This design comes from an exercise in tuning for small area on the open sky130 flow, not from production work. Where RTL was checked, it was by simulation tests only, not by an equivalence proof against the original. Some runs may be left out. An edit can pass the tests and still lose a function that they never use. For runs 2 to 7, 9 and 10, only the layout was checked, not whether the RTL still works. No activity file was given, so power comes from the tool's default toggle rates.

--- design.v ---
module debounce_fsm
    # (
        parameter DEBOUNCE_COUNTER_WIDTH    = 24
    )
    (
        input   logic i_clock,
        input   logic i_reset,
        input   logic [DEBOUNCE_COUNTER_WIDTH-1 : 0] i_debounce_counter,
        input   logic i_bouncing_signal,
        output  logic o_debounced_signal
    );
    logic bouncing_signal_meta;
    logic bouncing_signal_stable;
    always_ff @(posedge i_clock) begin
        bouncing_signal_meta <= i_bouncing_signal;
        bouncing_signal_stable <= bouncing_signal_meta;
    end  
    typedef enum logic [1:0] {  IDLE,
                                EDGE_DETECTED,
                                DEBOUNCED_HIGH,
                                DEBOUNCED_LOW } fsm_state_t;
    fsm_state_t fsm_state;
    logic [DEBOUNCE_COUNTER_WIDTH-1 : 0] debounce_counter;
    always_ff @(posedge i_clock) begin
        if (i_reset) begin
            o_debounced_signal <= 1'b0;
            fsm_state <= IDLE;
        end else begin
            case (fsm_state)
                IDLE : begin
                    o_debounced_signal <= 1'b0;
                    debounce_counter <= 'b0;
                    fsm_state <= EDGE_DETECTED;
                end
                EDGE_DETECTED : begin
                    debounce_counter <= debounce_counter + 1;
                    if (debounce_counter == i_debounce_counter) begin
                        debounce_counter <= 'b0;
                        if (bouncing_signal_stable == 1'b1) begin
                            fsm_state <= DEBOUNCED_HIGH;
                        end else begin
                            fsm_state <= DEBOUNCED_LOW;
                        end
                    end
                end
                DEBOUNCED_HIGH : begin
                    o_debounced_signal <= 1'b1;
                    if (bouncing_signal_stable == 1'b0) begin
                        fsm_state <= EDGE_DETECTED;
                    end
                end
                DEBOUNCED_LOW : begin
                    o_debounced_signal <= 1'b0;
                    if (bouncing_signal_stable == 1'b1) begin
                        fsm_state <= EDGE_DETECTED;
                    end
                end
            endcase
        end
    end  
endmodule
module zed_debouncer
    # (
        parameter SWITCH_COUNT              = 8,
        parameter BUTTON_COUNT              = 5,
        parameter DEBOUNCE_COUNTER_WIDTH    = 24
    )
    (
        input   logic i_clock,
        input   logic i_reset,
        input   logic [DEBOUNCE_COUNTER_WIDTH-1 : 0] i_switch_debounce_counter,
        input   logic [DEBOUNCE_COUNTER_WIDTH-1 : 0] i_button_debounce_counter,
        input   logic i_sw0,
        input   logic i_sw1,
        input   logic i_sw2,
        input   logic i_sw3,
        input   logic i_sw4,
        input   logic i_sw5,
        input   logic i_sw6,
        input   logic i_sw7,
        input   logic i_btnu,
        input   logic i_btnd,
        input   logic i_btnl,
        input   logic i_btnr,
        input   logic i_btnc,
        output  logic o_sw0,
        output  logic o_sw1,
        output  logic o_sw2,
        output  logic o_sw3,
        output  logic o_sw4,
        output  logic o_sw5,
        output  logic o_sw6,
        output  logic o_sw7,
        output  logic o_btnu,
        output  logic o_btnd,
        output  logic o_btnl,
        output  logic o_btnr,
        output  logic o_btnc
    );
    logic [SWITCH_COUNT-1 : 0] bouncing_switch_array;
    logic [SWITCH_COUNT-1 : 0] debounced_switch_array;
    logic [BUTTON_COUNT-1 : 0] bouncing_button_array;
    logic [BUTTON_COUNT-1 : 0] debounced_button_array;
    assign bouncing_switch_array    = {i_sw7, i_sw6, i_sw5, i_sw4, i_sw3, i_sw2, i_sw1, i_sw0};
    assign {o_sw7, o_sw6, o_sw5, o_sw4, o_sw3, o_sw2, o_sw1, o_sw0} = debounced_switch_array;
    assign bouncing_button_array    = {i_btnu, i_btnd, i_btnl, i_btnr, i_btnc};
    assign {o_btnu, o_btnd, o_btnl, o_btnr, o_btnc} = debounced_button_array;
    genvar i;
    generate
        for (i = 0; i < SWITCH_COUNT; i++) begin : switch_debounce_fsm_gen
            debounce_fsm 
            # (
                .DEBOUNCE_COUNTER_WIDTH (DEBOUNCE_COUNTER_WIDTH)
            )
            switch_debounce_fsm_inst (
                .i_clock            (i_clock),
                .i_reset            (i_reset),
                .i_debounce_counter (i_switch_debounce_counter),
                .i_bouncing_signal  (bouncing_switch_array[i]),
                .o_debounced_signal (debounced_switch_array[i])
            );
        end 
    endgenerate
    genvar j;
    generate
        for (j = 0; j < BUTTON_COUNT; j++) begin : button_debounce_fsm_gen
            debounce_fsm 
            # (
                .DEBOUNCE_COUNTER_WIDTH (DEBOUNCE_COUNTER_WIDTH)
            )
            button_debounce_fsm_inst (
                .i_clock            (i_clock),
                .i_reset            (i_reset),
                .i_debounce_counter (i_button_debounce_counter),
                .i_bouncing_signal  (bouncing_button_array[j]),
                .o_debounced_signal (debounced_button_array[j])
            );
        end 
    endgenerate
endmodule
--- config.mk ---
export PLATFORM = sky130hd
export DESIGN_NAME = zed_debouncer
export DESIGN_NICKNAME = zed_debouncer
export VERILOG_FILES = /design/flow/design.v
export SDC_FILE = /design/flow/constraint.sdc
export NUM_CORES = 4
export LEC_CHECK = 0
export CAP_MARGIN = 20
export CORE_MARGIN = 2
export CORE_UTILIZATION = 40
export SLEW_MARGIN = 20
--- constraint.sdc ---
create_clock -name core_clock -period 5.0 [get_ports {i_clock}]
set_input_delay 1.0000 -clock core_clock [delete_from_list [all_inputs] [get_ports {i_clock}]]
set_output_delay 1.0000 -clock core_clock [all_outputs]
set_load 0.01 [all_outputs]
--- run.sh ---
#!/bin/bash
# synth_recipe.tcl (not shown) runs the flow's synth.tcl, then flattens the netlist and writes it again
# the make line also repeats each setting of config.mk as NAME=value (left out here)
make -C /OpenROAD-flow-scripts/flow DESIGN_CONFIG=/design/flow/config.mk WORK_HOME=/design/flow/orfs CLKGATE_MAP_FILE= SYNTH_SCRIPT=/design/flow/synth_recipe.tcl finish
Figure 1. The metal 1 layer (run 1).
Bar = 50 um.
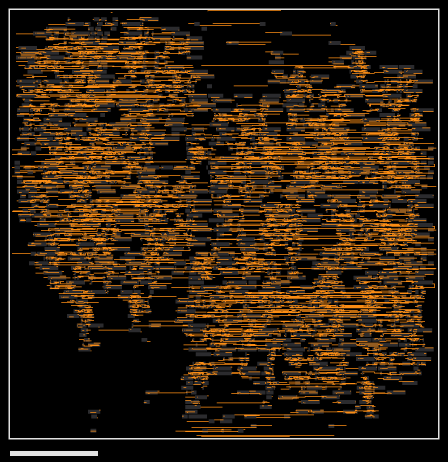
nets with wire on the layer: 2,257
share of all routed wire: 45%
met1 usage in global routing: 25.49%
Total Wirelength: 56,570 um
vias after detailed routing: 16,340

Figure 2. The metal 2 layer (run 1).
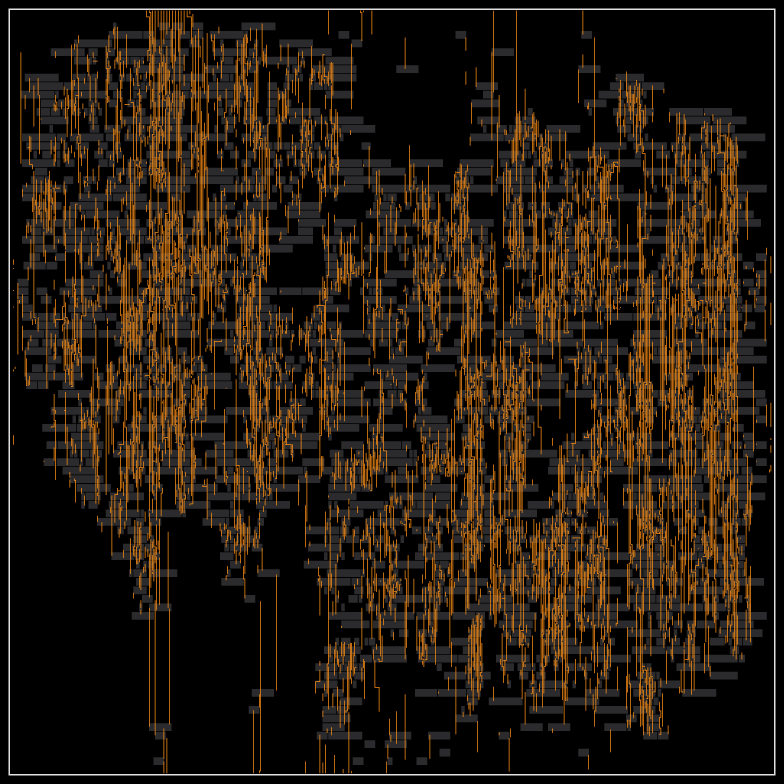
share of all routed wire: 46%
nets with wire on the layer: 1,964
main direction: vertical
wire length on this layer: 26.0 mm
met2 Resource Use GR: 30.23%

Figure 3. Signal wires on met3 (run 1).
Bar = 50 um.
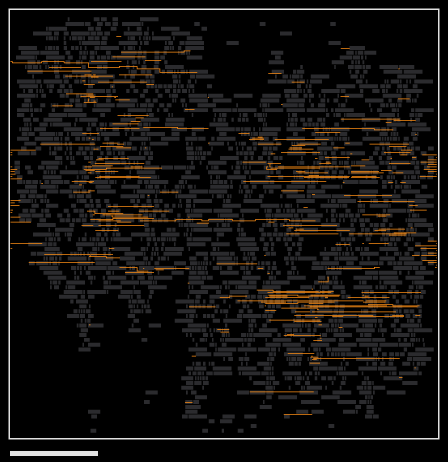
wire length on this layer: 3,550 um
longest straight run: 71.3 um
met3 Track Usage GR: 3.240%

==> impl_metrics.csv, run 1 <==
group,metric,value,unit
placement,total_placed_instance_area,24240,um2
placement,placement.setup.worst_slack,0.8211,ns
critical_path,critical_path.max_fanout,23,
power_and_ir_drop,switching_power,2.578,mW
placement,globalplace.congestion,0.8613,
synthesis,synth_largest_area_cell,"edfxtp_1",
drt,drt.antenna.violating_nets,0,
cts,tritoncts,"yes",
cells_and_area,antennaDiodeCount,0,
placement,place.detailed.instances,3007,
critical_path,critical_path_buf_inv_count,1,
sta,maxSlewHeadroom,31.43,%
critical_path,critical_path.endpoint_type,"flip-flop",
cells_and_area,finalInstanceArea,25800,um2
die,chipHeight,243.2,um
sta,grt_setup_unrepaired,"no",
drt,drt_first_pass_iters,6,
sta,layout_worst_path_cycle_share,72.32,%
global_route,grt_pass1_wl,88220,um
cells_and_area,multi_input_area_share,45.08,%
cts,cts.reportedPaths.clkPinSlew,0.06,ns
power_and_ir_drop,p_int,6.474,mW
sta,report.final.setup_viol,0,
global_route,grt_antenna_before_repair,0,
global_route,largest_net_degree_at_the_start_of_global_routing,53,
synthesis,synthesized_area_fraction_occupied_by_adder_cells,3.553,%
die,num_rows,87,
power_and_ir_drop,switch_share,28.48,%
power_and_ir_drop,worst_ir_drop_vdd,0.2376,mV
cells_and_area,register_area,10670,um2
drt,met2RoutedLength,26050,um
synthesis,synth_cells,2277,
synthesis,mappedNetlistArea,22890,um2
drt,remaining_drc_errors,0,
cells_and_area,comb.multi_input.count,1741,
synthesis,post_synth_xor_area_fraction,22.88,%
die,fp.coreArea,56500,um2
run,max-cap-violations,0,
cts,clock_tree.htree_level_count,2,
die,die-area,59150,um2
drt,dr.max_layer_used,"met4",
sta,fin_crit,3.616,ns
worst_hold_path,hold_path_class,"flip-flop to flip-flop",
synthesis,synth_sequential_area_ratio,46.62,%
synthesis,synth_simple_gate_area_share,21.05,%
synthesis,ys_types,53,
cts,post-cts-setup-buffers,0,
power_and_ir_drop,power.share.sequential,47.2,%
cells_and_area,n_clock_buffer,72,
sta,finalHoldViolCount,0,
cells_and_area,largestClassByArea,"multi-input gates",
cells_and_area,layout.nonclk_buf_share,3.085,%
critical_path,cp.arrival,3.92,ns
placement,hpwl,37980,um
critical_path,timing.critical_path.max_delay_family,"simple AND/OR/NAND/NOR gates",
cells_and_area,seq-cell-share,41.36,%
synthesis,share_of_the_synthesized_area_in_the_top_cell_type,40.93,%
critical_path,cpPeakStageDelay,0.96,ns
sta,totalNegativeSetupSlack,0,ns
drt,vias_per_cell,5.284,
critical_path,list_of_cells_traversed_by_the_critical_path,"clkdlybuf4s50_1 > xnor2_1 > nand4_1 > nor4_1 > nand3_1 > nand2_1 > nor2_1",
global_route,grt_busiest_layer,"met2",
drt,met3RoutedLength,3547,um
cts,cts-root-to-sink-buffers,3,
critical_path,critical_path.startpoint_type,"primary input",
synthesis,synth.ff_latch_count,377,
synthesis,yosys_warnings,1,
cts,clock_latency,0.59,ns
cells_and_area,n_all_inverters,53,
synthesis,synthFlopType,"edfxtp_1",
die,io_pins,76,
cells_and_area,final_common_cell,"nor2_1",
critical_path,worst-endpoint-required,5.30,ns
die,initial_utilization,40.52,%
cts,cts_inserted_buffers,46,
die,die_width,243.2,um
sta,final_critical_path_setup_slack,1.384,ns
sta,fmax,0.2766,GHz
cts,post_cts_resized,0,
cells_and_area,final_core_utilization,45.66,%
synthesis,synth_edf_count,312,
critical_path,critical_path.slowest_cell,"clkdlybuf4s50_1",
cells_and_area,most-common-layout-cells,"nor2_1 (416), xnor2_1 (331), edfxtp_1 (312)",
power_and_ir_drop,power.share.combinational,14.9,%
global_route,number_of_global_route_vias_before_repair,15750,
power_and_ir_drop,power-per-cell-area,350.9,nW/um2
cells_and_area,layout.sequential_cells,377,
drt,route.detailed.wl_per_inst,18.29,um
synthesis,mappedNetlistNets,2405,
synthesis,yosys-top-cells-area,"edfxtp_1 (41%), xnor2_1 (13%), xor2_1 (10%), nor2_1 (7.0%), dfxtp_1 (5.7%)",
sta,final.setup_skew,0.02585,ns
cells_and_area,num-fill-cells,5226,
synthesis,postSynth.asyncResetShare,0,%
power_and_ir_drop,pwr-share-clk,37.9,%
run_status,status,"no timing/DRC/antenna violations",
cts,postCtsHoldBufs,0,
synthesis,synth_top_family_by_area,"XOR/XNOR gates",
synthesis,syn_area_per_cell,10.05,um2
drt,drt-met1-wl,25250,um
cells_and_area,area_share_clock_buf_inv,6.034,%
cells_and_area,drive_above_1_share,5.220,%
cells_and_area,multi_input_area,11630,um2
power_and_ir_drop,power_leakage,8.712,nW
cells_and_area,nonClockBufferCount,80,
sta,whs,0.3256,ns
die,tapcell.inserted,756,
global_route,grt_use_total,18.77,%
drt,dr.first_iter.drc_count,1360,
cts,clock_sinks,377,
power_and_ir_drop,p_total,9.052,mW
critical_path,timing_worst_setup_path_type,"primary input to flip-flop",
cells_and_area,post_layout_nets,2427,
sta,worst_margin_slew,1.025,ns
global_route,final_global_route_overflow_total,0,
synthesis,synthMuxAreaShare,1.235,%
sta,report.final.slew_viol_count,0,
placement,port_buffers,75,
cells_and_area,synthToLayoutAreaGrowth,12.70,%
cts,root_buffer,"clkbuf_16",
cells_and_area,final-instance-count-excl-fill,3093,
synthesis,compound_cell_area_share_of_the_yosys_netlist,1.733,%
run 1: power by group through the flow:
stage,Sequential (mW),Combinational [mW],Clock [mW]
finish,4.27,1.35,3.43
global route,4.32,1.50,3.63
CTS,4.27,1.36,3.51
detailed placement,4.33,1.35,0
global placement,4.32,1.31,0
floorplan,4.18,1.04,0
run 1: cells in the mapped netlist, types with 3 or more instances:
cell / count
nor3_1: 37
a21o_1: 9
o21a_1: 13
clkbuf_2: 3
nor2_2: 5
nor2_1: 429
mux2i_1: 26
edfxtp_1: 312
o21ai_0: 18
xor2_1: 267
nor4_1: 40
and2_1: 8
inv_1: 53
nor3_2: 4
nand4_1: 104
xnor2_1: 331
clkbuf_1: 47
and3_1: 67
nand3_1: 118
nor2b_1: 7
dfxtp_1: 65
a311oi_1: 13
and4_1: 17
buf_2: 54
nand2_1: 125
ha_1: 65
run 1: worst paths after layout:
path	startpoint	end	slack [ns]	cells after the start
worst min-delay path	flip-flop	flip-flop	0.33	0
worst max register to register	flip-flop	flip-flop	2.40	5
worst min register to register	flip-flop	flip-flop	0.33	0
worst max-delay path	i_switch_debounce_counter[2]	flip-flop	1.38	7
==> run 2, diff against run 1 <==
--- a/design.v
+++ b/design.v
@@ -11,51 +11,36 @@
     );
-    logic bouncing_signal_meta;
-    logic bouncing_signal_stable;
+    localparam W = DEBOUNCE_COUNTER_WIDTH;
+    logic meta;
+    logic stable;
+    logic level;
+    logic waiting;
+    logic [W-1 : 0] count_n;
+    logic [W : 0]   carry;
+    logic [W-1 : 0] count_n_inc;
+    localparam H = W / 2;
+    always_comb begin
+        carry[0] = 1'b1;
+        for (int i = 0; i < W; i++) begin
+            count_n_inc[i] = count_n[i] ^ carry[i];
+            if (i == H - 1)
+                carry[i+1] = &count_n[H-1 : 0];
+            else
+                carry[i+1] = count_n[i] & carry[i];
+        end
+    end
     always_ff @(posedge i_clock) begin
-        bouncing_signal_meta <= i_bouncing_signal;
-        bouncing_signal_stable <= bouncing_signal_meta;
-    end  
-    typedef enum logic [1:0] {  IDLE,
-                                EDGE_DETECTED,
-                                DEBOUNCED_HIGH,
-                                DEBOUNCED_LOW } fsm_state_t;
-    fsm_state_t fsm_state;
-    logic [DEBOUNCE_COUNTER_WIDTH-1 : 0] debounce_counter;
-    always_ff @(posedge i_clock) begin
+        meta    <= i_bouncing_signal;
+        stable  <= meta | i_reset;
+        level   <= stable & ~i_reset;
+        count_n <= waiting ? count_n_inc : ~i_debounce_counter;
         if (i_reset) begin
+            waiting            <= 1'b0;
             o_debounced_signal <= 1'b0;
-            fsm_state <= IDLE;
+        end else if (waiting) begin
+            waiting            <= ~carry[W];
         end else begin
-            case (fsm_state)
-                IDLE : begin
-                    o_debounced_signal <= 1'b0;
-                    debounce_counter <= 'b0;
-                    fsm_state <= EDGE_DETECTED;
-                end
-                EDGE_DETECTED : begin
-                    debounce_counter <= debounce_counter + 1;
-                    if (debounce_counter == i_debounce_counter) begin
-                        debounce_counter <= 'b0;
-                        if (bouncing_signal_stable == 1'b1) begin
-                            fsm_state <= DEBOUNCED_HIGH;
-                        end else begin
-                            fsm_state <= DEBOUNCED_LOW;
-                        end
-                    end
-                end
-                DEBOUNCED_HIGH : begin
-                    o_debounced_signal <= 1'b1;
-                    if (bouncing_signal_stable == 1'b0) begin
-                        fsm_state <= EDGE_DETECTED;
-                    end
-                end
-                DEBOUNCED_LOW : begin
-                    o_debounced_signal <= 1'b0;
-                    if (bouncing_signal_stable == 1'b1) begin
-                        fsm_state <= EDGE_DETECTED;
-                    end
-                end
-            endcase
+            waiting            <= stable ^ level;
+            o_debounced_signal <= level;
         end
-    end  
+    end
 endmodule
==> run 2 against run 1 <==
Compared with the run above:
- via count fell by 39%
- routed wire length fell by 47%
- sequential share of layout area barely moved
- cell count fell by 32%
- die area fell by 31%
- total power fell by 18%
- largest power group unchanged
==> impl_metrics.csv, run 2 <==
group,metric,value,unit
sta,layout_worst_path_cycle_share,68.47,%
placement,globalplace.congestion,0.7053,
placement,total_placed_instance_area,16840,um2
power_and_ir_drop,power-per-cell-area,408.8,nW/um2
sta,grt_setup_unrepaired,"no",
critical_path,critical_path.endpoint_type,"flip-flop",
critical_path,timing.critical_path.max_delay_family,"adder cells",
global_route,final_global_route_overflow_total,0,
cells_and_area,antennaDiodeCount,0,
placement,place.detailed.instances,2024,
run_status,status,"no timing/DRC/antenna violations",
critical_path,list_of_cells_traversed_by_the_critical_path,"ha_1 > nand4_1 > nor3_1 > ha_1 > ha_1 > ha_1 > ha_1 > ha_1 > ha_1 > ha_1 > ha_1 > ha_1 > ha_1 > ha_1 > ha_1 > nand2_1 > o21ai_0",
cts,root_buffer,"clkbuf_16",
sta,maxSlewHeadroom,56.75,%
synthesis,synth_cells,1481,
drt,dr.first_iter.drc_count,418,
critical_path,critical_path.startpoint_type,"flip-flop",
synthesis,compound_cell_area_share_of_the_yosys_netlist,7.457,%
synthesis,yosys-top-cells-area,"dfxtp_1 (48%), ha_1 (23%), mux2i_1 (7.8%), o21ai_0 (6.2%), nand2_1 (4.8%)",
die,die-area,41080,um2
die,die_width,202.7,um
cells_and_area,post_layout_nets,1899,
power_and_ir_drop,worst_ir_drop_vdd,0.2165,mV
critical_path,path_depth,17,
cts,clock_latency,0.56,ns
drt,drt-met1-wl,14860,um
cts,post-cts-setup-buffers,0,
die,num_rows,72,
cells_and_area,final-instance-count-excl-fill,2098,
synthesis,synthFlopType,"dfxtp_1",
power_and_ir_drop,switching_power,1.833,mW
synthesis,mappedNetlistArea,15790,um2
synthesis,synthMostInstantiatedCell,"dfxtp_1",
run,max-cap-violations,0,
cells_and_area,finalInstanceArea,18230,um2
die,io_pins,76,
critical_path,timing.reg2reg.worst_path_depth,17,
sta,worst_margin_slew,0.6487,ns
cells_and_area,final_common_cell,"dfxtp_1",
sta,final_critical_path_setup_slack,1.576,ns
power_and_ir_drop,p_int,5.621,mW
placement,port_buffers,75,
synthesis,synthMuxAreaShare,7.798,%
placement,placement.setup.worst_slack,1.560,ns
worst_hold_path,timing.hold.worst_path_depth,1,
global_route,largest_net_degree_at_the_start_of_global_routing,53,
critical_path,critical_path.max_fanout,2,
drt,met3RoutedLength,1211,um
sta,report.final.slew_viol_count,0,
cts,cts-root-to-sink-buffers,3,
cts,clock_tree.htree_level_count,2,
sta,report.final.setup_viol,0,
critical_path,worst-endpoint-required,5.39,ns
sta,fin_crit,3.424,ns
synthesis,mappedNetlistNets,1830,
die,chipHeight,202.7,um
synthesis,ys_types,23,
cts,tritoncts,"yes",
sta,totalNegativeSetupSlack,0,ns
synthesis,synth_simple_gate_area_share,7.996,%
synthesis,synth_edf_count,0,
critical_path,setup.reg_to_reg.worst_slack,1.58,ns
drt,vias_per_cell,4.735,
worst_hold_path,hold_path_class,"flip-flop to flip-flop",
synthesis,post_synth_xor_area_fraction,1.442,%
power_and_ir_drop,p_total,7.454,mW
placement,hpwl,20230,um
cts,clock_sinks,377,
drt,met2RoutedLength,13150,um
synthesis,synth_sequential_area_ratio,47.80,%
sta,whs,0.4040,ns
power_and_ir_drop,power_leakage,8.677,nW
drt,dr.max_layer_used,"met4",
global_route,grt_busiest_layer,"met2",
drt,drt_first_pass_iters,5,
power_and_ir_drop,power.share.combinational,11.0,%
global_route,number_of_global_route_vias_before_repair,9864,
cells_and_area,drive_above_1_share,5.443,%
global_route,grt_antenna_before_repair,1,
sta,fmax,0.2921,GHz
synthesis,synth.ff_latch_count,377,
[run 2: cell types whose count changed after synthesis, moves of 67 or more]
cell and change:
edfxtp_1 -312, xor2_1 -254, nand2_1 +77, nand3_1 -105, nor2_1 -416, mux2i_1 +97
ha_1 +221, nand4_1 -78, o21ai_0 +179, and3_1 -67, dfxtp_1 +312, xnor2_1 -318
[run 2: cell type report]
type | instances | area, um2 | share of cell area, %
sequential | 377 | 7547 | 41.39
multi-input combinational | 956 | 7477 | 41.01
clock buffer | 59 | 1256 | 6.890
timing repair buffer | 89 | 850.8 | 4.666
tap | 518 | 648.1 | 3.555
inverter | 84 | 315.3 | 1.729
clock inverter | 15 | 137.6 | 0.7549
[run 2: worst register-to-register path, delay by kind of cell, from the launching register on]
family | cells | cell delay (ns)
compound gates | 1 | 0.07
flops | 1 | 0.31
fa+ha+maj | 13 | 2.67
simple gates | 3 | 0.21
[run 2: power by group through the flow]
stage,Combinational [mW],Sequential [mW],Clock [mW]
6_report,0.817,3.56,3.07
5_1_grt,0.972,3.61,3.29
4_1_cts,0.835,3.57,3.17
3_5_place_dp,0.826,3.63,0
2_1_floorplan,0.624,3.59,0
3_3_place_gp,0.794,3.62,0
Figure 4. Signal wires on met3 (run 2).
Bar = 50 um.
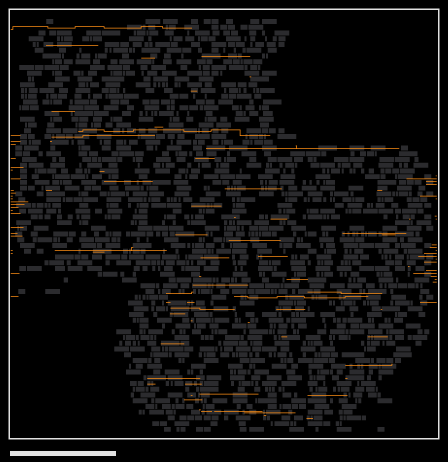
main direction: horizontal
wire length on this layer: 1,210 um
nets with wire on the layer: 65
share of all routed wire: 4.0%
longest straight run: 91.3 um
vias after detailed routing: 9,935
Total Wirelength: 29,990 um
met3 Track Usage GR: 3.274%

Figure 5. The metal 1 layer (run 2).
Bar = 50 um.
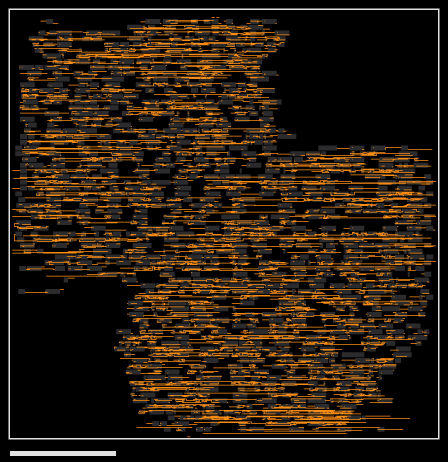
main direction: horizontal
share of all routed wire: 50%
longest straight run: 71.8 um
nets with wire on the layer: 1,790
wire length on this layer: 14,900 um
met1 usage in global routing: 19.90%

Figure 6. The metal 4 layer (run 2).
Bar = 50 um.
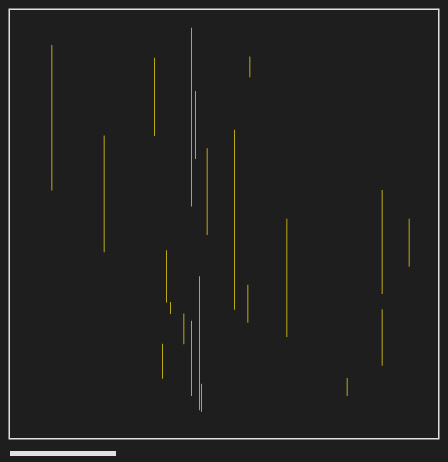
longest straight run: 85.0 um
nets with wire on the layer: 11
wire length on this layer: 764 um
main direction: vertical
share of all routed wire: 2.6%

==> run 3, diff against run 2 <==
--- a/config.mk
+++ b/config.mk
@@ -10,2 +10,6 @@
 export CORE_UTILIZATION = 40
+export CTS_BUF_LIST = sky130_fd_sc_hd__clkbuf_8 sky130_fd_sc_hd__clkbuf_16
+export CTS_CLUSTER_DIAMETER = 60
+export CTS_CLUSTER_SIZE = 20
 export SLEW_MARGIN = 20
+export SYNTH_HIERARCHICAL = 1
==> run 3 against run 2 <==
Compared with the run above:
- area after synthesis is 0.13% higher
- via count is 0.31% lower
- total power is 8.5% lower
- critical path type unchanged
- count of clock-buffer cells in the layout is 25 lower
- clock power is 19% lower
- die area is 0.13% higher
- flip-flop and latch count stayed put
- first-iteration DRC count is 0.72% lower
- largest cell class unchanged
- still clean on timing, DRC and antenna
- routed wire length is 3.8% lower
==> impl_metrics.csv, run 3 <==
group,metric,value,unit
die,fp.coreArea,38830,um2
drt,drt_first_pass_iters,4,
synthesis,synthMostInstantiatedCell,"dfxtp_1",
placement,total_placed_instance_area,16530,um2
die,die-area,41130,um2
power_and_ir_drop,p_int,5.052,mW
power_and_ir_drop,power.share.sequential,52.1,%
synthesis,share_of_the_synthesized_area_in_the_top_cell_type,47.74,%
critical_path,critical_path.endpoint_type,"flip-flop",
run_status,status,"no timing/DRC/antenna violations",
power_and_ir_drop,worst_ir_drop_vdd,0.2666,mV
critical_path,critical_path.startpoint_type,"flip-flop",
worst_hold_path,timing.hold.worst_path_depth,1,
power_and_ir_drop,p_total,6.820,mW
drt,dr.max_layer_used,"met4",
global_route,number_of_global_route_vias_before_repair,9436,
cells_and_area,final_core_utilization,45.28,%
placement,hpwl,19850,um
sta,finalHoldViolCount,0,
power_and_ir_drop,power_leakage,8.047,nW
cts,cts.reportedPaths.clkPinSlew,0.07,ns
sta,layout_worst_path_cycle_share,64.07,%
cts,cts-root-to-sink-buffers,3,
sta,final_critical_path_setup_slack,1.796,ns
global_route,grt_busiest_layer,"met2",
power_and_ir_drop,power-per-cell-area,387.9,nW/um2
cells_and_area,post_layout_nets,1887,
critical_path,timing_worst_setup_path_type,"flip-flop to flip-flop",
synthesis,postSynth.asyncResetShare,0,%
synthesis,synth_largest_area_cell,"dfxtp_1",
cts,clock_sinks,377,
critical_path,critical_path.slowest_cell,"dfxtp_1",
global_route,grt_pass1_wl,47910,um
placement,globalplace.congestion,0.7429,
synthesis,synth.ff_latch_count,377,
drt,route.detailed.wl_per_inst,13.88,um
power_and_ir_drop,p_comb,766,uW
power_and_ir_drop,seq-power,3.55,mW
cells_and_area,antennaDiodeCount,0,
drt,drt.antenna.violating_nets,0,
global_route,global_route.usage.met3,2.456,%
cts,post-cts-setup-buffers,0,
global_route,grt_antenna_before_repair,0,
cts,tritoncts,"yes",
cts,postCtsHoldBufs,0,
worst_hold_path,hold_path_class,"flip-flop to flip-flop",
global_route,final_global_route_overflow_total,0,
synthesis,synth_cells,1482,
cells_and_area,num-fill-cells,3644,
critical_path,cpPeakStageDelay,0.31,ns
drt,drt-met1-wl,14300,um
drt,vias_per_cell,4.764,
sta,grt_setup_unrepaired,"no",
critical_path,setup.reg_to_reg.worst_slack,1.80,ns
global_route,met1_usage,19.41,%
power_and_ir_drop,pwr-share-clk,36.7,%
sta,final.setup_skew,0.01410,ns
synthesis,syn_area_per_cell,10.67,um2
die,chipHeight,202.8,um
placement,placement.setup.worst_slack,1.779,ns
synthesis,synthFlopType,"dfxtp_1",
sta,maxSlewHeadroom,46.47,%
cts,root_buffer,"clkbuf_16",
sta,report.final.slew_viol_count,0,
cts,clock_latency,0.57,ns
synthesis,ys_types,22,
global_route,grt_use_total,14.41,%
die,initial_utilization,40.72,%
drt,remaining_drc_errors,0,
power_and_ir_drop,power.share.combinational,11.2,%
synthesis,yosys-top-cells-area,"dfxtp_1 (48%), ha_1 (23%), o21ai_0 (7.8%), nand2_1 (6.5%), buf_12 (3.3%)",
sta,whs,0.4021,ns
sta,totalNegativeSetupSlack,0,ns
critical_path,critical_path.max_fanout,2,
sta,worst_margin_slew,0.8005,ns
cells_and_area,drive_above_1_share,6.022,%
synthesis,synth_edf_count,0,
synthesis,mappedNetlistArea,15810,um2
cts,cts_inserted_buffers,30,
global_route,largest_net_degree_at_the_start_of_global_routing,49,
sta,report.final.setup_viol,0,
cts,post_cts_resized,0,
synthesis,synth_sequential_area_ratio,47.74,%
run,max-cap-violations,0,
placement,place.detailed.instances,2024,
## run 3: cell count changes in the layout (fill, tap and decap cells not counted), moves of 13 or more
cell,change
or2_2,+13
o21ai_0,+50
or2_1,-13
inv_1,-69
mux2i_1,-71
nand2_1,+71
o21ai_2,+13
## run 3: critical path: cells and delay by family, from the launching register on
family / cells / cell delay (ns)
DFF: 1 / 0.31
and+or+nand+nor: 3 / 0.19
adders and majority gates: 13 / 2.50
AOI/OAI and AO/OA: 1 / 0.08
## run 3: cells by family after synthesis
kind of cell / after synthesis / synth area share, %
flip-flops: 377 / 47.74
AND/OR/NAND/NOR: 364 / 9.671
AO/OA/AOI/OAI: 299 / 9.979
adder cells (fa/ha/maj): 286 / 22.63
buffers and inverters: 78 / 5.247
multiplexers: 52 / 3.292
XOR/XNOR: 26 / 1.440
## run 3: layout make-up
cell class	count	area, um2	share of cell area, %
Clock inverter	21	235.2	1.338
Clock buffer	34	817.0	4.647
Multi-Input combinational cell	1027	7433	42.28
Tap cell	518	648.1	3.687
Sequential cell	377	7547	42.93
Inverter	13	48.80	0.2776
Timing Repair Buffer	89	850.8	4.840
Figure 7. Full-chip view from the flow's report step (run 3).
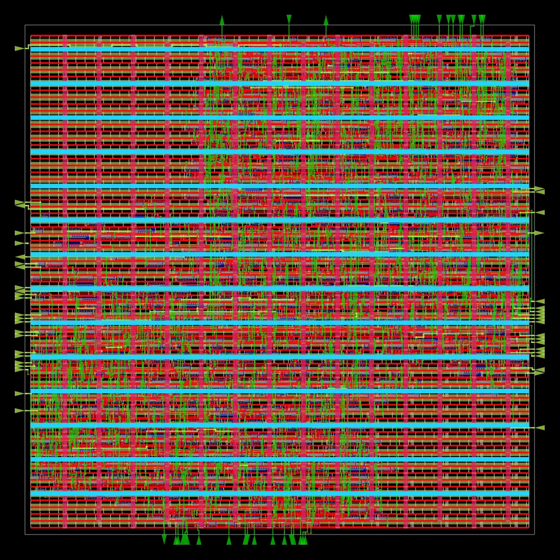
Non-Filler Cell Area, Final: 17,580 um2
number of placement rows: 72
non-filler instance count after layout: 2,079

Figure 8. The metal 4 layer (run 3).
Bar = 50 um.
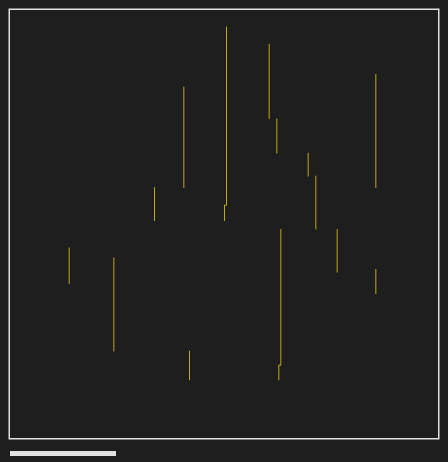
main direction: vertical
longest straight run: 84.4 um
share of all routed wire: 1.7%
Total Wirelength: 28,860 um
vias after detailed routing: 9,904

Figure 9. The metal 2 layer (run 3).
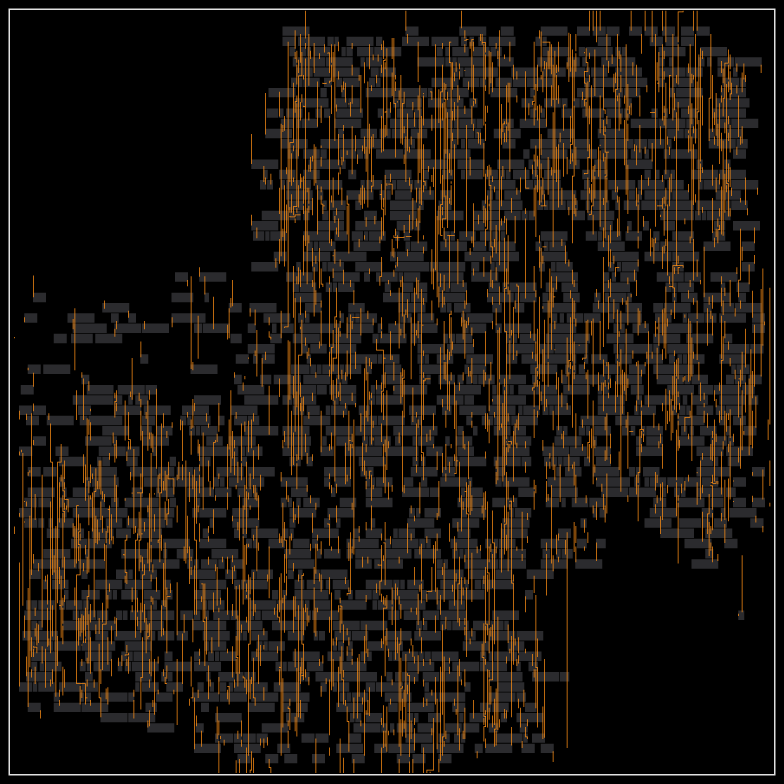
share of all routed wire: 45%
wire length on this layer: 13,000 um
met2 Resource Use GR: 24.30%

==> run 4, diff against run 3 <==
--- a/config.mk
+++ b/config.mk
@@ -9,6 +9,7 @@
 export CORE_MARGIN = 2
-export CORE_UTILIZATION = 40
+export CORE_UTILIZATION = 65
 export CTS_BUF_LIST = sky130_fd_sc_hd__clkbuf_8 sky130_fd_sc_hd__clkbuf_16
-export CTS_CLUSTER_DIAMETER = 60
-export CTS_CLUSTER_SIZE = 20
+export CTS_CLUSTER_DIAMETER = 80
+export CTS_CLUSTER_SIZE = 24
+export PLACE_DENSITY = 0.75
 export SLEW_MARGIN = 20
==> run 4 against run 3 <==
Compared with the run above:
- fmax is 0.91% lower
- first-iteration DRC count rose by 29%
- global-route usage grew 7.6 points
- largest cell class unchanged
==> impl_metrics.csv, run 4 <==
group,metric,value,unit
run_status,status,"no timing/DRC/antenna violations",
drt,vias_per_cell,5.278,
placement,hpwl,18950,um
synthesis,synth.ff_latch_count,377,
global_route,grt_busiest_layer,"met2",
global_route,grt_antenna_before_repair,0,
critical_path,setup.reg_to_reg.worst_slack,1.77,ns
cells_and_area,largest_register_ff_count,192,
drt,met3RoutedLength,842,um
critical_path,timing.reg2reg.worst_path_depth,17,
cts,postCtsHoldBufs,0,
cts,clock_sinks,377,
critical_path,cp.arrival,3.70,ns
critical_path,list_of_cells_traversed_by_the_critical_path,"ha_1 > nand3_1 > nor3_1 > ha_1 > ha_1 > ha_1 > ha_1 > ha_1 > ha_1 > ha_1 > ha_1 > ha_1 > ha_1 > ha_1 > ha_1 > a21oi_1 > o21a_1",
die,initial_utilization,65.59,%
drt,dr.first_iter.drc_count,536,
global_route,grt_pass1_wl,46240,um
synthesis,synth_largest_area_cell,"dfxtp_1",
drt,dr.max_layer_used,"met4",
sta,fmax,0.3093,GHz
run,max-cap-violations,0,
critical_path,critical_path.slowest_cell,"dfxtp_1",
critical_path,timing.critical_path.max_delay_family,"adder cells",
drt,met2RoutedLength,12130,um
cts,clock_latency,0.52,ns
sta,totalNegativeSetupSlack,0,ns
synthesis,synth_cells,1482,
synthesis,syn_area_per_cell,10.67,um2
power_and_ir_drop,power-per-cell-area,353.5,nW/um2
synthesis,yosys_warnings,7,
synthesis,postSynth.asyncResetShare,0,%
cts,post-cts-setup-buffers,0,
critical_path,timing_worst_setup_path_type,"flip-flop to flip-flop",
synthesis,yosys-top-cells-count,"dfxtp_1 (377), ha_1 (286), nand2_1 (273), o21ai_0 (247), mux2i_1 (52)",
worst_hold_path,hold_path_class,"flip-flop to flip-flop",
cells_and_area,largest_registers,"switch_debounce_fsm_gen.switch_debounce_fsm_inst.count_n x192, button_debounce_fsm_gen.button_debounce_fsm_inst.count_n x120",
sta,layout_worst_path_cycle_share,64.66,%
die,io_pins,76,
die,chipHeight,160.0,um
cts,cts_inserted_buffers,19,
power_and_ir_drop,power_leakage,7.763,nW
critical_path,critical_path.startpoint_type,"flip-flop",
sta,worst_margin_slew,0.6101,ns
placement,globalplace.congestion,0.7737,
sta,grt_setup_unrepaired,"no",
cts,clock_tree.htree_level_count,1,
synthesis,synthMostInstantiatedCell,"dfxtp_1",
synthesis,mappedNetlistNets,1831,
synthesis,mappedNetlistArea,15810,um2
cts,cts.reportedPaths.clkPinSlew,0.09,ns
power_and_ir_drop,worst_ir_drop_vdd,0.2566,mV
cells_and_area,most-common-layout-cells,"dfxtp_1 (377), ha_1 (286), nand2_1 (273)",
cells_and_area,post_layout_nets,1876,
critical_path,worst-endpoint-required,5.47,ns
cts,post_cts_resized,0,
synthesis,share_of_the_synthesized_area_in_the_top_cell_type,47.74,%
die,die_width,160.0,um
synthesis,synth_sequential_area_ratio,47.74,%
sta,fin_crit,3.233,ns
cells_and_area,largest-register,"switch_debounce_fsm_gen.switch_debounce_fsm_inst.count_n",
drt,drt-met1-wl,13700,um
sta,report.final.setup_viol,0,
global_route,grt.met2_usage,36.17,%
synthesis,synth_edf_count,0,
global_route,grt_use_total,21.99,%
cells_and_area,drive_above_1_share,4.060,%
drt,drt_first_pass_iters,5,
placement,port_buffers,75,
cells_and_area,final_common_cell,"dfxtp_1",
die,die-area,25590,um2
critical_path,critical_path.endpoint_type,"flip-flop",
sta,report.final.slew_viol_count,0,
global_route,number_of_global_route_vias_before_repair,9366,
synthesis,ys_types,22,
die,fp.coreArea,24110,um2
global_route,final_global_route_overflow_total,0,
cts,root_buffer,"clkbuf_16",
synthesis,yosys-top-cells-area,"dfxtp_1 (48%), ha_1 (23%), o21ai_0 (7.8%), nand2_1 (6.5%), buf_12 (3.3%)",
critical_path,path_depth,17,
sta,finalHoldViolCount,0,
critical_path,critical_path.max_fanout,2,
drt,drt.antenna.violating_nets,0,
sta,final.setup_skew,0.01275,ns
critical_path,critical_path_buf_inv_count,0,
cells_and_area,synthToLayoutAreaGrowth,6.125,%
run 4: cell counts after synthesis:
No cell type changed its count.
run 4: kinds of logic after synthesis:
kind of cell    after synthesis  synth area share [%]
flops                       377                 47.74
simple gates                364                 9.671
compound gates              299                 9.979
fa+ha+maj                   286                 22.63
buf+inv                      78                 5.247
mux                          52                 3.292
xor+xnor                     26                 1.440
run 4: power by group:
part	switching [mW]	internal (mW)
Combinational	0.418	0.346
Sequential	0.175	3.38
Clock	0.918	0.692
Total	1.51	4.42
run 4: area by class of cell:
cell class                      count  area (um2)
Inverter                           13       48.80
Fill cell                        1954        7327
Tap cell                          324       405.4
Clock buffer                       19       475.5
Clock inverter                      2       17.52
Multi-Input combinational cell   1027        7433
Sequential cell                   377        7547
Timing Repair Buffer               89       850.8
run 4: through the flow:
step	util (%)	hold slack [ns]	worst slack, ns	area, um2	cells
floorplan	-	0.3895	2.029	15810	1482
global placement	67.56	0.3943	1.811	16290	1830
detailed placement	67.56	0.3941	1.768	16290	1830
CTS	69.60	0.4159	1.758	16780	1851
global route	69.60	0.4316	1.542	16780	1851
finish	69.60	0.4138	1.767	16780	1851
Figure 10. The metal 1 layer (run 4).
Bar = 50 um.
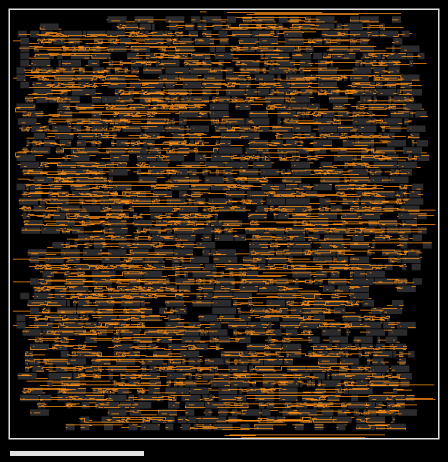
longest straight run: 58.0 um
wire length on this layer: 13,700 um
share of all routed wire: 51%
main direction: horizontal
met1 usage in global routing: 31.46%
vias after detailed routing: 9,769
Total Wirelength: 27,050 um

Figure 11. The metal 4 layer (run 4).
Bar = 50 um.
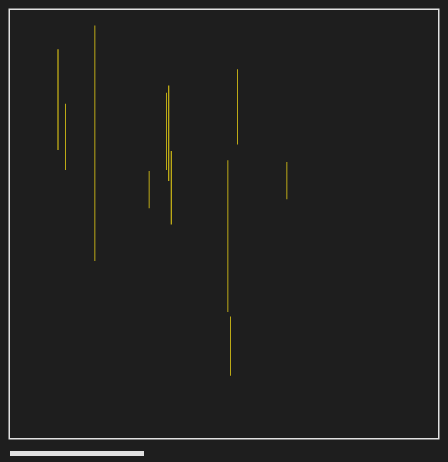
share of all routed wire: 1.4%
wire length on this layer: 374 um
longest straight run: 87.7 um
nets with wire on the layer: 7

Figure 12. Signal wires on met3 (run 4).
Bar = 50 um.
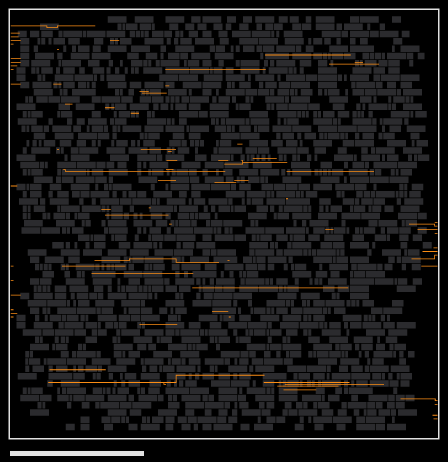
nets with wire on the layer: 53
wire length on this layer: 842 um
met3 Track Usage GR: 2.597%

==> run 5, diff against run 4 <==
--- a/config.mk
+++ b/config.mk
@@ -9,3 +9,3 @@
 export CORE_MARGIN = 2
-export CORE_UTILIZATION = 65
+export CORE_UTILIZATION = 80
 export CTS_BUF_LIST = sky130_fd_sc_hd__clkbuf_8 sky130_fd_sc_hd__clkbuf_16
@@ -13,3 +13,3 @@
 export CTS_CLUSTER_SIZE = 24
-export PLACE_DENSITY = 0.75
+export PLACE_DENSITY = 0.85
 export SLEW_MARGIN = 20
==> run 5 against run 4 <==
Compared with the run above:
- area after synthesis unchanged
- still clean on timing, DRC and antenna
- sequential power about the same
- flip-flop and latch count unchanged
- register-to-register slack worse by 0.08 ns
- largest power group unchanged
- clock skew down 0.0029 ns
- combinational power up 5.6%
==> impl_metrics.csv, run 5 <==
group,metric,value,unit
critical_path,critical_path.endpoint_type,"flip-flop",
power_and_ir_drop,switch_share,25.76,%
sta,fmax,0.3017,GHz
die,chipHeight,144.6,um
global_route,grt_use_total,29.29,%
cells_and_area,num-fill-cells,1096,
synthesis,synthFlopType,"dfxtp_1",
critical_path,cpPeakStageDelay,0.33,ns
global_route,final_global_route_overflow_total,0,
drt,remaining_drc_errors,0,
critical_path,crit_path_frequent_cell,"ha_1",
sta,report.final.setup_viol,0,
critical_path,critical_path.startpoint_type,"flip-flop",
global_route,grt_antenna_before_repair,0,
synthesis,synth_sequential_area_ratio,47.74,%
synthesis,synth_largest_area_cell,"dfxtp_1",
cells_and_area,final-instance-count-excl-fill,1790,
synthesis,yosys-top-cells-area,"dfxtp_1 (48%), ha_1 (23%), o21ai_0 (7.8%), nand2_1 (6.5%), buf_12 (3.3%)",
synthesis,synthMostInstantiatedCell,"dfxtp_1",
critical_path,timing_worst_setup_path_type,"flip-flop to flip-flop",
synthesis,mappedNetlistNets,1831,
power_and_ir_drop,power-per-cell-area,357.0,nW/um2
die,num_rows,51,
drt,dr.first_iter.drc_count,565,
placement,port_buffers,75,
power_and_ir_drop,power_leakage,7.753,nW
cells_and_area,largest_registers,"switch_debounce_fsm_gen.switch_debounce_fsm_inst.count_n x192, button_debounce_fsm_gen.button_debounce_fsm_inst.count_n x120",
power_and_ir_drop,p_int,4.423,mW
die,io_pins,76,
power_and_ir_drop,worst_ir_drop_vdd,0.3737,mV
drt,route.detailed.wl_per_inst,16.85,um
critical_path,critical_path.slowest_cell,"dfxtp_1",
cts,clock_tree.htree_level_count,1,
global_route,grt_pass1_wl,47980,um
placement,total_placed_instance_area,16200,um2
cells_and_area,finalInstanceArea,16690,um2
cts,postCtsHoldBufs,0,
cts,cts-root-to-sink-buffers,3,
cts,root_buffer,"clkbuf_16",
critical_path,cp.arrival,3.77,ns
cts,post_cts_resized,0,
run,max-cap-violations,0,
cells_and_area,antennaDiodeCount,0,
cells_and_area,final_common_cell,"dfxtp_1",
placement,globalplace.congestion,0.7922,
synthesis,ys_types,22,
power_and_ir_drop,p_comb,807,uW
cells_and_area,drive_above_1_share,3.934,%
critical_path,timing.critical_path.max_delay_family,"adder cells",
cts,clock_latency,0.52,ns
sta,report.final.slew_viol_count,0,
power_and_ir_drop,p_total,5.958,mW
cells_and_area,largest_register_ff_count,192,
synthesis,yosys_warnings,7,
cts,cts_inserted_buffers,19,
die,die_width,144.6,um
sta,finalHoldViolCount,0,
global_route,number_of_global_route_vias_before_repair,9901,
cts,cts.reportedPaths.clkPinSlew,0.09,ns
cts,tritoncts,"yes",
cells_and_area,largest-register,"switch_debounce_fsm_gen.switch_debounce_fsm_inst.count_n",
synthesis,synth_cells,1482,
critical_path,worst-endpoint-required,5.45,ns
worst_hold_path,hold_path_class,"flip-flop to flip-flop",
sta,layout_worst_path_cycle_share,66.29,%
critical_path,critical_path.max_fanout,2,
cts,post-cts-setup-buffers,0,
cells_and_area,synthToLayoutAreaGrowth,5.556,%
cells_and_area,post_layout_nets,1875,
drt,vias_per_cell,5.735,
power_and_ir_drop,top_power_group,"sequential cells",
sta,worst_margin_slew,1.050,ns
synthesis,mappedNetlistArea,15810,um2
power_and_ir_drop,seq-power,3.56,mW
power_and_ir_drop,pwr-share-clk,26.7,%
cts,clock_sinks,377,
global_route,largest_net_degree_at_the_start_of_global_routing,53,
sta,totalNegativeSetupSlack,0,ns
sta,final_critical_path_setup_slack,1.686,ns
placement,placement.setup.worst_slack,1.736,ns
cells_and_area,most-common-layout-cells,"dfxtp_1 (377), ha_1 (286), nand2_1 (273)",
synthesis,synth.ff_latch_count,377,
power_and_ir_drop,power.share.sequential,59.8,%
power_and_ir_drop,power.share.combinational,13.5,%
sta,fin_crit,3.314,ns
synthesis,syn_area_per_cell,10.67,um2
die,initial_utilization,81.50,%
synthesis,postSynth.asyncResetShare,0,%
die,fp.coreArea,19400,um2
sta,final.setup_skew,0.009870,ns
placement,hpwl,20400,um
placement,place.detailed.instances,1770,
critical_path,critical_path_buf_inv_count,0,
run_status,status,"no timing/DRC/antenna violations",
drt,drt.antenna.violating_nets,0,
cells_and_area,final_core_utilization,86.03,%
sta,maxSlewHeadroom,29.99,%
die,die-area,20900,um2
drt,drt_first_pass_iters,5,
synthesis,synth_edf_count,0,
critical_path,list_of_cells_traversed_by_the_critical_path,"ha_1 > nand3_1 > nor3_1 > ha_1 > ha_1 > ha_1 > ha_1 > ha_1 > ha_1 > ha_1 > ha_1 > ha_1 > ha_1 > ha_1 > ha_1 > a21oi_1 > o21a_1",
sta,whs,0.4158,ns
power_and_ir_drop,switching_power,1.535,mW
synthesis,share_of_the_synthesized_area_in_the_top_cell_type,47.74,%
power_and_ir_drop,power_clock,1.59,mW
sta,grt_setup_unrepaired,"no",
synthesis,yosys-top-cells-count,"dfxtp_1 (377), ha_1 (286), nand2_1 (273), o21ai_0 (247), mux2i_1 (52)",
## run 5: logic make-up (layout without fill, tap and decap cells)
group	Yosys count	count (layout)	synth area share [%]
buffers and inverters	78	121	5.247
AOI/OAI and AO/OA	299	299	9.979
DFF	377	377	47.74
adders and majority gates	286	286	22.63
and+or+nand+nor	364	364	9.671
muxes	52	52	3.292
xor gates and xnor gates	26	26	1.440
## run 5: area by class of cell
type                    instances  area [um2]  area share, %
flip-flops and latches        377        7547          45.22
multi-input cells            1027        7433          44.54
repair buffers                 88       843.3          5.053
clock buffers                  19       475.5          2.849
well taps                     265       331.6          1.987
inverters                      13       48.80         0.2924
clock inverters                 1       8.758        0.05248
## run 5: final timing paths
kind / startpoint / to / slack (ns) / cells past startpoint
min reg2reg: flip-flop / flip-flop / 0.42 / 1
max reg2reg: flip-flop / flip-flop / 1.69 / 17
max: flip-flop / flip-flop / 1.69 / 17
min: flip-flop / flip-flop / 0.42 / 1
## run 5: layer usage
layer,track usage [%],share of wire [%],vias to the layer above
li1,-,-,5201
met1,37.19,45,4826
met2,52.21,49,173
met3,3.377,3.3,66
met4,9.402,2.8,0
met5,0,0,-
Figure 13. Signal wires on met3 (run 5).
Bar = 50 um.
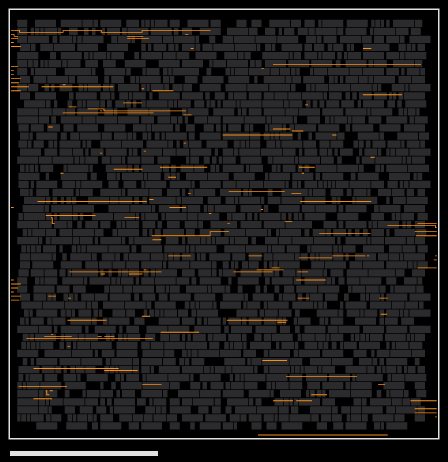
main direction: horizontal
wire length on this layer: 984 um
nets with wire on the layer: 77
Total Wirelength: 30,170 um
met3 Track Usage GR: 3.377%

Figure 14. The metal 4 layer (run 5).
Bar = 50 um.
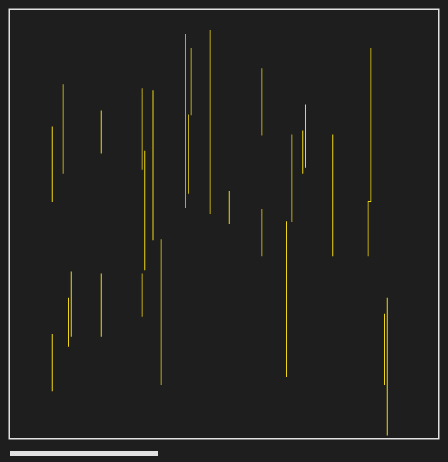
nets with wire on the layer: 19
main direction: vertical
share of all routed wire: 2.8%
wire length on this layer: 846 um
vias after detailed routing: 10,270

Figure 15. The metal 2 layer (run 5).
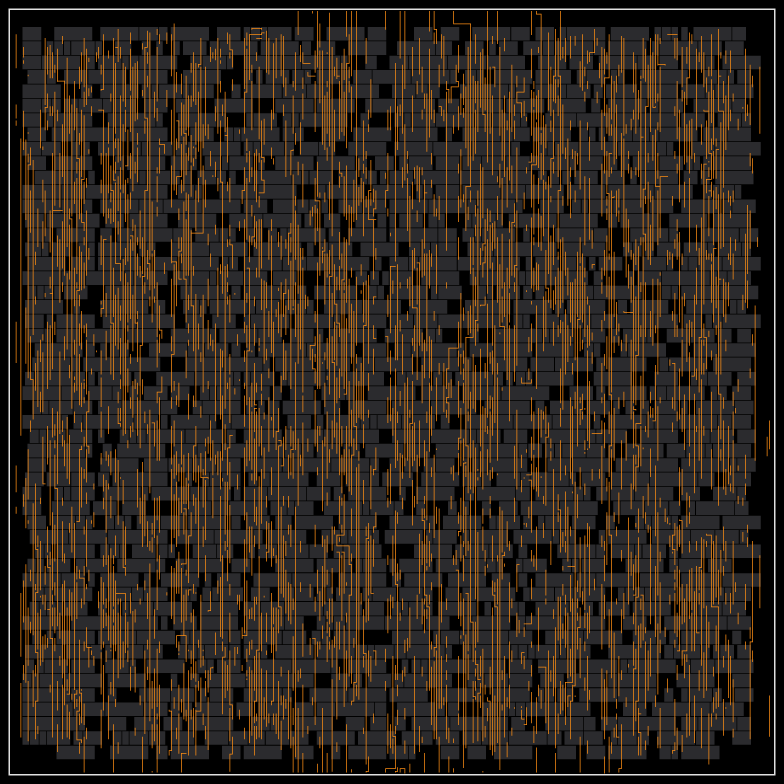
nets with wire on the layer: 1,540
longest straight run: 56.1 um
wire length on this layer: 14,900 um
met2 Resource Use GR: 52.21%

==> run 6, diff against run 5 <==
--- a/config.mk
+++ b/config.mk
@@ -9,7 +9,6 @@
 export CORE_MARGIN = 2
-export CORE_UTILIZATION = 80
-export CTS_BUF_LIST = sky130_fd_sc_hd__clkbuf_8 sky130_fd_sc_hd__clkbuf_16
+export CORE_UTILIZATION = 40
+export CTS_BUF_LIST = sky130_fd_sc_hd__clkbuf_16
 export CTS_CLUSTER_DIAMETER = 80
-export CTS_CLUSTER_SIZE = 24
-export PLACE_DENSITY = 0.85
+export CTS_CLUSTER_SIZE = 30
 export SLEW_MARGIN = 20
==> run 6 against run 5 <==
Compared with the run above:
- global-route usage down 15 points
- largest power group unchanged
- count of clock-buffer cells in the layout is 4 higher
- sequential share of layout area fell by 1.7 points
- die area rose by 97%
- worst setup slack gained 0.10 ns
- highest routed layer unchanged
- still clean
- critical path type unchanged
==> impl_metrics.csv, run 6 <==
group,metric,value,unit
critical_path,timing_worst_setup_path_type,"flip-flop to flip-flop",
cells_and_area,largest_register_ff_count,192,
cells_and_area,antennaDiodeCount,0,
global_route,grt_busiest_layer,"met2",
drt,drt-met1-wl,14250,um
run,max-cap-violations,0,
die,io_pins,76,
placement,total_placed_instance_area,16530,um2
synthesis,yosys-top-cells-count,"dfxtp_1 (377), ha_1 (286), nand2_1 (273), o21ai_0 (247), mux2i_1 (52)",
global_route,number_of_global_route_vias_before_repair,9377,
synthesis,yosys_warnings,7,
critical_path,timing.reg2reg.worst_path_depth,17,
drt,dr.max_layer_used,"met4",
placement,globalplace.congestion,0.7429,
power_and_ir_drop,power_leakage,7.909,nW
drt,dr.first_iter.drc_count,356,
cells_and_area,final_core_utilization,44.63,%
die,initial_utilization,40.72,%
critical_path,list_of_cells_traversed_by_the_critical_path,"ha_1 > nand3_1 > nor3_1 > ha_1 > ha_1 > ha_1 > ha_1 > ha_1 > ha_1 > ha_1 > ha_1 > ha_1 > ha_1 > ha_1 > ha_1 > nand2_1 > o21ai_0",
cts,post-cts-setup-buffers,0,
synthesis,ys_types,22,
synthesis,synth_simple_gate_area_share,9.671,%
synthesis,synthMostInstantiatedCell,"dfxtp_1",
synthesis,synth_top_family_by_area,"adder cells",
die,num_rows,72,
die,die_width,202.8,um
power_and_ir_drop,p_total,6.425,mW
synthesis,synth_largest_area_cell,"dfxtp_1",
critical_path,cpPeakStageDelay,0.32,ns
critical_path,worst-endpoint-required,5.42,ns
sta,report.final.setup_viol,0,
synthesis,synth_edf_count,0,
sta,grt_setup_unrepaired,"no",
synthesis,synthesized_area_fraction_occupied_by_adder_cells,22.63,%
synthesis,mappedNetlistNets,1831,
sta,totalNegativeSetupSlack,0,ns
worst_hold_path,hold_path_class,"flip-flop to flip-flop",
synthesis,mappedNetlistArea,15810,um2
drt,drt.antenna.violating_nets,0,
sta,finalHoldViolCount,0,
critical_path,critical_path.endpoint_type,"flip-flop",
synthesis,synth_sequential_area_ratio,47.74,%
cells_and_area,largest-register,"switch_debounce_fsm_gen.switch_debounce_fsm_inst.count_n",
placement,place.detailed.instances,2024,
placement,hpwl,19850,um
drt,vias_per_cell,4.789,
cells_and_area,final-instance-count-excl-fill,2062,
drt,route.detailed.wl_per_inst,13.91,um
critical_path,setup.reg_to_reg.worst_slack,1.79,ns
sta,maxSlewHeadroom,46.74,%
sta,fin_crit,3.213,ns
cells_and_area,drive_above_1_share,5.052,%
critical_path,crit_path_frequent_cell,"ha_1",
cts,cts.reportedPaths.clkPinSlew,0.11,ns
sta,whs,0.3824,ns
cts,clock_sinks,377,
critical_path,path_depth,17,
cells_and_area,synthToLayoutAreaGrowth,9.607,%
placement,port_buffers,75,
sta,layout_worst_path_cycle_share,64.25,%
global_route,grt.met2_usage,24.23,%
synthesis,yosys-top-cells-area,"dfxtp_1 (48%), ha_1 (23%), o21ai_0 (7.8%), nand2_1 (6.5%), buf_12 (3.3%)",
critical_path,critical_path_buf_inv_count,0,
cts,cts-root-to-sink-buffers,3,
drt,met2RoutedLength,12920,um
cts,postCtsHoldBufs,0,
power_and_ir_drop,power-per-cell-area,370.7,nW/um2
synthesis,synth_cells,1482,
synthesis,share_of_the_synthesized_area_in_the_top_cell_type,47.74,%
synthesis,syn_area_per_cell,10.67,um2
cts,post_cts_resized,0,
die,chipHeight,202.8,um
critical_path,cp.arrival,3.64,ns
cts,clock_latency,0.55,ns
placement,placement.setup.worst_slack,1.779,ns
global_route,grt_antenna_before_repair,0,
critical_path,critical_path.max_fanout,2,
drt,remaining_drc_errors,0,
sta,report.final.slew_viol_count,0,
synthesis,post_synth_xor_area_fraction,1.440,%
global_route,grt_use_total,14.29,%
cells_and_area,final_common_cell,"dfxtp_1",
cts,root_buffer,"clkbuf_16",
sta,worst_margin_slew,0.7964,ns
synthesis,synth.ff_latch_count,377,
cells_and_area,largest_registers,"switch_debounce_fsm_gen.switch_debounce_fsm_inst.count_n x192, button_debounce_fsm_gen.button_debounce_fsm_inst.count_n x120",
power_and_ir_drop,worst_ir_drop_vdd,0.1947,mV
cts,tritoncts,"yes",
synthesis,compound_cell_area_share_of_the_yosys_netlist,9.979,%
critical_path,timing.critical_path.max_delay_family,"adder cells",
critical_path,critical_path.slowest_cell,"dfxtp_1",
synthesis,postSynth.asyncResetShare,0,%
cells_and_area,most-common-layout-cells,"dfxtp_1 (377), ha_1 (286), nand2_1 (273)",
global_route,final_global_route_overflow_total,0,
run_status,status,"no timing/DRC/antenna violations",
drt,met3RoutedLength,1075,um
die,fp.coreArea,38830,um2
sta,final.setup_skew,0.03008,ns
drt,drt_first_pass_iters,5,
synthesis,synthMuxAreaShare,3.292,%
cts,clock_tree.htree_level_count,1,
cells_and_area,post_layout_nets,1879,
global_route,met1_usage,19.35,%
-- run 6: changes by cell type in the layout (fill, tap and decap cells not counted), sizes merged --
cell / delta
clkbuf: +4
buf: +1
clkinv: +4
inv: +10
-- run 6: worst min path at each step --
stage	to	slack, ns	cells after the start
floorplan	flip-flop	0.39	1
global placement	flip-flop	0.40	1
detailed placement	flip-flop	0.40	1
CTS	flip-flop	0.38	1
global route	flip-flop	0.39	1
finish	flip-flop	0.38	1
-- run 6: layout make-up --
class	count	area [um2]
Sequential cell	377	7547
Inverter	13	48.80
Multi-Input combinational cell	1027	7433
Fill cell	3653	21500
Clock inverter	15	225.2
Tap cell	518	648.1
Clock buffer	23	575.6
Timing Repair Buffer	89	850.8
-- run 6: report_power, final --
part / switching [mW] / internal (mW)
logic: 0.422 / 0.343
registers: 0.168 / 3.38
clock network: 1.17 / 0.938
-- run 6: kinds of logic (layout without fill, tap and decap cells) --
family,Yosys count,in the layout
buffers and inverters,78,140
xor gates and xnor gates,26,26
AOI/OAI and AO/OA,299,299
muxes,52,52
and+or+nand+nor,364,364
adders and majority gates,286,286
DFF,377,377
Figure 16. Signal wires on met3 (run 6).
Bar = 50 um.
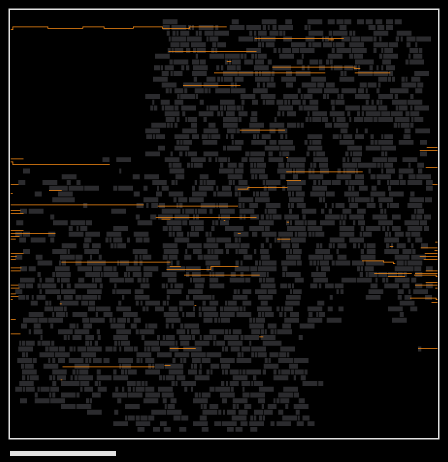
main direction: horizontal
nets with wire on the layer: 58
share of all routed wire: 3.8%
longest straight run: 62.8 um
Total Wirelength: 28,680 um
vias after detailed routing: 9,874
met3 Track Usage GR: 2.167%

Figure 17. The metal 4 layer (run 6).
Bar = 50 um.
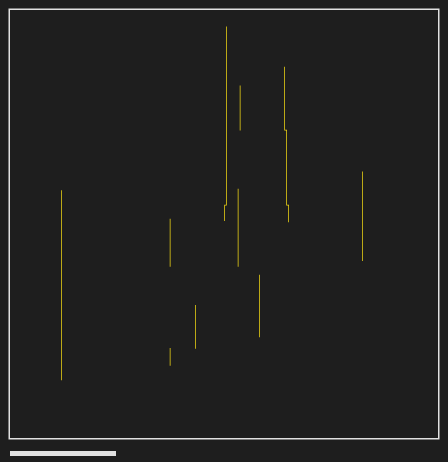
nets with wire on the layer: 4
share of all routed wire: 1.5%
wire length on this layer: 438 um

Figure 18. Full-chip view from the flow's report step (run 6).
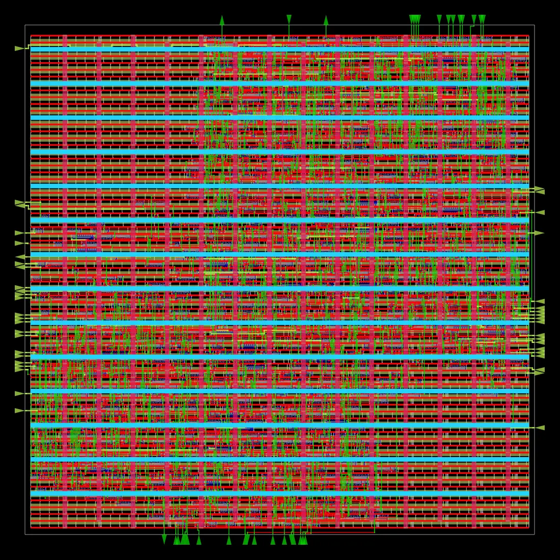
Non-Filler Cell Area, Final: 17,330 um2
total die area: 41,130 um2

==> run 7, diff against run 6 <==
--- a/config.mk
+++ b/config.mk
@@ -10,5 +10,5 @@
 export CORE_UTILIZATION = 40
-export CTS_BUF_LIST = sky130_fd_sc_hd__clkbuf_16
-export CTS_CLUSTER_DIAMETER = 80
-export CTS_CLUSTER_SIZE = 30
+export CTS_BUF_LIST = sky130_fd_sc_hd__clkbuf_4 sky130_fd_sc_hd__clkbuf_8
+export CTS_CLUSTER_DIAMETER = 50
+export CTS_CLUSTER_SIZE = 12
 export SLEW_MARGIN = 20
==> run 7 against run 6 <==
Compared with the run above:
- still clean on timing, DRC and antenna
- register-to-register slack is essentially flat
- non-clock buffer count is the same
- via count grew 1.1%
- area after synthesis is the same
- worst hold slack gained 0.016 ns
==> impl_metrics.csv, run 7 <==
group,metric,value,unit
run_status,status,"no timing/DRC/antenna violations",
synthesis,synthesized_area_fraction_occupied_by_adder_cells,22.63,%
critical_path,cp.arrival,3.70,ns
critical_path,critical_path.endpoint_type,"flip-flop",
cells_and_area,post_layout_nets,1900,
critical_path,critical_path.max_fanout,2,
drt,remaining_drc_errors,0,
drt,drt.antenna.violating_nets,0,
sta,fmax,0.3099,GHz
cells_and_area,largest_register_ff_count,192,
sta,finalHoldViolCount,0,
synthesis,synth_cells,1482,
drt,dr.first_iter.drc_count,346,
power_and_ir_drop,power.share.combinational,11.3,%
power_and_ir_drop,worst_ir_drop_vdd,0.1989,mV
cells_and_area,largest-register,"switch_debounce_fsm_gen.switch_debounce_fsm_inst.count_n",
die,die-area,41130,um2
cells_and_area,num-fill-cells,3649,
drt,route.detailed.wl_per_inst,13.96,um
die,die_width,202.8,um
power_and_ir_drop,switching_power,1.721,mW
global_route,grt_pass1_wl,48440,um
cts,clock_sinks,377,
critical_path,critical_path.startpoint_type,"flip-flop",
sta,report.final.setup_viol,0,
power_and_ir_drop,power_clock,2.43,mW
synthesis,synthFlopType,"dfxtp_1",
die,num_rows,72,
cts,tritoncts,"yes",
cells_and_area,antennaDiodeCount,0,
placement,total_placed_instance_area,16530,um2
cells_and_area,finalInstanceArea,17530,um2
cells_and_area,register_area,7547,um2
cells_and_area,multi_input_area,7433,um2
cts,root_buffer,"clkbuf_8",
cts,clock_tree.htree_level_count,2,
sta,final.setup_skew,0.03147,ns
power_and_ir_drop,power_leakage,8.032,nW
power_and_ir_drop,power-per-cell-area,385.3,nW/um2
sta,worst_margin_slew,0.8056,ns
placement,port_buffers,75,
power_and_ir_drop,seq-power,3.55,mW
sta,fin_crit,3.227,ns
sta,maxSlewHeadroom,46.12,%
synthesis,yosys-top-cells-area,"dfxtp_1 (48%), ha_1 (23%), o21ai_0 (7.8%), nand2_1 (6.5%), buf_12 (3.3%)",
synthesis,synth_top_family_by_area,"adder cells",
synthesis,yosys_warnings,7,
critical_path,critical_path_buf_inv_count,0,
critical_path,timing.critical_path.max_delay_family,"adder cells",
cells_and_area,largest_registers,"switch_debounce_fsm_gen.switch_debounce_fsm_inst.count_n x192, button_debounce_fsm_gen.button_debounce_fsm_inst.count_n x120",
cells_and_area,synthToLayoutAreaGrowth,10.86,%
sta,final_critical_path_setup_slack,1.773,ns
critical_path,worst-endpoint-required,5.47,ns
power_and_ir_drop,p_total,6.752,mW
power_and_ir_drop,p_comb,765,uW
cells_and_area,final_common_cell,"dfxtp_1",
drt,drt_first_pass_iters,4,
synthesis,synth_simple_gate_area_share,9.671,%
die,initial_utilization,40.72,%
cts,clock_latency,0.62,ns
critical_path,timing_worst_setup_path_type,"flip-flop to flip-flop",
power_and_ir_drop,p_int,5.031,mW
cts,post_cts_resized,0,
power_and_ir_drop,top_power_group,"sequential cells",
cells_and_area,most-common-layout-cells,"dfxtp_1 (377), ha_1 (286), nand2_1 (273)",
synthesis,syn_area_per_cell,10.67,um2
power_and_ir_drop,power.share.sequential,52.6,%
critical_path,critical_path.slowest_cell,"dfxtp_1",
drt,vias_per_cell,4.761,
worst_hold_path,hold_path_class,"flip-flop to flip-flop",
synthesis,share_of_the_synthesized_area_in_the_top_cell_type,47.74,%
cells_and_area,drive_above_1_share,7.161,%
sta,grt_setup_unrepaired,"no",
synthesis,synth.ff_latch_count,377,
run,max-cap-violations,0,
cts,cts_inserted_buffers,43,
synthesis,synth_edf_count,0,
synthesis,ys_types,22,
global_route,final_global_route_overflow_total,0,
placement,hpwl,19850,um
synthesis,post_synth_xor_area_fraction,1.440,%
global_route,grt_use_total,14.80,%
power_and_ir_drop,pwr-share-clk,36.1,%
power_and_ir_drop,switch_share,25.49,%
critical_path,list_of_cells_traversed_by_the_critical_path,"ha_1 > nand3_1 > nor3_1 > ha_1 > ha_1 > ha_1 > ha_1 > ha_1 > ha_1 > ha_1 > ha_1 > ha_1 > ha_1 > ha_1 > ha_1 > nand2_1 > o21ai_0",
synthesis,synthMostInstantiatedCell,"dfxtp_1",
placement,globalplace.congestion,0.7429,
synthesis,yosys-top-cells-count,"dfxtp_1 (377), ha_1 (286), nand2_1 (273), o21ai_0 (247), mux2i_1 (52)",
die,fp.coreArea,38830,um2
global_route,number_of_global_route_vias_before_repair,9561,
synthesis,mappedNetlistNets,1831,
global_route,grt_antenna_before_repair,0,
sta,report.final.slew_viol_count,0,
critical_path,cpPeakStageDelay,0.32,ns
cts,cts.reportedPaths.clkPinSlew,0.08,ns
critical_path,crit_path_frequent_cell,"ha_1",
cts,post-cts-setup-buffers,0,
cts,postCtsHoldBufs,0,
global_route,largest_net_degree_at_the_start_of_global_routing,49,
synthesis,postSynth.asyncResetShare,0,%
cts,cts-root-to-sink-buffers,3,
synthesis,synthMuxAreaShare,3.292,%
placement,placement.setup.worst_slack,1.779,ns
synthesis,synth_sequential_area_ratio,47.74,%
sta,layout_worst_path_cycle_share,64.54,%
sta,totalNegativeSetupSlack,0,ns
synthesis,compound_cell_area_share_of_the_yosys_netlist,9.979,%
synthesis,mappedNetlistArea,15810,um2
synthesis,synth_largest_area_cell,"dfxtp_1",
-- run 7: worst paths after layout --
| check | from | to | slack, ns | cells past startpoint |
|---|---|---|---|---|
| worst max-delay path | flip-flop | flip-flop | 1.77 | 17 |
| worst max register to register | flip-flop | flip-flop | 1.77 | 17 |
| worst min-delay path | flip-flop | flip-flop | 0.40 | 1 |
| worst min register to register | flip-flop | flip-flop | 0.40 | 1 |
-- run 7: per-layer routing --
layer	routed length (um)	track usage [%]
met5	0	0
met4	661	5.214
met3	1126	2.873
met2	13080	24.18
met1	14400	19.52
-- run 7: through the flow --
stage / instances / hold slack [ns]
2_1_floorplan: 1482 / 0.3895
3_3_place_gp: 2024 / 0.3961
3_5_place_dp: 2024 / 0.3990
4_1_cts: 2096 / 0.3992
5_1_grt: 2096 / 0.4076
6_report: 2096 / 0.3983
-- run 7: final cells by class --
type,count,share of cell area [%]
sequential,377,43.06
multi-input combinational,1027,42.41
timing repair buffer,89,4.854
clock buffer,54,4.026
tap,518,3.698
clock inverter,18,1.670
inverter,13,0.2784
Figure 19. Full-chip view from the flow's report step (run 7).
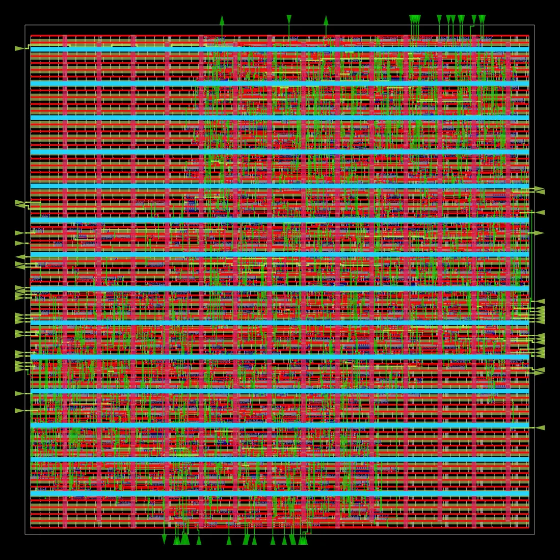
I/O pin count: 76
Finished Core Util: 45.14%
y dimension of the die: 202.8 um

Figure 20. The metal 4 layer (run 7).
Bar = 50 um.
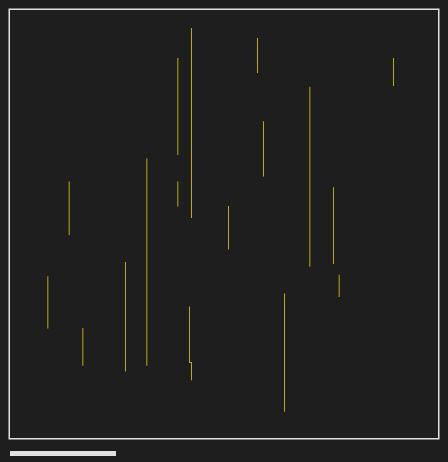
nets with wire on the layer: 6
wire length on this layer: 662 um
main direction: vertical
vias after detailed routing: 9,980
Total Wirelength: 29,270 um

Figure 21. Signal wires on met3 (run 7).
Bar = 50 um.
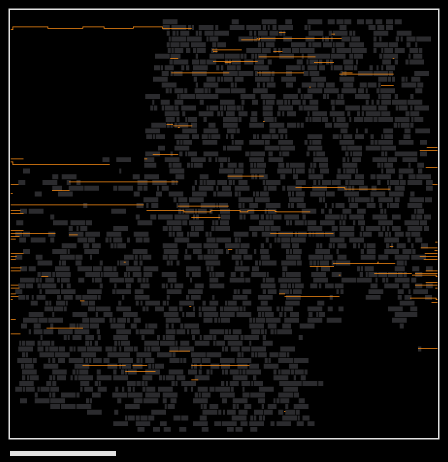
wire length on this layer: 1,130 um
longest straight run: 62.8 um
share of all routed wire: 3.9%
nets with wire on the layer: 62
met3 Track Usage GR: 2.873%

==> run 8, diff against run 7 <==
--- a/design.v
+++ b/design.v
@@ -19,3 +19,2 @@
     logic [W-1 : 0] count_n_inc;
-    localparam H = W / 2;
     always_comb begin
@@ -24,6 +23,3 @@
             count_n_inc[i] = count_n[i] ^ carry[i];
-            if (i == H - 1)
-                carry[i+1] = &count_n[H-1 : 0];
-            else
-                carry[i+1] = count_n[i] & carry[i];
+            carry[i+1]     = count_n[i] & carry[i];
         end
--- a/config.mk
+++ b/config.mk
@@ -10,6 +10,2 @@
 export CORE_UTILIZATION = 40
-export CTS_BUF_LIST = sky130_fd_sc_hd__clkbuf_4 sky130_fd_sc_hd__clkbuf_8
-export CTS_CLUSTER_DIAMETER = 50
-export CTS_CLUSTER_SIZE = 12
 export SLEW_MARGIN = 20
-export SYNTH_HIERARCHICAL = 1
==> run 8 against run 7 <==
Compared with the run above:
- register-to-register slack worse by 1.6 ns
- critical path depth up 8
- fmax down 34%
- sequential power is essentially flat
- final area grew 5.3%
- highest routed layer unchanged
- largest cell class is now multi-input gates
- flip-flop and latch count unchanged
- non-clock buffer count is the same
- core utilization is 2.9 points higher
- routed wire length decreased by 6.8%
- total power up 8.8%
- worst setup slack worse by 1.6 ns
- combinational power rose by 5.8%
==> impl_metrics.csv, run 8 <==
group,metric,value,unit
run_status,status,"no timing/DRC/antenna violations",
critical_path,critical_path.endpoint_type,"flip-flop",
cells_and_area,n_clock_buffer,58,
synthesis,yosys_warnings,1,
placement,globalplace.congestion,0.7010,
power_and_ir_drop,switching_power,1.737,mW
power_and_ir_drop,power.share.sequential,48.2,%
cells_and_area,final_common_cell,"dfxtp_1",
cts,post-cts-setup-buffers,0,
power_and_ir_drop,pwr-share-clk,40.8,%
drt,vias_per_cell,4.623,
cts,postCtsHoldBufs,0,
cells_and_area,post_layout_nets,1872,
cells_and_area,antennaDiodeCount,0,
power_and_ir_drop,worst_ir_drop_vdd,0.2284,mV
placement,hpwl,18440,um
power_and_ir_drop,power_leakage,8.379,nW
cells_and_area,largest_registers,"switch_debounce_fsm_gen.switch_debounce_fsm_inst.count_n x192, button_debounce_fsm_gen.button_debounce_fsm_inst.count_n x120",
die,num_rows,72,
synthesis,mappedNetlistNets,1803,
die,initial_utilization,40.29,%
cells_and_area,layout.nonclk_buf_share,4.610,%
cts,clock_tree.htree_level_count,2,
cells_and_area,largest_register_ff_count,192,
cells_and_area,area_share_clock_buf_inv,7.356,%
cells_and_area,comb.multi_input.count,919,
die,io_pins,76,
global_route,number_of_global_route_vias_before_repair,9144,
critical_path,worst-endpoint-required,5.49,ns
sta,layout_worst_path_cycle_share,97.24,%
critical_path,setup.reg_to_reg.worst_slack,0.14,ns
critical_path,cp.arrival,5.35,ns
drt,drt.antenna.violating_nets,0,
cts,clock_latency,0.55,ns
global_route,final_global_route_overflow_total,0,
worst_hold_path,timing.hold.worst_path_depth,1,
cells_and_area,final_core_utilization,48.09,%
cells_and_area,finalInstanceArea,18450,um2
synthesis,synth_sequential_area_ratio,48.81,%
power_and_ir_drop,power.share.combinational,11.0,%
run,max-cap-violations,0,
synthesis,postSynth.asyncResetShare,0,%
synthesis,share_of_the_synthesized_area_in_the_top_cell_type,48.81,%
power_and_ir_drop,p_total,7.347,mW
critical_path,critical_path.startpoint_type,"flip-flop",
sta,whs,0.4020,ns
power_and_ir_drop,power_clock,3.00,mW
placement,total_placed_instance_area,16560,um2
power_and_ir_drop,seq-power,3.54,mW
cells_and_area,multi_input_area,7727,um2
global_route,largest_net_degree_at_the_start_of_global_routing,53,
cts,root_buffer,"clkbuf_16",
sta,report.final.slew_viol_count,0,
sta,totalNegativeSetupSlack,0,ns
placement,placement.setup.worst_slack,-0.3077,ns
critical_path,timing_worst_setup_path_type,"flip-flop to flip-flop",
synthesis,synth.ff_latch_count,377,
global_route,grt_use_total,13.91,%
placement,port_buffers,75,
global_route,grt_pass1_wl,45310,um
drt,route.detailed.wl_per_inst,13.29,um
synthesis,synthMostInstantiatedCell,"dfxtp_1",
sta,fin_crit,4.862,ns
sta,report.final.setup_viol,0,
cts,cts-root-to-sink-buffers,3,
power_and_ir_drop,switch_share,23.64,%
critical_path,cpPeakStageDelay,0.32,ns
sta,final_critical_path_setup_slack,0.1381,ns
critical_path,timing.reg2reg.worst_path_depth,25,
power_and_ir_drop,p_comb,809,uW
synthesis,syn_area_per_cell,10.73,um2
cells_and_area,most-common-layout-cells,"dfxtp_1 (365), nand2_1 (217), o21ai_0 (207)",
critical_path,critical_path.max_fanout,2,
cells_and_area,register_area,7562,um2
drt,remaining_drc_errors,0,
drt,dr.first_iter.drc_count,313,
synthesis,mappedNetlistArea,15460,um2
cells_and_area,synthToLayoutAreaGrowth,19.34,%
sta,worst_margin_slew,0.7137,ns
worst_hold_path,hold_path_class,"flip-flop to flip-flop",
synthesis,synth_edf_count,0,
sta,finalHoldViolCount,0,
cts,cts.reportedPaths.clkPinSlew,0.06,ns
power_and_ir_drop,top_power_group,"sequential cells",
cells_and_area,nonClockBufferCount,89,
synthesis,yosys-top-cells-area,"dfxtp_1 (49%), ha_1 (24%), mux2i_1 (7.0%), o21ai_0 (6.9%), nand2_1 (5.3%)",
synthesis,ys_types,17,
cells_and_area,layout.sequential_cells,377,
power_and_ir_drop,p_int,5.610,mW
cells_and_area,n_all_inverters,82,
synthesis,synth_cells,1441,
critical_path,critical_path.slowest_cell,"dfxtp_2",
die,fp.coreArea,38380,um2
cells_and_area,multi_input_area_share,41.87,%
cells_and_area,largest-register,"switch_debounce_fsm_gen.switch_debounce_fsm_inst.count_n",
cts,clock_sinks,377,
cells_and_area,num-fill-cells,3569,
sta,final.setup_skew,0.02185,ns
global_route,grt_antenna_before_repair,0,
synthesis,synth_largest_area_cell,"dfxtp_1",
cts,tritoncts,"yes",
critical_path,crit_path_frequent_cell,"ha_2",
power_and_ir_drop,power-per-cell-area,398.1,nW/um2
placement,place.detailed.instances,1985,
cells_and_area,largestClassByArea,"multi-input gates",
cells_and_area,seq-cell-share,40.98,%
drt,drt_first_pass_iters,4,
cts,cts_inserted_buffers,41,
synthesis,yosys-top-cells-count,"dfxtp_1 (377), ha_1 (299), nand2_1 (217), o21ai_0 (214), mux2i_1 (108)",
cells_and_area,drive_above_1_share,15.95,%
sta,fmax,0.2057,GHz
sta,maxSlewHeadroom,52.35,%
die,tapcell.inserted,518,
synthesis,synthFlopType,"dfxtp_1",
## run 8: cell types whose count changed after synthesis, sizes merged
cell	before	now
xnor2	13	0
nand4	26	0
inv	13	82
o21ai	273	217
nor3	13	0
buf	39	61
nand3	13	0
clkbuf	26	2
mux2i	52	108
nand2	273	217
ha	286	299
## run 8: timing repair
| item | in CTS | in global routing |
|---|---|---|
| resized for setup | 86 | 100 |
| pin swaps | 7 | 14 |
| setup endpoints to repair | 29 | 27 |
| endpoints found under the hold margin | 0 | 0 |
## run 8: layer usage
layer / wire (um) / GRT usage, % / vias to the layer above
met5: 0 / 0 / -
met3: 1287 / 3.101 / 36
met1: 13250 / 18.15 / 4325
met4: 520 / 4.577 / 0
li1: - / - / 5021
met2: 12230 / 22.87 / 114
## run 8: logic make-up (layout without fill, tap and decap cells)
logic type	after synthesis	count (layout)	share of synthesized area, %
buf+inv	145	240	4.563
mux	108	108	6.991
fa+ha+maj	299	299	24.19
flops	377	377	48.81
xor+xnor	13	13	0.7363
compound gates	243	243	8.075
simple gates	256	256	6.635
## run 8: critical path, delay by kind of cell, from the launching register on
family                   cells  cell delay, ns
AO/OA/AOI/OAI                2            0.31
flip-flops                   1            0.32
adder cells (fa/ha/maj)     23            4.19
Figure 22. The metal 4 layer (run 8).
Bar = 50 um.
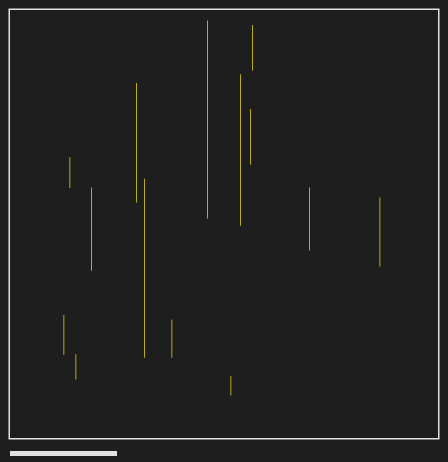
main direction: vertical
nets with wire on the layer: 6
share of all routed wire: 1.9%
wire length on this layer: 520 um
longest straight run: 92.5 um
Total Wirelength: 27,290 um
vias after detailed routing: 9,496

Figure 23. Full-chip view from the flow's report step (run 8).
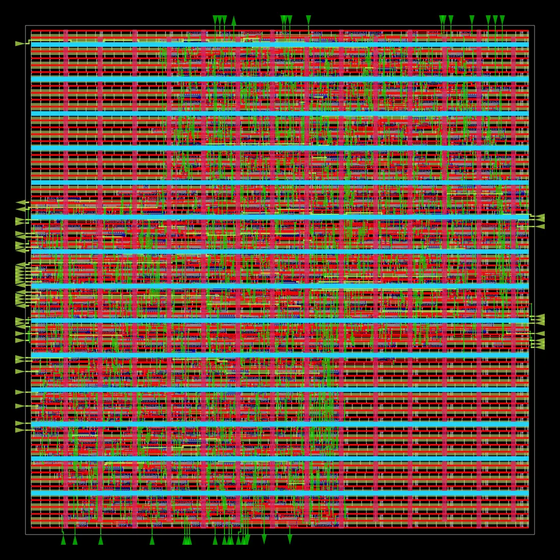
non-filler instance count after layout: 2,054
Die W: 200.6 um
total die area: 40,250 um2
y dimension of the die: 200.6 um

Figure 24. The metal 2 layer (run 8).
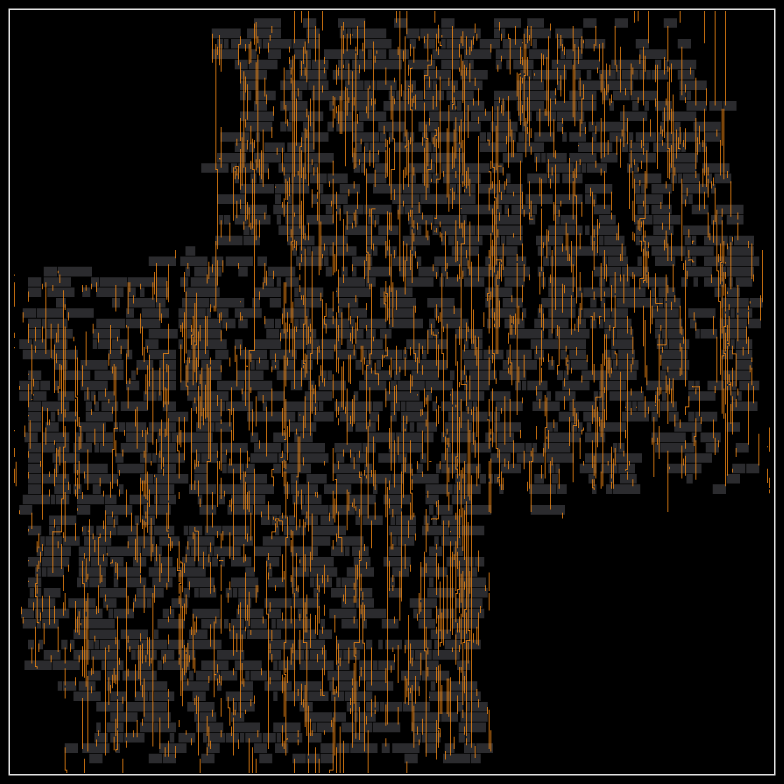
nets with wire on the layer: 1,432
wire length on this layer: 12,200 um
met2 Resource Use GR: 22.87%

==> run 9, diff against run 8 <==
--- a/design.v
+++ b/design.v
@@ -19,2 +19,3 @@
     logic [W-1 : 0] count_n_inc;
+    localparam H = W / 2;
     always_comb begin
@@ -23,3 +24,6 @@
             count_n_inc[i] = count_n[i] ^ carry[i];
-            carry[i+1]     = count_n[i] & carry[i];
+            if (i == H - 1)
+                carry[i+1] = &count_n[H-1 : 0];
+            else
+                carry[i+1] = count_n[i] & carry[i];
         end
==> flow/run.sh (new file) <==
#!/bin/bash
# Layout flow: the standard ORFS flow with smaller port buffers and a
# clock tree built without dummy loads. Each tool's output goes to its own
# log file in the work folder.
set -euo pipefail
cat >> config.mk <<'EOC'
export BUFFER_PORTS_ARGS = -buffer_cell sky130_fd_sc_hd__buf_1
export CTS_ARGS = -sink_clustering_enable -repair_clock_nets -sink_clustering_size 30 -sink_clustering_max_diameter 80 -buf_list {sky130_fd_sc_hd__clkbuf_8 sky130_fd_sc_hd__clkbuf_16} -dont_use_dummy_load
EOC
bash standard.sh synth > synth.log 2>&1
bash standard.sh floorplan > floorplan.log 2>&1
bash standard.sh place > place.log 2>&1
bash standard.sh cts > cts.log 2>&1
bash standard.sh route > route.log 2>&1
bash standard.sh finish > finish.log 2>&1
==> standard.sh (new file) <==
#!/bin/bash
# synth_recipe.tcl (not shown) runs the flow's synth.tcl, then flattens the netlist and writes it again
# the make line also repeats each setting of config.mk as NAME=value (left out here)
make -C /OpenROAD-flow-scripts/flow DESIGN_CONFIG=/design/flow/config.mk WORK_HOME=/design/flow/orfs CLKGATE_MAP_FILE= SYNTH_SCRIPT=/design/flow/synth_recipe.tcl "${@:-finish}"
--- a/config.mk
+++ b/config.mk
@@ -9,3 +9,7 @@
 export CORE_MARGIN = 2
-export CORE_UTILIZATION = 40
+export CORE_UTILIZATION = 65
+export PLACE_DENSITY = 0.75
 export SLEW_MARGIN = 20
+export SYNTH_HIERARCHICAL = 1
+export BUFFER_PORTS_ARGS = -buffer_cell sky130_fd_sc_hd__buf_1
+export CTS_ARGS = -sink_clustering_enable -repair_clock_nets -sink_clustering_size 30 -sink_clustering_max_diameter 80 -buf_list {sky130_fd_sc_hd__clkbuf_8 sky130_fd_sc_hd__clkbuf_16} -dont_use_dummy_load
removed: run.sh
==> run 9 against run 8 <==
Compared with the run above:
- first-iteration DRC count grew 99%
- largest cell class is now flip-flops and latches
- still clean on timing, DRC and antenna
- combinational power shrank 9.9%
- non-clock buffer count unchanged
- via count up 3.1%
- core utilization up 19 points
- critical path type unchanged
==> impl_metrics.csv, run 9 <==
group,metric,value,unit
run_status,status,"no timing/DRC/antenna violations",
drt,route.detailed.wl_per_inst,14.81,um
global_route,number_of_global_route_vias_before_repair,9066,
power_and_ir_drop,power.share.combinational,12.7,%
synthesis,synth_sequential_area_ratio,47.74,%
sta,fin_crit,3.259,ns
die,io_pins,76,
global_route,met1_usage,30.29,%
placement,hpwl,18680,um
placement,place.detailed.instances,1830,
critical_path,timing_worst_setup_path_type,"flip-flop to flip-flop",
cells_and_area,synthToLayoutAreaGrowth,2.612,%
critical_path,list_of_cells_traversed_by_the_critical_path,"ha_1 > nand3_1 > nor3_1 > ha_1 > ha_1 > ha_1 > ha_1 > ha_1 > ha_1 > ha_1 > ha_1 > ha_1 > ha_1 > ha_1 > ha_1 > a21oi_1 > o21a_1",
synthesis,yosys_warnings,7,
cts,cts-root-to-sink-buffers,3,
cells_and_area,largest_register_ff_count,192,
sta,worst_margin_slew,0.8014,ns
synthesis,yosys-top-cells-area,"dfxtp_1 (48%), ha_1 (23%), o21ai_0 (7.8%), nand2_1 (6.5%), buf_12 (3.3%)",
sta,layout_worst_path_cycle_share,65.18,%
sta,report.final.setup_viol,0,
power_and_ir_drop,power-per-cell-area,353.4,nW/um2
synthesis,synth_cells,1482,
synthesis,postSynth.asyncResetShare,0,%
die,fp.coreArea,24110,um2
critical_path,cp.arrival,3.72,ns
sta,finalHoldViolCount,0,
drt,remaining_drc_errors,0,
placement,total_placed_instance_area,15820,um2
cts,cts.reportedPaths.clkPinSlew,0.11,ns
global_route,grt_pass1_wl,44680,um
drt,met2RoutedLength,12310,um
global_route,grt_busiest_layer,"met2",
synthesis,yosys-top-cells-count,"dfxtp_1 (377), ha_1 (286), nand2_1 (273), o21ai_0 (247), mux2i_1 (52)",
power_and_ir_drop,pwr-share-clk,25.3,%
critical_path,worst-endpoint-required,5.46,ns
cells_and_area,largest-register,"switch_debounce_fsm_gen.switch_debounce_fsm_inst.count_n",
sta,final.setup_skew,0.03224,ns
critical_path,critical_path.max_fanout,2,
power_and_ir_drop,p_int,4.270,mW
run,max-cap-violations,0,
drt,drt_first_pass_iters,5,
cells_and_area,final_common_cell,"dfxtp_1",
critical_path,setup.reg_to_reg.worst_slack,1.74,ns
critical_path,critical_path.endpoint_type,"flip-flop",
synthesis,synth_edf_count,0,
power_and_ir_drop,p_total,5.733,mW
power_and_ir_drop,power.share.sequential,62.0,%
cells_and_area,antennaDiodeCount,0,
critical_path,cpPeakStageDelay,0.33,ns
cts,post_cts_resized,0,
sta,final_critical_path_setup_slack,1.741,ns
synthesis,ys_types,22,
synthesis,share_of_the_synthesized_area_in_the_top_cell_type,47.74,%
synthesis,syn_area_per_cell,10.67,um2
die,die_width,160.0,um
placement,port_buffers,75,
drt,dr.max_layer_used,"met4",
power_and_ir_drop,worst_ir_drop_vdd,0.1984,mV
cts,postCtsHoldBufs,0,
sta,whs,0.4195,ns
sta,totalNegativeSetupSlack,0,ns
sta,grt_setup_unrepaired,"no",
critical_path,critical_path.slowest_cell,"dfxtp_1",
sta,report.final.slew_viol_count,0,
critical_path,timing.reg2reg.worst_path_depth,17,
critical_path,timing.critical_path.max_delay_family,"adder cells",
critical_path,crit_path_frequent_cell,"ha_1",
cts,clock_latency,0.51,ns
sta,fmax,0.3068,GHz
cts,clock_tree.htree_level_count,1,
global_route,grt_use_total,21.48,%
synthesis,synth_largest_area_cell,"dfxtp_1",
critical_path,critical_path_buf_inv_count,0,
power_and_ir_drop,power_leakage,7.520,nW
synthesis,synthMostInstantiatedCell,"dfxtp_1",
worst_hold_path,hold_path_class,"flip-flop to flip-flop",
cells_and_area,final_core_utilization,67.30,%
drt,drt-met1-wl,13770,um
global_route,global_route.usage.met3,2.286,%
cells_and_area,most-common-layout-cells,"dfxtp_1 (377), ha_1 (286), nand2_1 (273)",
worst_hold_path,timing.hold.worst_path_depth,1,
cells_and_area,largest_registers,"switch_debounce_fsm_gen.switch_debounce_fsm_inst.count_n x192, button_debounce_fsm_gen.button_debounce_fsm_inst.count_n x120",
cts,post-cts-setup-buffers,0,
power_and_ir_drop,switching_power,1.463,mW
power_and_ir_drop,switch_share,25.52,%
synthesis,synth.ff_latch_count,377,
critical_path,critical_path.startpoint_type,"flip-flop",
sta,maxSlewHeadroom,46.57,%
global_route,final_global_route_overflow_total,0,
cells_and_area,post_layout_nets,1873,
die,die-area,25590,um2
synthesis,mappedNetlistNets,1831,
synthesis,synthFlopType,"dfxtp_1",
placement,globalplace.congestion,0.7765,
global_route,largest_net_degree_at_the_start_of_global_routing,53,
synthesis,mappedNetlistArea,15810,um2
cts,tritoncts,"yes",
drt,vias_per_cell,5.305,
cells_and_area,num-fill-cells,1934,
drt,met3RoutedLength,835,um
die,initial_utilization,65.59,%
global_route,grt_antenna_before_repair,0,
cts,root_buffer,"clkbuf_16",
cells_and_area,drive_above_1_share,3.745,%
drt,drt.antenna.violating_nets,0,
placement,placement.setup.worst_slack,1.774,ns
drt,dr.first_iter.drc_count,622,
cts,cts_inserted_buffers,16,
critical_path,path_depth,17,
cts,clock_sinks,377,
run 9: cell families after synthesis:
family | count (synthesis) | share of synthesized area [%]
flip-flops | 377 | 47.74
AND/OR/NAND/NOR | 364 | 9.671
AO/OA/AOI/OAI | 299 | 9.979
adder cells (fa/ha/maj) | 286 | 22.63
buffers and inverters | 78 | 5.247
multiplexers | 52 | 3.292
XOR/XNOR | 26 | 1.440
run 9: cell type report:
| cell class | instances | area (um2) | share of cell area (%) |
|---|---|---|---|
| inverter | 13 | 48.80 | 0.3008 |
| sequential | 377 | 7547 | 46.52 |
| multi-input combinational | 1027 | 7433 | 45.82 |
| tap | 324 | 405.4 | 2.499 |
| clock buffer | 16 | 400.4 | 2.468 |
| timing repair buffer | 89 | 387.9 | 2.391 |
run 9: power groups by stage:
| stage | combinational [mW] | sequential [mW] | clock [mW] |
|---|---|---|---|
| 2_1_floorplan | 0.639 | 3.58 | 0 |
| 3_3_place_gp | 0.690 | 3.61 | 0 |
| 3_5_place_dp | 0.731 | 3.63 | 0 |
| 4_1_cts | 0.740 | 3.56 | 1.49 |
| 5_1_grt | 0.871 | 3.60 | 1.60 |
| 6_report | 0.729 | 3.56 | 1.45 |
Figure 25. The metal 4 layer (run 9).
Bar = 50 um.
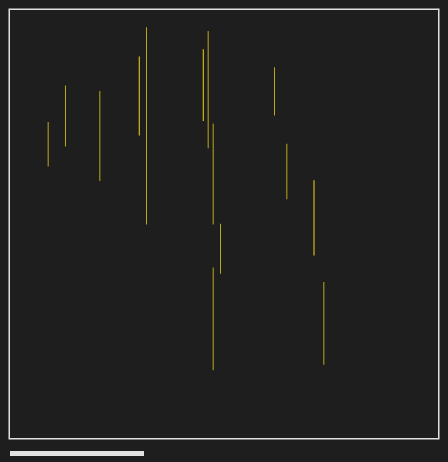
main direction: vertical
wire length on this layer: 435 um
longest straight run: 73.4 um
nets with wire on the layer: 10
share of all routed wire: 1.6%
vias after detailed routing: 9,793
Total Wirelength: 27,350 um

Figure 26. The metal 2 layer (run 9).
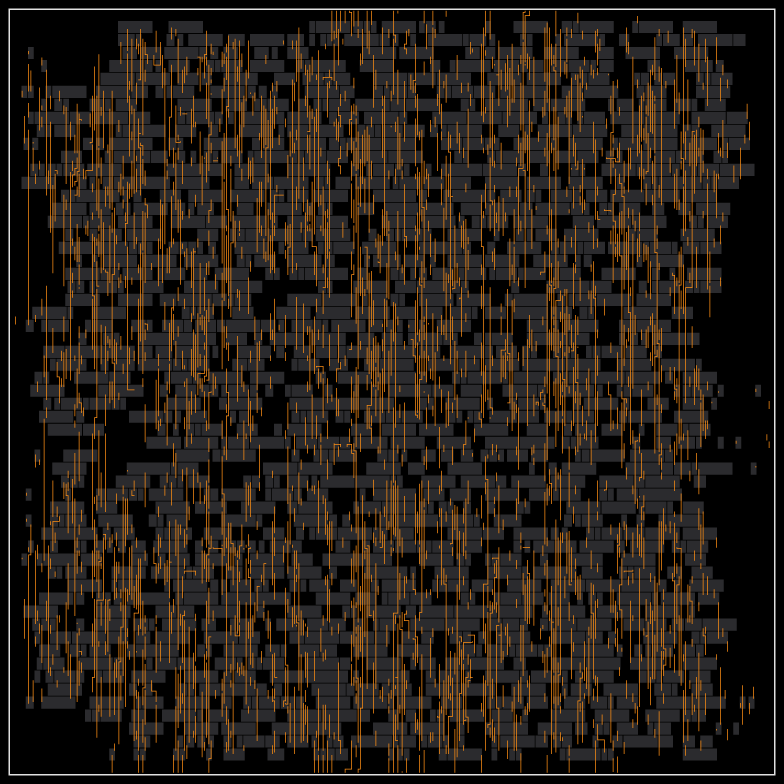
main direction: vertical
wire length on this layer: 12,300 um
met2 Resource Use GR: 35.95%

Figure 27. Full-chip view from the flow's report step (run 9).
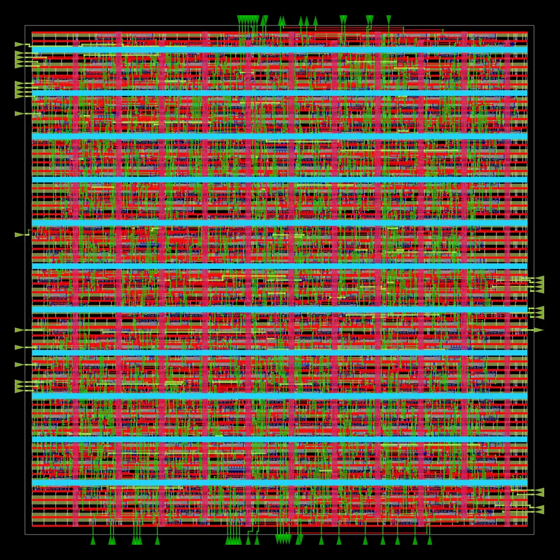
number of placement rows: 57
non-filler instance count after layout: 1,846
y dimension of the die: 160.0 um
Non-Filler Cell Area, Final: 16,220 um2

==> run 10, diff against run 9 <==
--- a/design.v
+++ b/design.v
@@ -19,3 +19,3 @@
     logic [W-1 : 0] count_n_inc;
-    localparam H = W / 2;
+    localparam H = 8;
     always_comb begin
==> run 10 against run 9 <==
Compared with the run above:
- still clean on timing, DRC and antenna
- cell count decreased by 0.98%
- sequential power about the same
- area after synthesis decreased by 0.62%
- first-iteration DRC count is 24% lower
- routed wire length decreased by 9.9%
- fmax shrank 17%
- critical path depth increased by 4
==> impl_metrics.csv, run 10 <==
group,metric,value,unit
global_route,number_of_global_route_vias_before_repair,8858,
cells_and_area,largest_register_ff_count,192,
cts,cts_inserted_buffers,16,
power_and_ir_drop,power.share.sequential,62.0,%
power_and_ir_drop,power-per-cell-area,353.5,nW/um2
critical_path,timing.reg2reg.worst_path_depth,21,
cells_and_area,antennaDiodeCount,0,
critical_path,timing_worst_setup_path_type,"flip-flop to flip-flop",
cells_and_area,final_core_utilization,68.27,%
critical_path,critical_path.startpoint_type,"flip-flop",
drt,route.detailed.wl_per_inst,13.47,um
global_route,global_route.usage.met3,2.136,%
power_and_ir_drop,p_total,5.699,mW
cells_and_area,largest-register,"switch_debounce_fsm_gen.switch_debounce_fsm_inst.count_n",
die,fp.coreArea,23610,um2
synthesis,yosys-top-cells-area,"dfxtp_1 (48%), ha_1 (23%), o21ai_0 (7.9%), nand2_1 (6.5%), buf_12 (3.3%)",
placement,total_placed_instance_area,15720,um2
critical_path,worst-endpoint-required,5.39,ns
sta,totalNegativeSetupSlack,0,ns
run_status,status,"no timing/DRC/antenna violations",
synthesis,ys_types,21,
drt,remaining_drc_errors,0,
synthesis,mappedNetlistNets,1818,
cts,clock_sinks,377,
die,num_rows,56,
cts,cts.reportedPaths.clkPinSlew,0.11,ns
power_and_ir_drop,worst_ir_drop_vdd,0.2592,mV
sta,layout_worst_path_cycle_share,78.83,%
sta,whs,0.4144,ns
sta,final.setup_skew,0.02075,ns
cts,clock_tree.htree_level_count,1,
sta,final_critical_path_setup_slack,1.059,ns
cells_and_area,final_common_cell,"dfxtp_1",
global_route,grt_antenna_before_repair,0,
die,io_pins,76,
drt,dr.first_iter.drc_count,470,
worst_hold_path,timing.hold.worst_path_depth,1,
global_route,grt_use_total,19.68,%
cells_and_area,final-instance-count-excl-fill,1828,
cells_and_area,most-common-layout-cells,"dfxtp_1 (377), ha_1 (286), nand2_1 (273)",
drt,met3RoutedLength,590,um
synthesis,synth.ff_latch_count,377,
sta,maxSlewHeadroom,54.97,%
synthesis,synth_largest_area_cell,"dfxtp_1",
synthesis,synthMostInstantiatedCell,"dfxtp_1",
cells_and_area,drive_above_1_share,3.777,%
synthesis,share_of_the_synthesized_area_in_the_top_cell_type,48.03,%
placement,hpwl,17180,um
synthesis,mappedNetlistArea,15710,um2
synthesis,synthFlopType,"dfxtp_1",
power_and_ir_drop,switching_power,1.431,mW
synthesis,synth_edf_count,0,
cells_and_area,largest_registers,"switch_debounce_fsm_gen.switch_debounce_fsm_inst.count_n x192, button_debounce_fsm_gen.button_debounce_fsm_inst.count_n x120",
cts,postCtsHoldBufs,0,
worst_hold_path,hold_path_class,"flip-flop to flip-flop",
power_and_ir_drop,switch_share,25.12,%
cts,post-cts-setup-buffers,0,
sta,report.final.setup_viol,0,
sta,worst_margin_slew,0.6754,ns
global_route,grt_pass1_wl,41940,um
cts,cts-root-to-sink-buffers,3,
cts,root_buffer,"clkbuf_16",
cts,clock_latency,0.51,ns
global_route,largest_net_degree_at_the_start_of_global_routing,53,
run,max-cap-violations,0,
placement,place.detailed.instances,1812,
power_and_ir_drop,p_comb,719,uW
sta,grt_setup_unrepaired,"no",
sta,report.final.slew_viol_count,0,
sta,finalHoldViolCount,0,
power_and_ir_drop,power_leakage,7.524,nW
critical_path,setup.reg_to_reg.worst_slack,1.06,ns
placement,placement.setup.worst_slack,1.062,ns
cells_and_area,post_layout_nets,1860,
drt,drt_first_pass_iters,5,
critical_path,critical_path.max_fanout,2,
global_route,final_global_route_overflow_total,0,
die,initial_utilization,66.54,%
synthesis,yosys_warnings,7,
critical_path,critical_path.endpoint_type,"flip-flop",
cells_and_area,finalInstanceArea,16120,um2
synthesis,yosys-top-cells-count,"dfxtp_1 (377), ha_1 (286), nand2_1 (273), o21ai_0 (247), mux2i_1 (52)",
placement,port_buffers,75,
cells_and_area,synthToLayoutAreaGrowth,2.588,%
synthesis,syn_area_per_cell,10.70,um2
die,die-area,25430,um2
die,die_width,159.5,um
drt,drt-met1-wl,12520,um
drt,met2RoutedLength,11210,um
power_and_ir_drop,seq-power,3.53,mW
die,chipHeight,159.5,um
sta,fin_crit,3.941,ns
power_and_ir_drop,power.share.combinational,12.6,%
critical_path,cp.arrival,4.33,ns
cts,tritoncts,"yes",
drt,vias_per_cell,5.194,
power_and_ir_drop,p_int,4.267,mW
power_and_ir_drop,top_power_group,"sequential cells",
synthesis,synth_sequential_area_ratio,48.03,%
drt,drt.antenna.violating_nets,0,
power_and_ir_drop,pwr-share-clk,25.4,%
drt,dr.max_layer_used,"met4",
cts,post_cts_resized,0,
global_route,grt_busiest_layer,"met2",
sta,fmax,0.2537,GHz
power_and_ir_drop,power_clock,1.45,mW
synthesis,synth_cells,1469,
placement,globalplace.congestion,0.7400,
synthesis,postSynth.asyncResetShare,0,%
==> run 10: changes by cell type in the layout (fill, tap and decap cells not counted) <==
cell     previous run  this run
nand4_1            26        13
nor2_1             13        26
nor3_1             13         0
==> run 10: kinds of logic (layout without fill, tap and decap cells) <==
logic type	Yosys count	count (layout)	share of synthesized area, %
flops	377	377	48.03
fa+ha+maj	286	286	22.77
compound gates	299	299	10.04
simple gates	351	351	9.110
buf+inv	78	118	5.280
xor+xnor	26	26	1.449
mux	52	52	3.313
==> run 10: critical path, cell delays in order (launching register included) <==
cell     delay, ns
dfxtp_1       0.32
ha_1          0.20
nand4_1       0.08
nor2_1        0.06
ha_1          0.18
ha_1          0.18
ha_1          0.18
ha_1          0.19
ha_1          0.19
ha_1          0.19
ha_1          0.18
ha_1          0.18
ha_1          0.18
ha_1          0.18
ha_1          0.18
ha_1          0.19
ha_1          0.18
ha_1          0.19
ha_1          0.19
ha_1          0.26
nand2_1       0.06
o21ai_0       0.07
==> run 10: final cells by class <==
class,count,area [um2]
Tap cell,319,399.1
Clock buffer,16,400.4
Fill cell,1896,7493
Multi-Input combinational cell,1014,7336
Timing Repair Buffer,89,387.9
Inverter,13,48.80
Sequential cell,377,7547
Figure 28. The metal 1 layer (run 10).
Bar = 50 um.
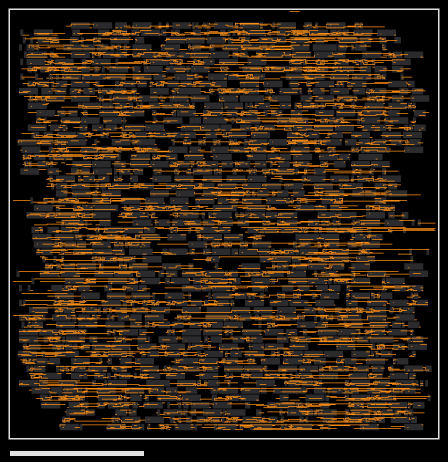
nets with wire on the layer: 1,745
main direction: horizontal
longest straight run: 61.2 um
Total Wirelength: 24,630 um
vias after detailed routing: 9,495
met1 usage in global routing: 27.08%

Figure 29. The metal 2 layer (run 10).
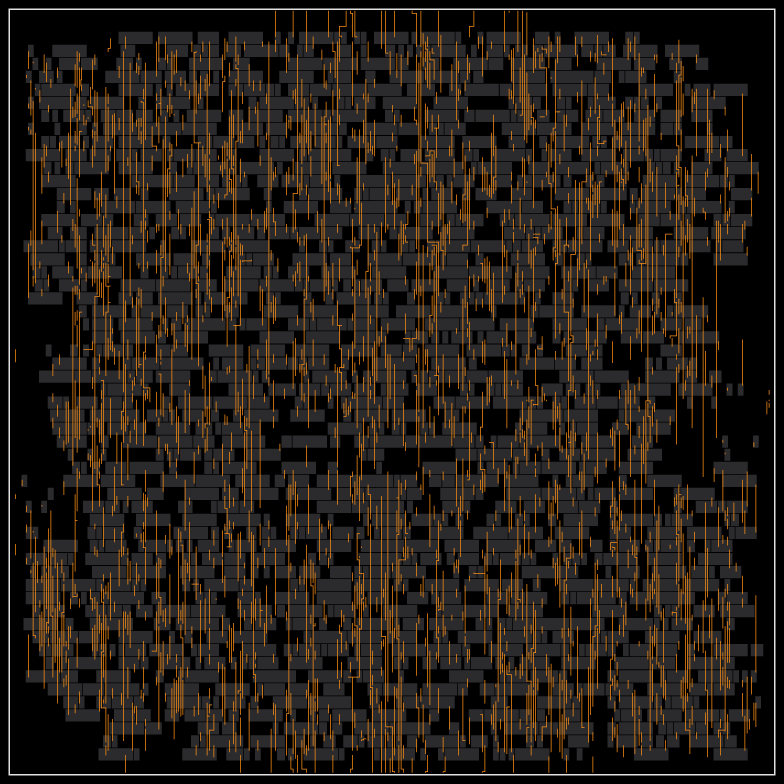
wire length on this layer: 11,200 um
longest straight run: 71.1 um
nets with wire on the layer: 1,387
share of all routed wire: 46%
met2 Resource Use GR: 33.71%

Figure 30. The metal 4 layer (run 10).
Bar = 50 um.
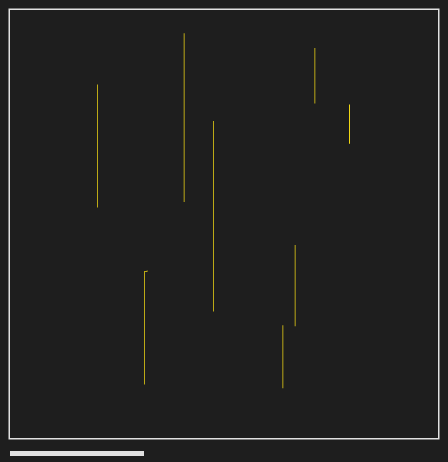
share of all routed wire: 1.3%
longest straight run: 70.7 um
wire length on this layer: 310 um

==> run 11, diff against run 10 <==
--- a/design.v
+++ b/design.v
@@ -19,3 +19,3 @@
     logic [W-1 : 0] count_n_inc;
-    localparam H = 8;
+    localparam H = 4;
     always_comb begin
==> run 11 against run 10 <==
Compared with the run above:
- critical path type unchanged
- clock power is essentially flat
- final area shrank 1.4%
- worst hold slack lost 0.00059 ns
- cell count shrank 3.3%
- still clean on timing, DRC and antenna
- non-clock buffer count shrank 1
- highest routed layer unchanged
- sequential share of layout area grew 0.70 points
- first-iteration DRC count grew 22%
- global-route usage grew 0.78 points
==> impl_metrics.csv, run 11 <==
group,metric,value,unit
power_and_ir_drop,power.share.combinational,12.3,%
cts,clock_tree.htree_level_count,1,
cells_and_area,comb.multi_input.count,1001,
cells_and_area,drive_above_1_share,4.116,%
synthesis,synthFlopType,"dfxtp_1",
sta,report.final.slew_viol_count,0,
drt,met3RoutedLength,883,um
placement,globalplace.congestion,0.7132,
worst_hold_path,timing.hold.worst_path_depth,1,
critical_path,critical_path.max_fanout,2,
global_route,largest_net_degree_at_the_start_of_global_routing,53,
die,die-area,24510,um2
synthesis,ys_types,18,
cells_and_area,largest_register_ff_count,192,
critical_path,timing.reg2reg.worst_path_depth,24,
power_and_ir_drop,power_clock,1.45,mW
sta,report.final.setup_viol,0,
synthesis,mappedNetlistArea,15130,um2
cells_and_area,layout.nonclk_buf_share,2.394,%
critical_path,critical_path.startpoint_type,"flip-flop",
critical_path,cpPeakStageDelay,0.32,ns
drt,drt-met1-wl,12460,um
drt,remaining_drc_errors,0,
cts,clock_sinks,377,
cts,cts.reportedPaths.clkPinSlew,0.10,ns
global_route,final_global_route_overflow_total,0,
run_status,status,"no timing/DRC/antenna violations",
power_and_ir_drop,power.share.sequential,62.2,%
sta,finalHoldViolCount,0,
sta,totalNegativeSetupSlack,0,ns
die,fp.coreArea,22710,um2
die,io_pins,76,
power_and_ir_drop,p_int,4.269,mW
cts,post_cts_resized,0,
cells_and_area,register_area,7551,um2
global_route,grt_busiest_layer,"met2",
placement,port_buffers,75,
power_and_ir_drop,switch_share,24.87,%
power_and_ir_drop,switching_power,1.413,mW
sta,fin_crit,4.796,ns
power_and_ir_drop,worst_ir_drop_vdd,0.2762,mV
cts,root_buffer,"clkbuf_16",
power_and_ir_drop,top_power_group,"sequential cells",
critical_path,critical_path.slowest_cell,"dfxtp_1",
cells_and_area,seq-cell-share,47.52,%
cts,tritoncts,"yes",
drt,route.detailed.wl_per_inst,14.01,um
synthesis,mappedNetlistNets,1792,
power_and_ir_drop,seq-power,3.54,mW
synthesis,yosys-top-cells-area,"dfxtp_1 (50%), ha_1 (24%), o21ai_0 (7.7%), nand2_1 (7.1%), mux2i_1 (2.6%)",
synthesis,synth.ff_latch_count,377,
cells_and_area,num-fill-cells,1713,
synthesis,synth_largest_area_cell,"dfxtp_1",
global_route,global_route.usage.met3,2.935,%
critical_path,critical_path_buf_inv_count,0,
sta,maxSlewHeadroom,33.66,%
cells_and_area,multi_input_area,7201,um2
cts,postCtsHoldBufs,0,
critical_path,list_of_cells_traversed_by_the_critical_path,"ha_1 > and3_1 > ha_1 > ha_1 > ha_1 > ha_1 > ha_1 > ha_1 > ha_1 > ha_1 > ha_1 > ha_1 > ha_1 > ha_1 > ha_1 > ha_1 > ha_1 > ha_1 > ha_1 > ha_2 > ha_1 > ha_1 > nand2_1 > o21ai_1",
cells_and_area,nonClockBufferCount,88,
sta,fmax,0.2085,GHz
global_route,grt_use_total,20.47,%
cts,clock_latency,0.51,ns
critical_path,timing.critical_path.max_delay_family,"adder cells",
synthesis,synth_cells,1443,
cts,post-cts-setup-buffers,0,
synthesis,synth_sequential_area_ratio,49.89,%
sta,layout_worst_path_cycle_share,95.93,%
die,initial_utilization,66.61,%
cts,cts_inserted_buffers,16,
cells_and_area,largest_registers,"switch_debounce_fsm_gen.switch_debounce_fsm_inst.count_n x192, button_debounce_fsm_gen.button_debounce_fsm_inst.count_n x120",
power_and_ir_drop,power_leakage,7.454,nW
sta,final.setup_skew,0.03180,ns
synthesis,syn_area_per_cell,10.48,um2
die,tapcell.inserted,285,
critical_path,worst-endpoint-required,5.38,ns
global_route,grt_pass1_wl,40840,um
drt,drt.antenna.violating_nets,0,
run,max-cap-violations,0,
sta,worst_margin_slew,0.9951,ns
sta,whs,0.4138,ns
synthesis,synthMostInstantiatedCell,"dfxtp_1",
power_and_ir_drop,power-per-cell-area,357.6,nW/um2
drt,dr.first_iter.drc_count,575,
-- run 11: cell count changes in the layout (fill, tap and decap cells not counted), moves of 5 or more --
cell,previous run,this run
o21ai_2,13,0
inv_1,13,0
ha_1,286,276
nand4_1,13,0
nand2_1,273,286
o21ai_0,247,234
o21ai_1,13,52
ha_2,0,10
nand3_1,13,0
mux2i_1,52,39
a21oi_2,0,5
nor2_1,26,13
a21oi_1,13,8
and3_1,0,13
-- run 11: per-stage QoR --
step	std cells	setup WS (ns)	utilization [%]	power, mW
2_1_floorplan	1443	0.6522	-	4.129
3_3_place_gp	1751	0.2523	67.99	4.247
3_5_place_dp	1751	0.1965	67.99	4.305
4_1_cts	1767	0.1517	69.76	5.743
5_1_grt	1767	-0.006014	69.97	6.002
6_report	1767	0.2035	69.97	5.682
-- run 11: cell families (layout without fill, tap and decap cells) --
kind of cell               after synthesis  in the layout  synth area share, %
AOI/OAI and AO/OA                      312            312                10.54
adders and majority gates              286            286                23.66
DFF                                    377            377                49.89
xor gates and xnor gates                26             26                1.505
buffers and inverters                   65            104                2.796
and+or+nand+nor                        338            338                9.032
muxes                                   39             39                2.581
Figure 31. The metal 1 layer (run 11).
Bar = 50 um.
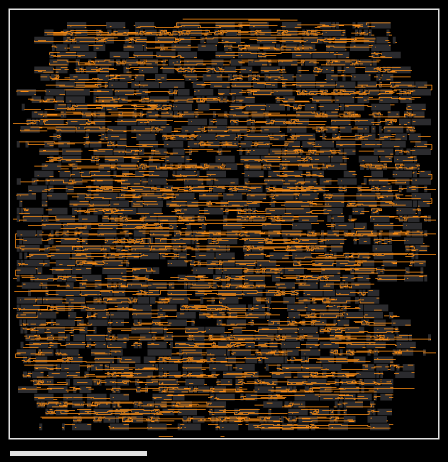
longest straight run: 44.6 um
share of all routed wire: 50%
nets with wire on the layer: 1,728
wire length on this layer: 12,500 um
main direction: horizontal
vias after detailed routing: 9,429
Total Wirelength: 24,760 um
met1 usage in global routing: 28.87%

Figure 32. The metal 2 layer (run 11).
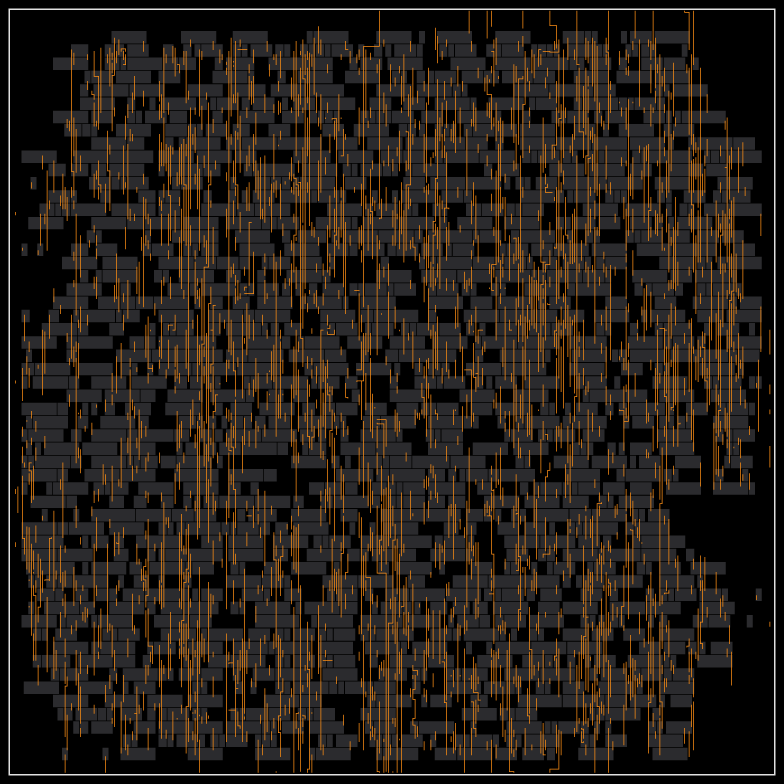
main direction: vertical
share of all routed wire: 45%
wire length on this layer: 11,100 um
longest straight run: 61.5 um
met2 Resource Use GR: 34.07%

Figure 33. Full-chip view from the flow's report step (run 11).
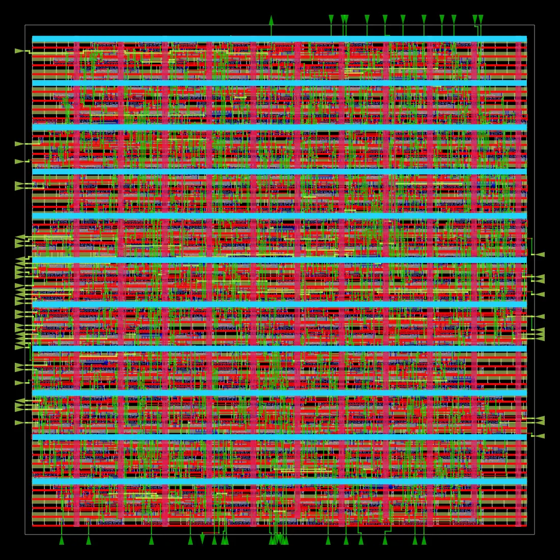
Non-Filler Cell Area, Final: 15,890 um2
y dimension of the die: 156.6 um
Finished Core Util: 69.97%
Die W: 156.6 um
non-filler instance count after layout: 1,767

==> run 12, diff against run 11 <==
--- a/config.mk
+++ b/config.mk
@@ -9,4 +9,4 @@
 export CORE_MARGIN = 2
-export CORE_UTILIZATION = 65
-export PLACE_DENSITY = 0.75
+export CORE_UTILIZATION = 75
+export PLACE_DENSITY = 0.9
 export SLEW_MARGIN = 20
==> run 12 against run 11 <==
Compared with the run above:
- still clean
- flip-flop and latch count unchanged
- cell count down 1.1%
- sequential share of layout area about the same
- clock power about the same
- area after synthesis unchanged
- worst setup slack worse by 0.046 ns
- register-to-register slack worse by 0.05 ns
- clock skew down 0.0067 ns
- non-clock buffer count unchanged
- total power up 0.71%
- critical path type unchanged
- largest power group unchanged
==> impl_metrics.csv, run 12 <==
group,metric,value,unit
power_and_ir_drop,seq-power,3.55,mW
power_and_ir_drop,switch_share,25.27,%
sta,final.setup_skew,0.02509,ns
die,die-area,21320,um2
sta,fmax,0.2065,GHz
global_route,grt_antenna_before_repair,1,
cells_and_area,largest-register,"switch_debounce_fsm_gen.switch_debounce_fsm_inst.count_n",
placement,globalplace.congestion,0.7637,
die,fp.coreArea,19650,um2
cells_and_area,largest_registers,"switch_debounce_fsm_gen.switch_debounce_fsm_inst.count_n x192, button_debounce_fsm_gen.button_debounce_fsm_inst.count_n x120",
placement,hpwl,18560,um
drt,route.detailed.wl_per_inst,15.48,um
critical_path,timing.critical_path.max_delay_family,"adder cells",
sta,final_critical_path_setup_slack,0.1580,ns
global_route,grt_pass1_wl,45200,um
drt,drt-met1-wl,12180,um
synthesis,synth_sequential_area_ratio,49.89,%
power_and_ir_drop,top_power_group,"sequential cells",
drt,dr.max_layer_used,"met5",
cells_and_area,largest_register_ff_count,192,
drt,vias_per_cell,5.713,
run_status,status,"no timing/DRC/antenna violations",
cts,cts-root-to-sink-buffers,3,
critical_path,critical_path.endpoint_type,"flip-flop",
cells_and_area,synthToLayoutAreaGrowth,5.062,%
synthesis,yosys-top-cells-count,"dfxtp_1 (377), ha_1 (286), nand2_1 (286), o21ai_0 (234), o21ai_1 (52)",
cells_and_area,final_core_utilization,80.86,%
critical_path,crit_path_frequent_cell,"ha_1",
power_and_ir_drop,power_clock,1.44,mW
placement,total_placed_instance_area,15420,um2
sta,whs,0.4165,ns
drt,met2RoutedLength,13180,um
sta,report.final.setup_viol,0,
global_route,grt_use_total,25.53,%
placement,place.detailed.instances,1731,
die,initial_utilization,76.97,%
power_and_ir_drop,power_leakage,7.441,nW
synthesis,synth_edf_count,0,
global_route,final_global_route_overflow_total,0,
cells_and_area,final-instance-count-excl-fill,1747,
cts,root_buffer,"clkbuf_16",
sta,totalNegativeSetupSlack,0,ns
global_route,number_of_global_route_vias_before_repair,9824,
cts,clock_sinks,377,
critical_path,timing_worst_setup_path_type,"flip-flop to flip-flop",
die,die_width,146.0,um
drt,remaining_drc_errors,0,
synthesis,synth_largest_area_cell,"dfxtp_1",
synthesis,ys_types,18,
cells_and_area,finalInstanceArea,15890,um2
cts,clock_latency,0.51,ns
sta,worst_margin_slew,1.117,ns
power_and_ir_drop,switching_power,1.446,mW
sta,finalHoldViolCount,0,
synthesis,synthFlopType,"dfxtp_1",
critical_path,worst-endpoint-required,5.39,ns
cells_and_area,drive_above_1_share,4.723,%
cells_and_area,post_layout_nets,1833,
critical_path,critical_path.slowest_cell,"dfxtp_1",
critical_path,critical_path_buf_inv_count,0,
cts,cts_inserted_buffers,16,
power_and_ir_drop,power.share.combinational,12.8,%
synthesis,synthMostInstantiatedCell,"dfxtp_1",
synthesis,synth.ff_latch_count,377,
sta,maxSlewHeadroom,25.54,%
sta,layout_worst_path_cycle_share,96.84,%
synthesis,mappedNetlistNets,1792,
cts,clock_tree.htree_level_count,1,
power_and_ir_drop,pwr-share-clk,25.1,%
synthesis,share_of_the_synthesized_area_in_the_top_cell_type,49.89,%
drt,drt_first_pass_iters,5,
critical_path,cpPeakStageDelay,0.33,ns
drt,met3RoutedLength,1087,um
cells_and_area,most-common-layout-cells,"dfxtp_1 (375), nand2_1 (286), ha_1 (270)",
drt,drt.antenna.violating_nets,0,
die,io_pins,76,
power_and_ir_drop,worst_ir_drop_vdd,0.3042,mV
drt,dr.first_iter.drc_count,670,
die,chipHeight,146.0,um
synthesis,yosys_warnings,7,
placement,port_buffers,75,
global_route,largest_net_degree_at_the_start_of_global_routing,53,
cells_and_area,antennaDiodeCount,0,
synthesis,synth_cells,1443,
synthesis,postSynth.asyncResetShare,0,%
sta,fin_crit,4.842,ns
cts,postCtsHoldBufs,0,
power_and_ir_drop,p_comb,734,uW
cts,cts.reportedPaths.clkPinSlew,0.11,ns
synthesis,syn_area_per_cell,10.48,um2
synthesis,yosys-top-cells-area,"dfxtp_1 (50%), ha_1 (24%), o21ai_0 (7.7%), nand2_1 (7.1%), mux2i_1 (2.6%)",
critical_path,critical_path.startpoint_type,"flip-flop",
die,num_rows,51,
power_and_ir_drop,power.share.sequential,62.0,%
power_and_ir_drop,p_int,4.277,mW
critical_path,critical_path.max_fanout,2,
sta,report.final.slew_viol_count,0,
power_and_ir_drop,power-per-cell-area,360.1,nW/um2
critical_path,list_of_cells_traversed_by_the_critical_path,"ha_1 > and3_1 > ha_1 > ha_1 > ha_1 > ha_1 > ha_1 > ha_1 > ha_1 > ha_1 > ha_1 > ha_1 > ha_1 > ha_1 > ha_1 > ha_1 > ha_1 > ha_1 > ha_2 > ha_1 > ha_1 > ha_1 > nand2_1 > o21ai_1",
worst_hold_path,hold_path_class,"flip-flop to flip-flop",
placement,placement.setup.worst_slack,0.1571,ns
power_and_ir_drop,p_total,5.723,mW
cts,tritoncts,"yes",
run,max-cap-violations,0,
synthesis,mappedNetlistArea,15130,um2
cells_and_area,final_common_cell,"dfxtp_1",
critical_path,cp.arrival,5.23,ns
==> run 12: timing repair <==
action	CTS	global route
endpoints found under the hold margin	0	0
setup buffers	0	0
gates resized for setup	0	27
endpoints found under the setup margin	0	19
==> run 12: cell families (layout without fill, tap and decap cells) <==
logic type      after synthesis  count (layout)  synth area share [%]
compound gates              312             312                 10.54
xor+xnor                     26              26                 1.505
fa+ha+maj                   286             286                 23.66
buf+inv                      65             104                 2.796
flops                       377             377                 49.89
mux                          39              39                 2.581
simple gates                338             338                 9.032
==> run 12: layer usage <==
metal	up-vias	track usage, %
met5	-	0
met4	2	7.379
met3	45	3.313
met2	193	45.12
met1	4720	32.96
li1	5021	-
==> run 12: path summary, 6_finish.rpt <==
check	start	endpoint	depth (start not counted)	slack [ns]
max	flip-flop	flip-flop	24	0.16
min	flip-flop	flip-flop	1	0.42
max reg2reg	flip-flop	flip-flop	24	0.16
min reg2reg	flip-flop	flip-flop	1	0.42
==> run 12: final cells by class <==
class,count,area [um2]
clock buffers,16,400.4
flip-flops and latches,377,7550
multi-input cells,1001,7231
well taps,265,331.6
repair buffers,88,380.4
fillers,1164,3761
Figure 34. The metal 1 layer (run 12).
Bar = 50 um.
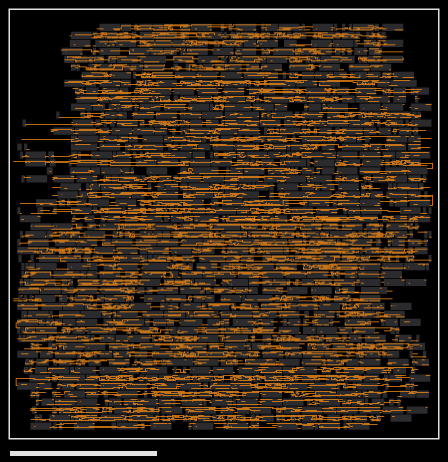
longest straight run: 45.8 um
wire length on this layer: 12,200 um
main direction: horizontal
nets with wire on the layer: 1,728
met1 usage in global routing: 32.96%
vias after detailed routing: 9,981
Total Wirelength: 27,050 um

Figure 35. The metal 2 layer (run 12).
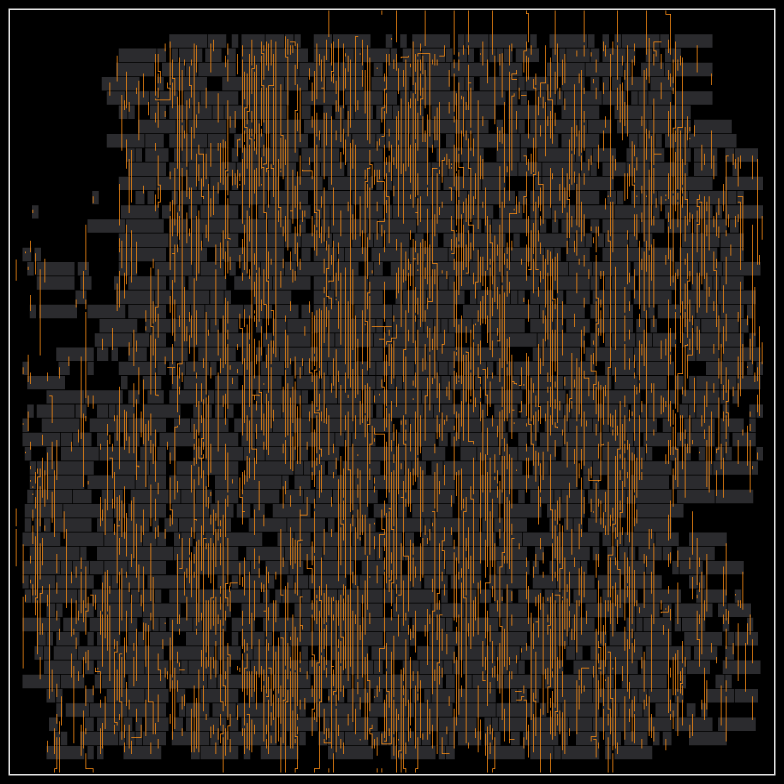
wire length on this layer: 13,200 um
nets with wire on the layer: 1,515
main direction: vertical
longest straight run: 60.2 um
met2 Resource Use GR: 45.12%

Figure 36. Signal wires on met3 (run 12).
Bar = 50 um.
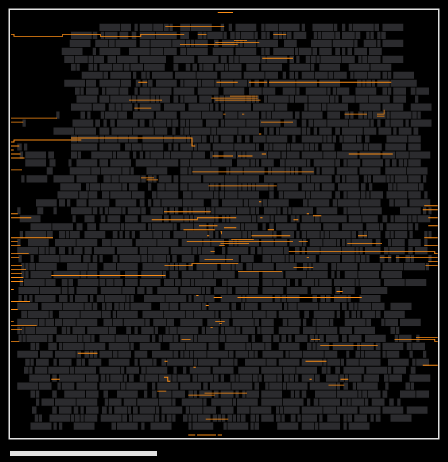
longest straight run: 49.7 um
share of all routed wire: 4.0%
met3 Track Usage GR: 3.313%

-- what the ideal ports hide --
In the flow no input, the clock included, has a driving cell. The finished layouts below were timed again as built, in two steps.
Step 1 (the two cells are an assumption about what drives the block):
set clk [get_ports {i_clock}]
set_driving_cell -lib_cell sky130_fd_sc_hd__clkbuf_16 $clk
set_driving_cell -lib_cell sky130_fd_sc_hd__buf_2 [delete_from_list [all_inputs] $clk]
Step 2 also shifts input and output timing later by t, the mid clock arrival at the registers, as if the neighbouring blocks saw the same clock.
a / b / c = ideal ports / drivers / drivers and shift; a / b = the first two.
| run | t, ns | setup WS [ns] | worst hold slack (ns) | worst data-port slew with drivers (ns) | cell pins on the clock port's net |
|---|---|---|---|---|---|
| run 1 | 0.634 | 1.384 / 1.417 / 0.783 | 0.326 / 0.326 / 0.326 | 0.05 | 1 |
| run 2 | 0.595 | 1.576 / 1.577 / 1.577 | 0.404 / 0.404 / 0.404 | 0.05 | 1 |
| run 3 | 0.617 | 1.796 / 1.796 / 1.796 | 0.402 / 0.402 / 0.402 | 0.05 | 1 |
| run 4 | 0.567 | 1.767 / 1.767 / 1.767 | 0.414 / 0.414 / 0.414 | 0.05 | 1 |
| run 5 | 0.557 | 1.686 / 1.686 / 1.686 | 0.416 / 0.416 / 0.416 | 0.08 | 1 |
| run 6 | 0.589 | 1.787 / 1.787 / 1.787 | 0.382 / 0.382 / 0.382 | 0.05 | 1 |
| run 7 | 0.656 | 1.773 / 1.773 / 1.773 | 0.398 / 0.398 / 0.398 | 0.05 | 1 |
| run 8 | 0.589 | 0.138 / 0.138 / 0.138 | 0.402 / 0.402 / 0.402 | 0.06 | 1 |
| run 9 | 0.544 | 1.741 / 1.741 / 1.741 | 0.419 / 0.419 / 0.419 | 0.07 | 1 |
| run 10 | 0.548 | 1.059 / 1.059 / 1.059 | 0.414 / 0.414 / 0.414 | 0.06 | 1 |
| run 11 | 0.544 | 0.204 / 0.203 / 0.203 | 0.414 / 0.414 / 0.414 | 0.06 | 1 |
| run 12 | 0.546 | 0.158 / 0.158 / 0.158 | 0.416 / 0.416 / 0.416 | 0.09 | 1 |
After both steps every run listed still meets setup and hold. The setup slack of run 1, which loses most, moves by +0.033 ns with the drivers and by -0.601 ns with both steps.
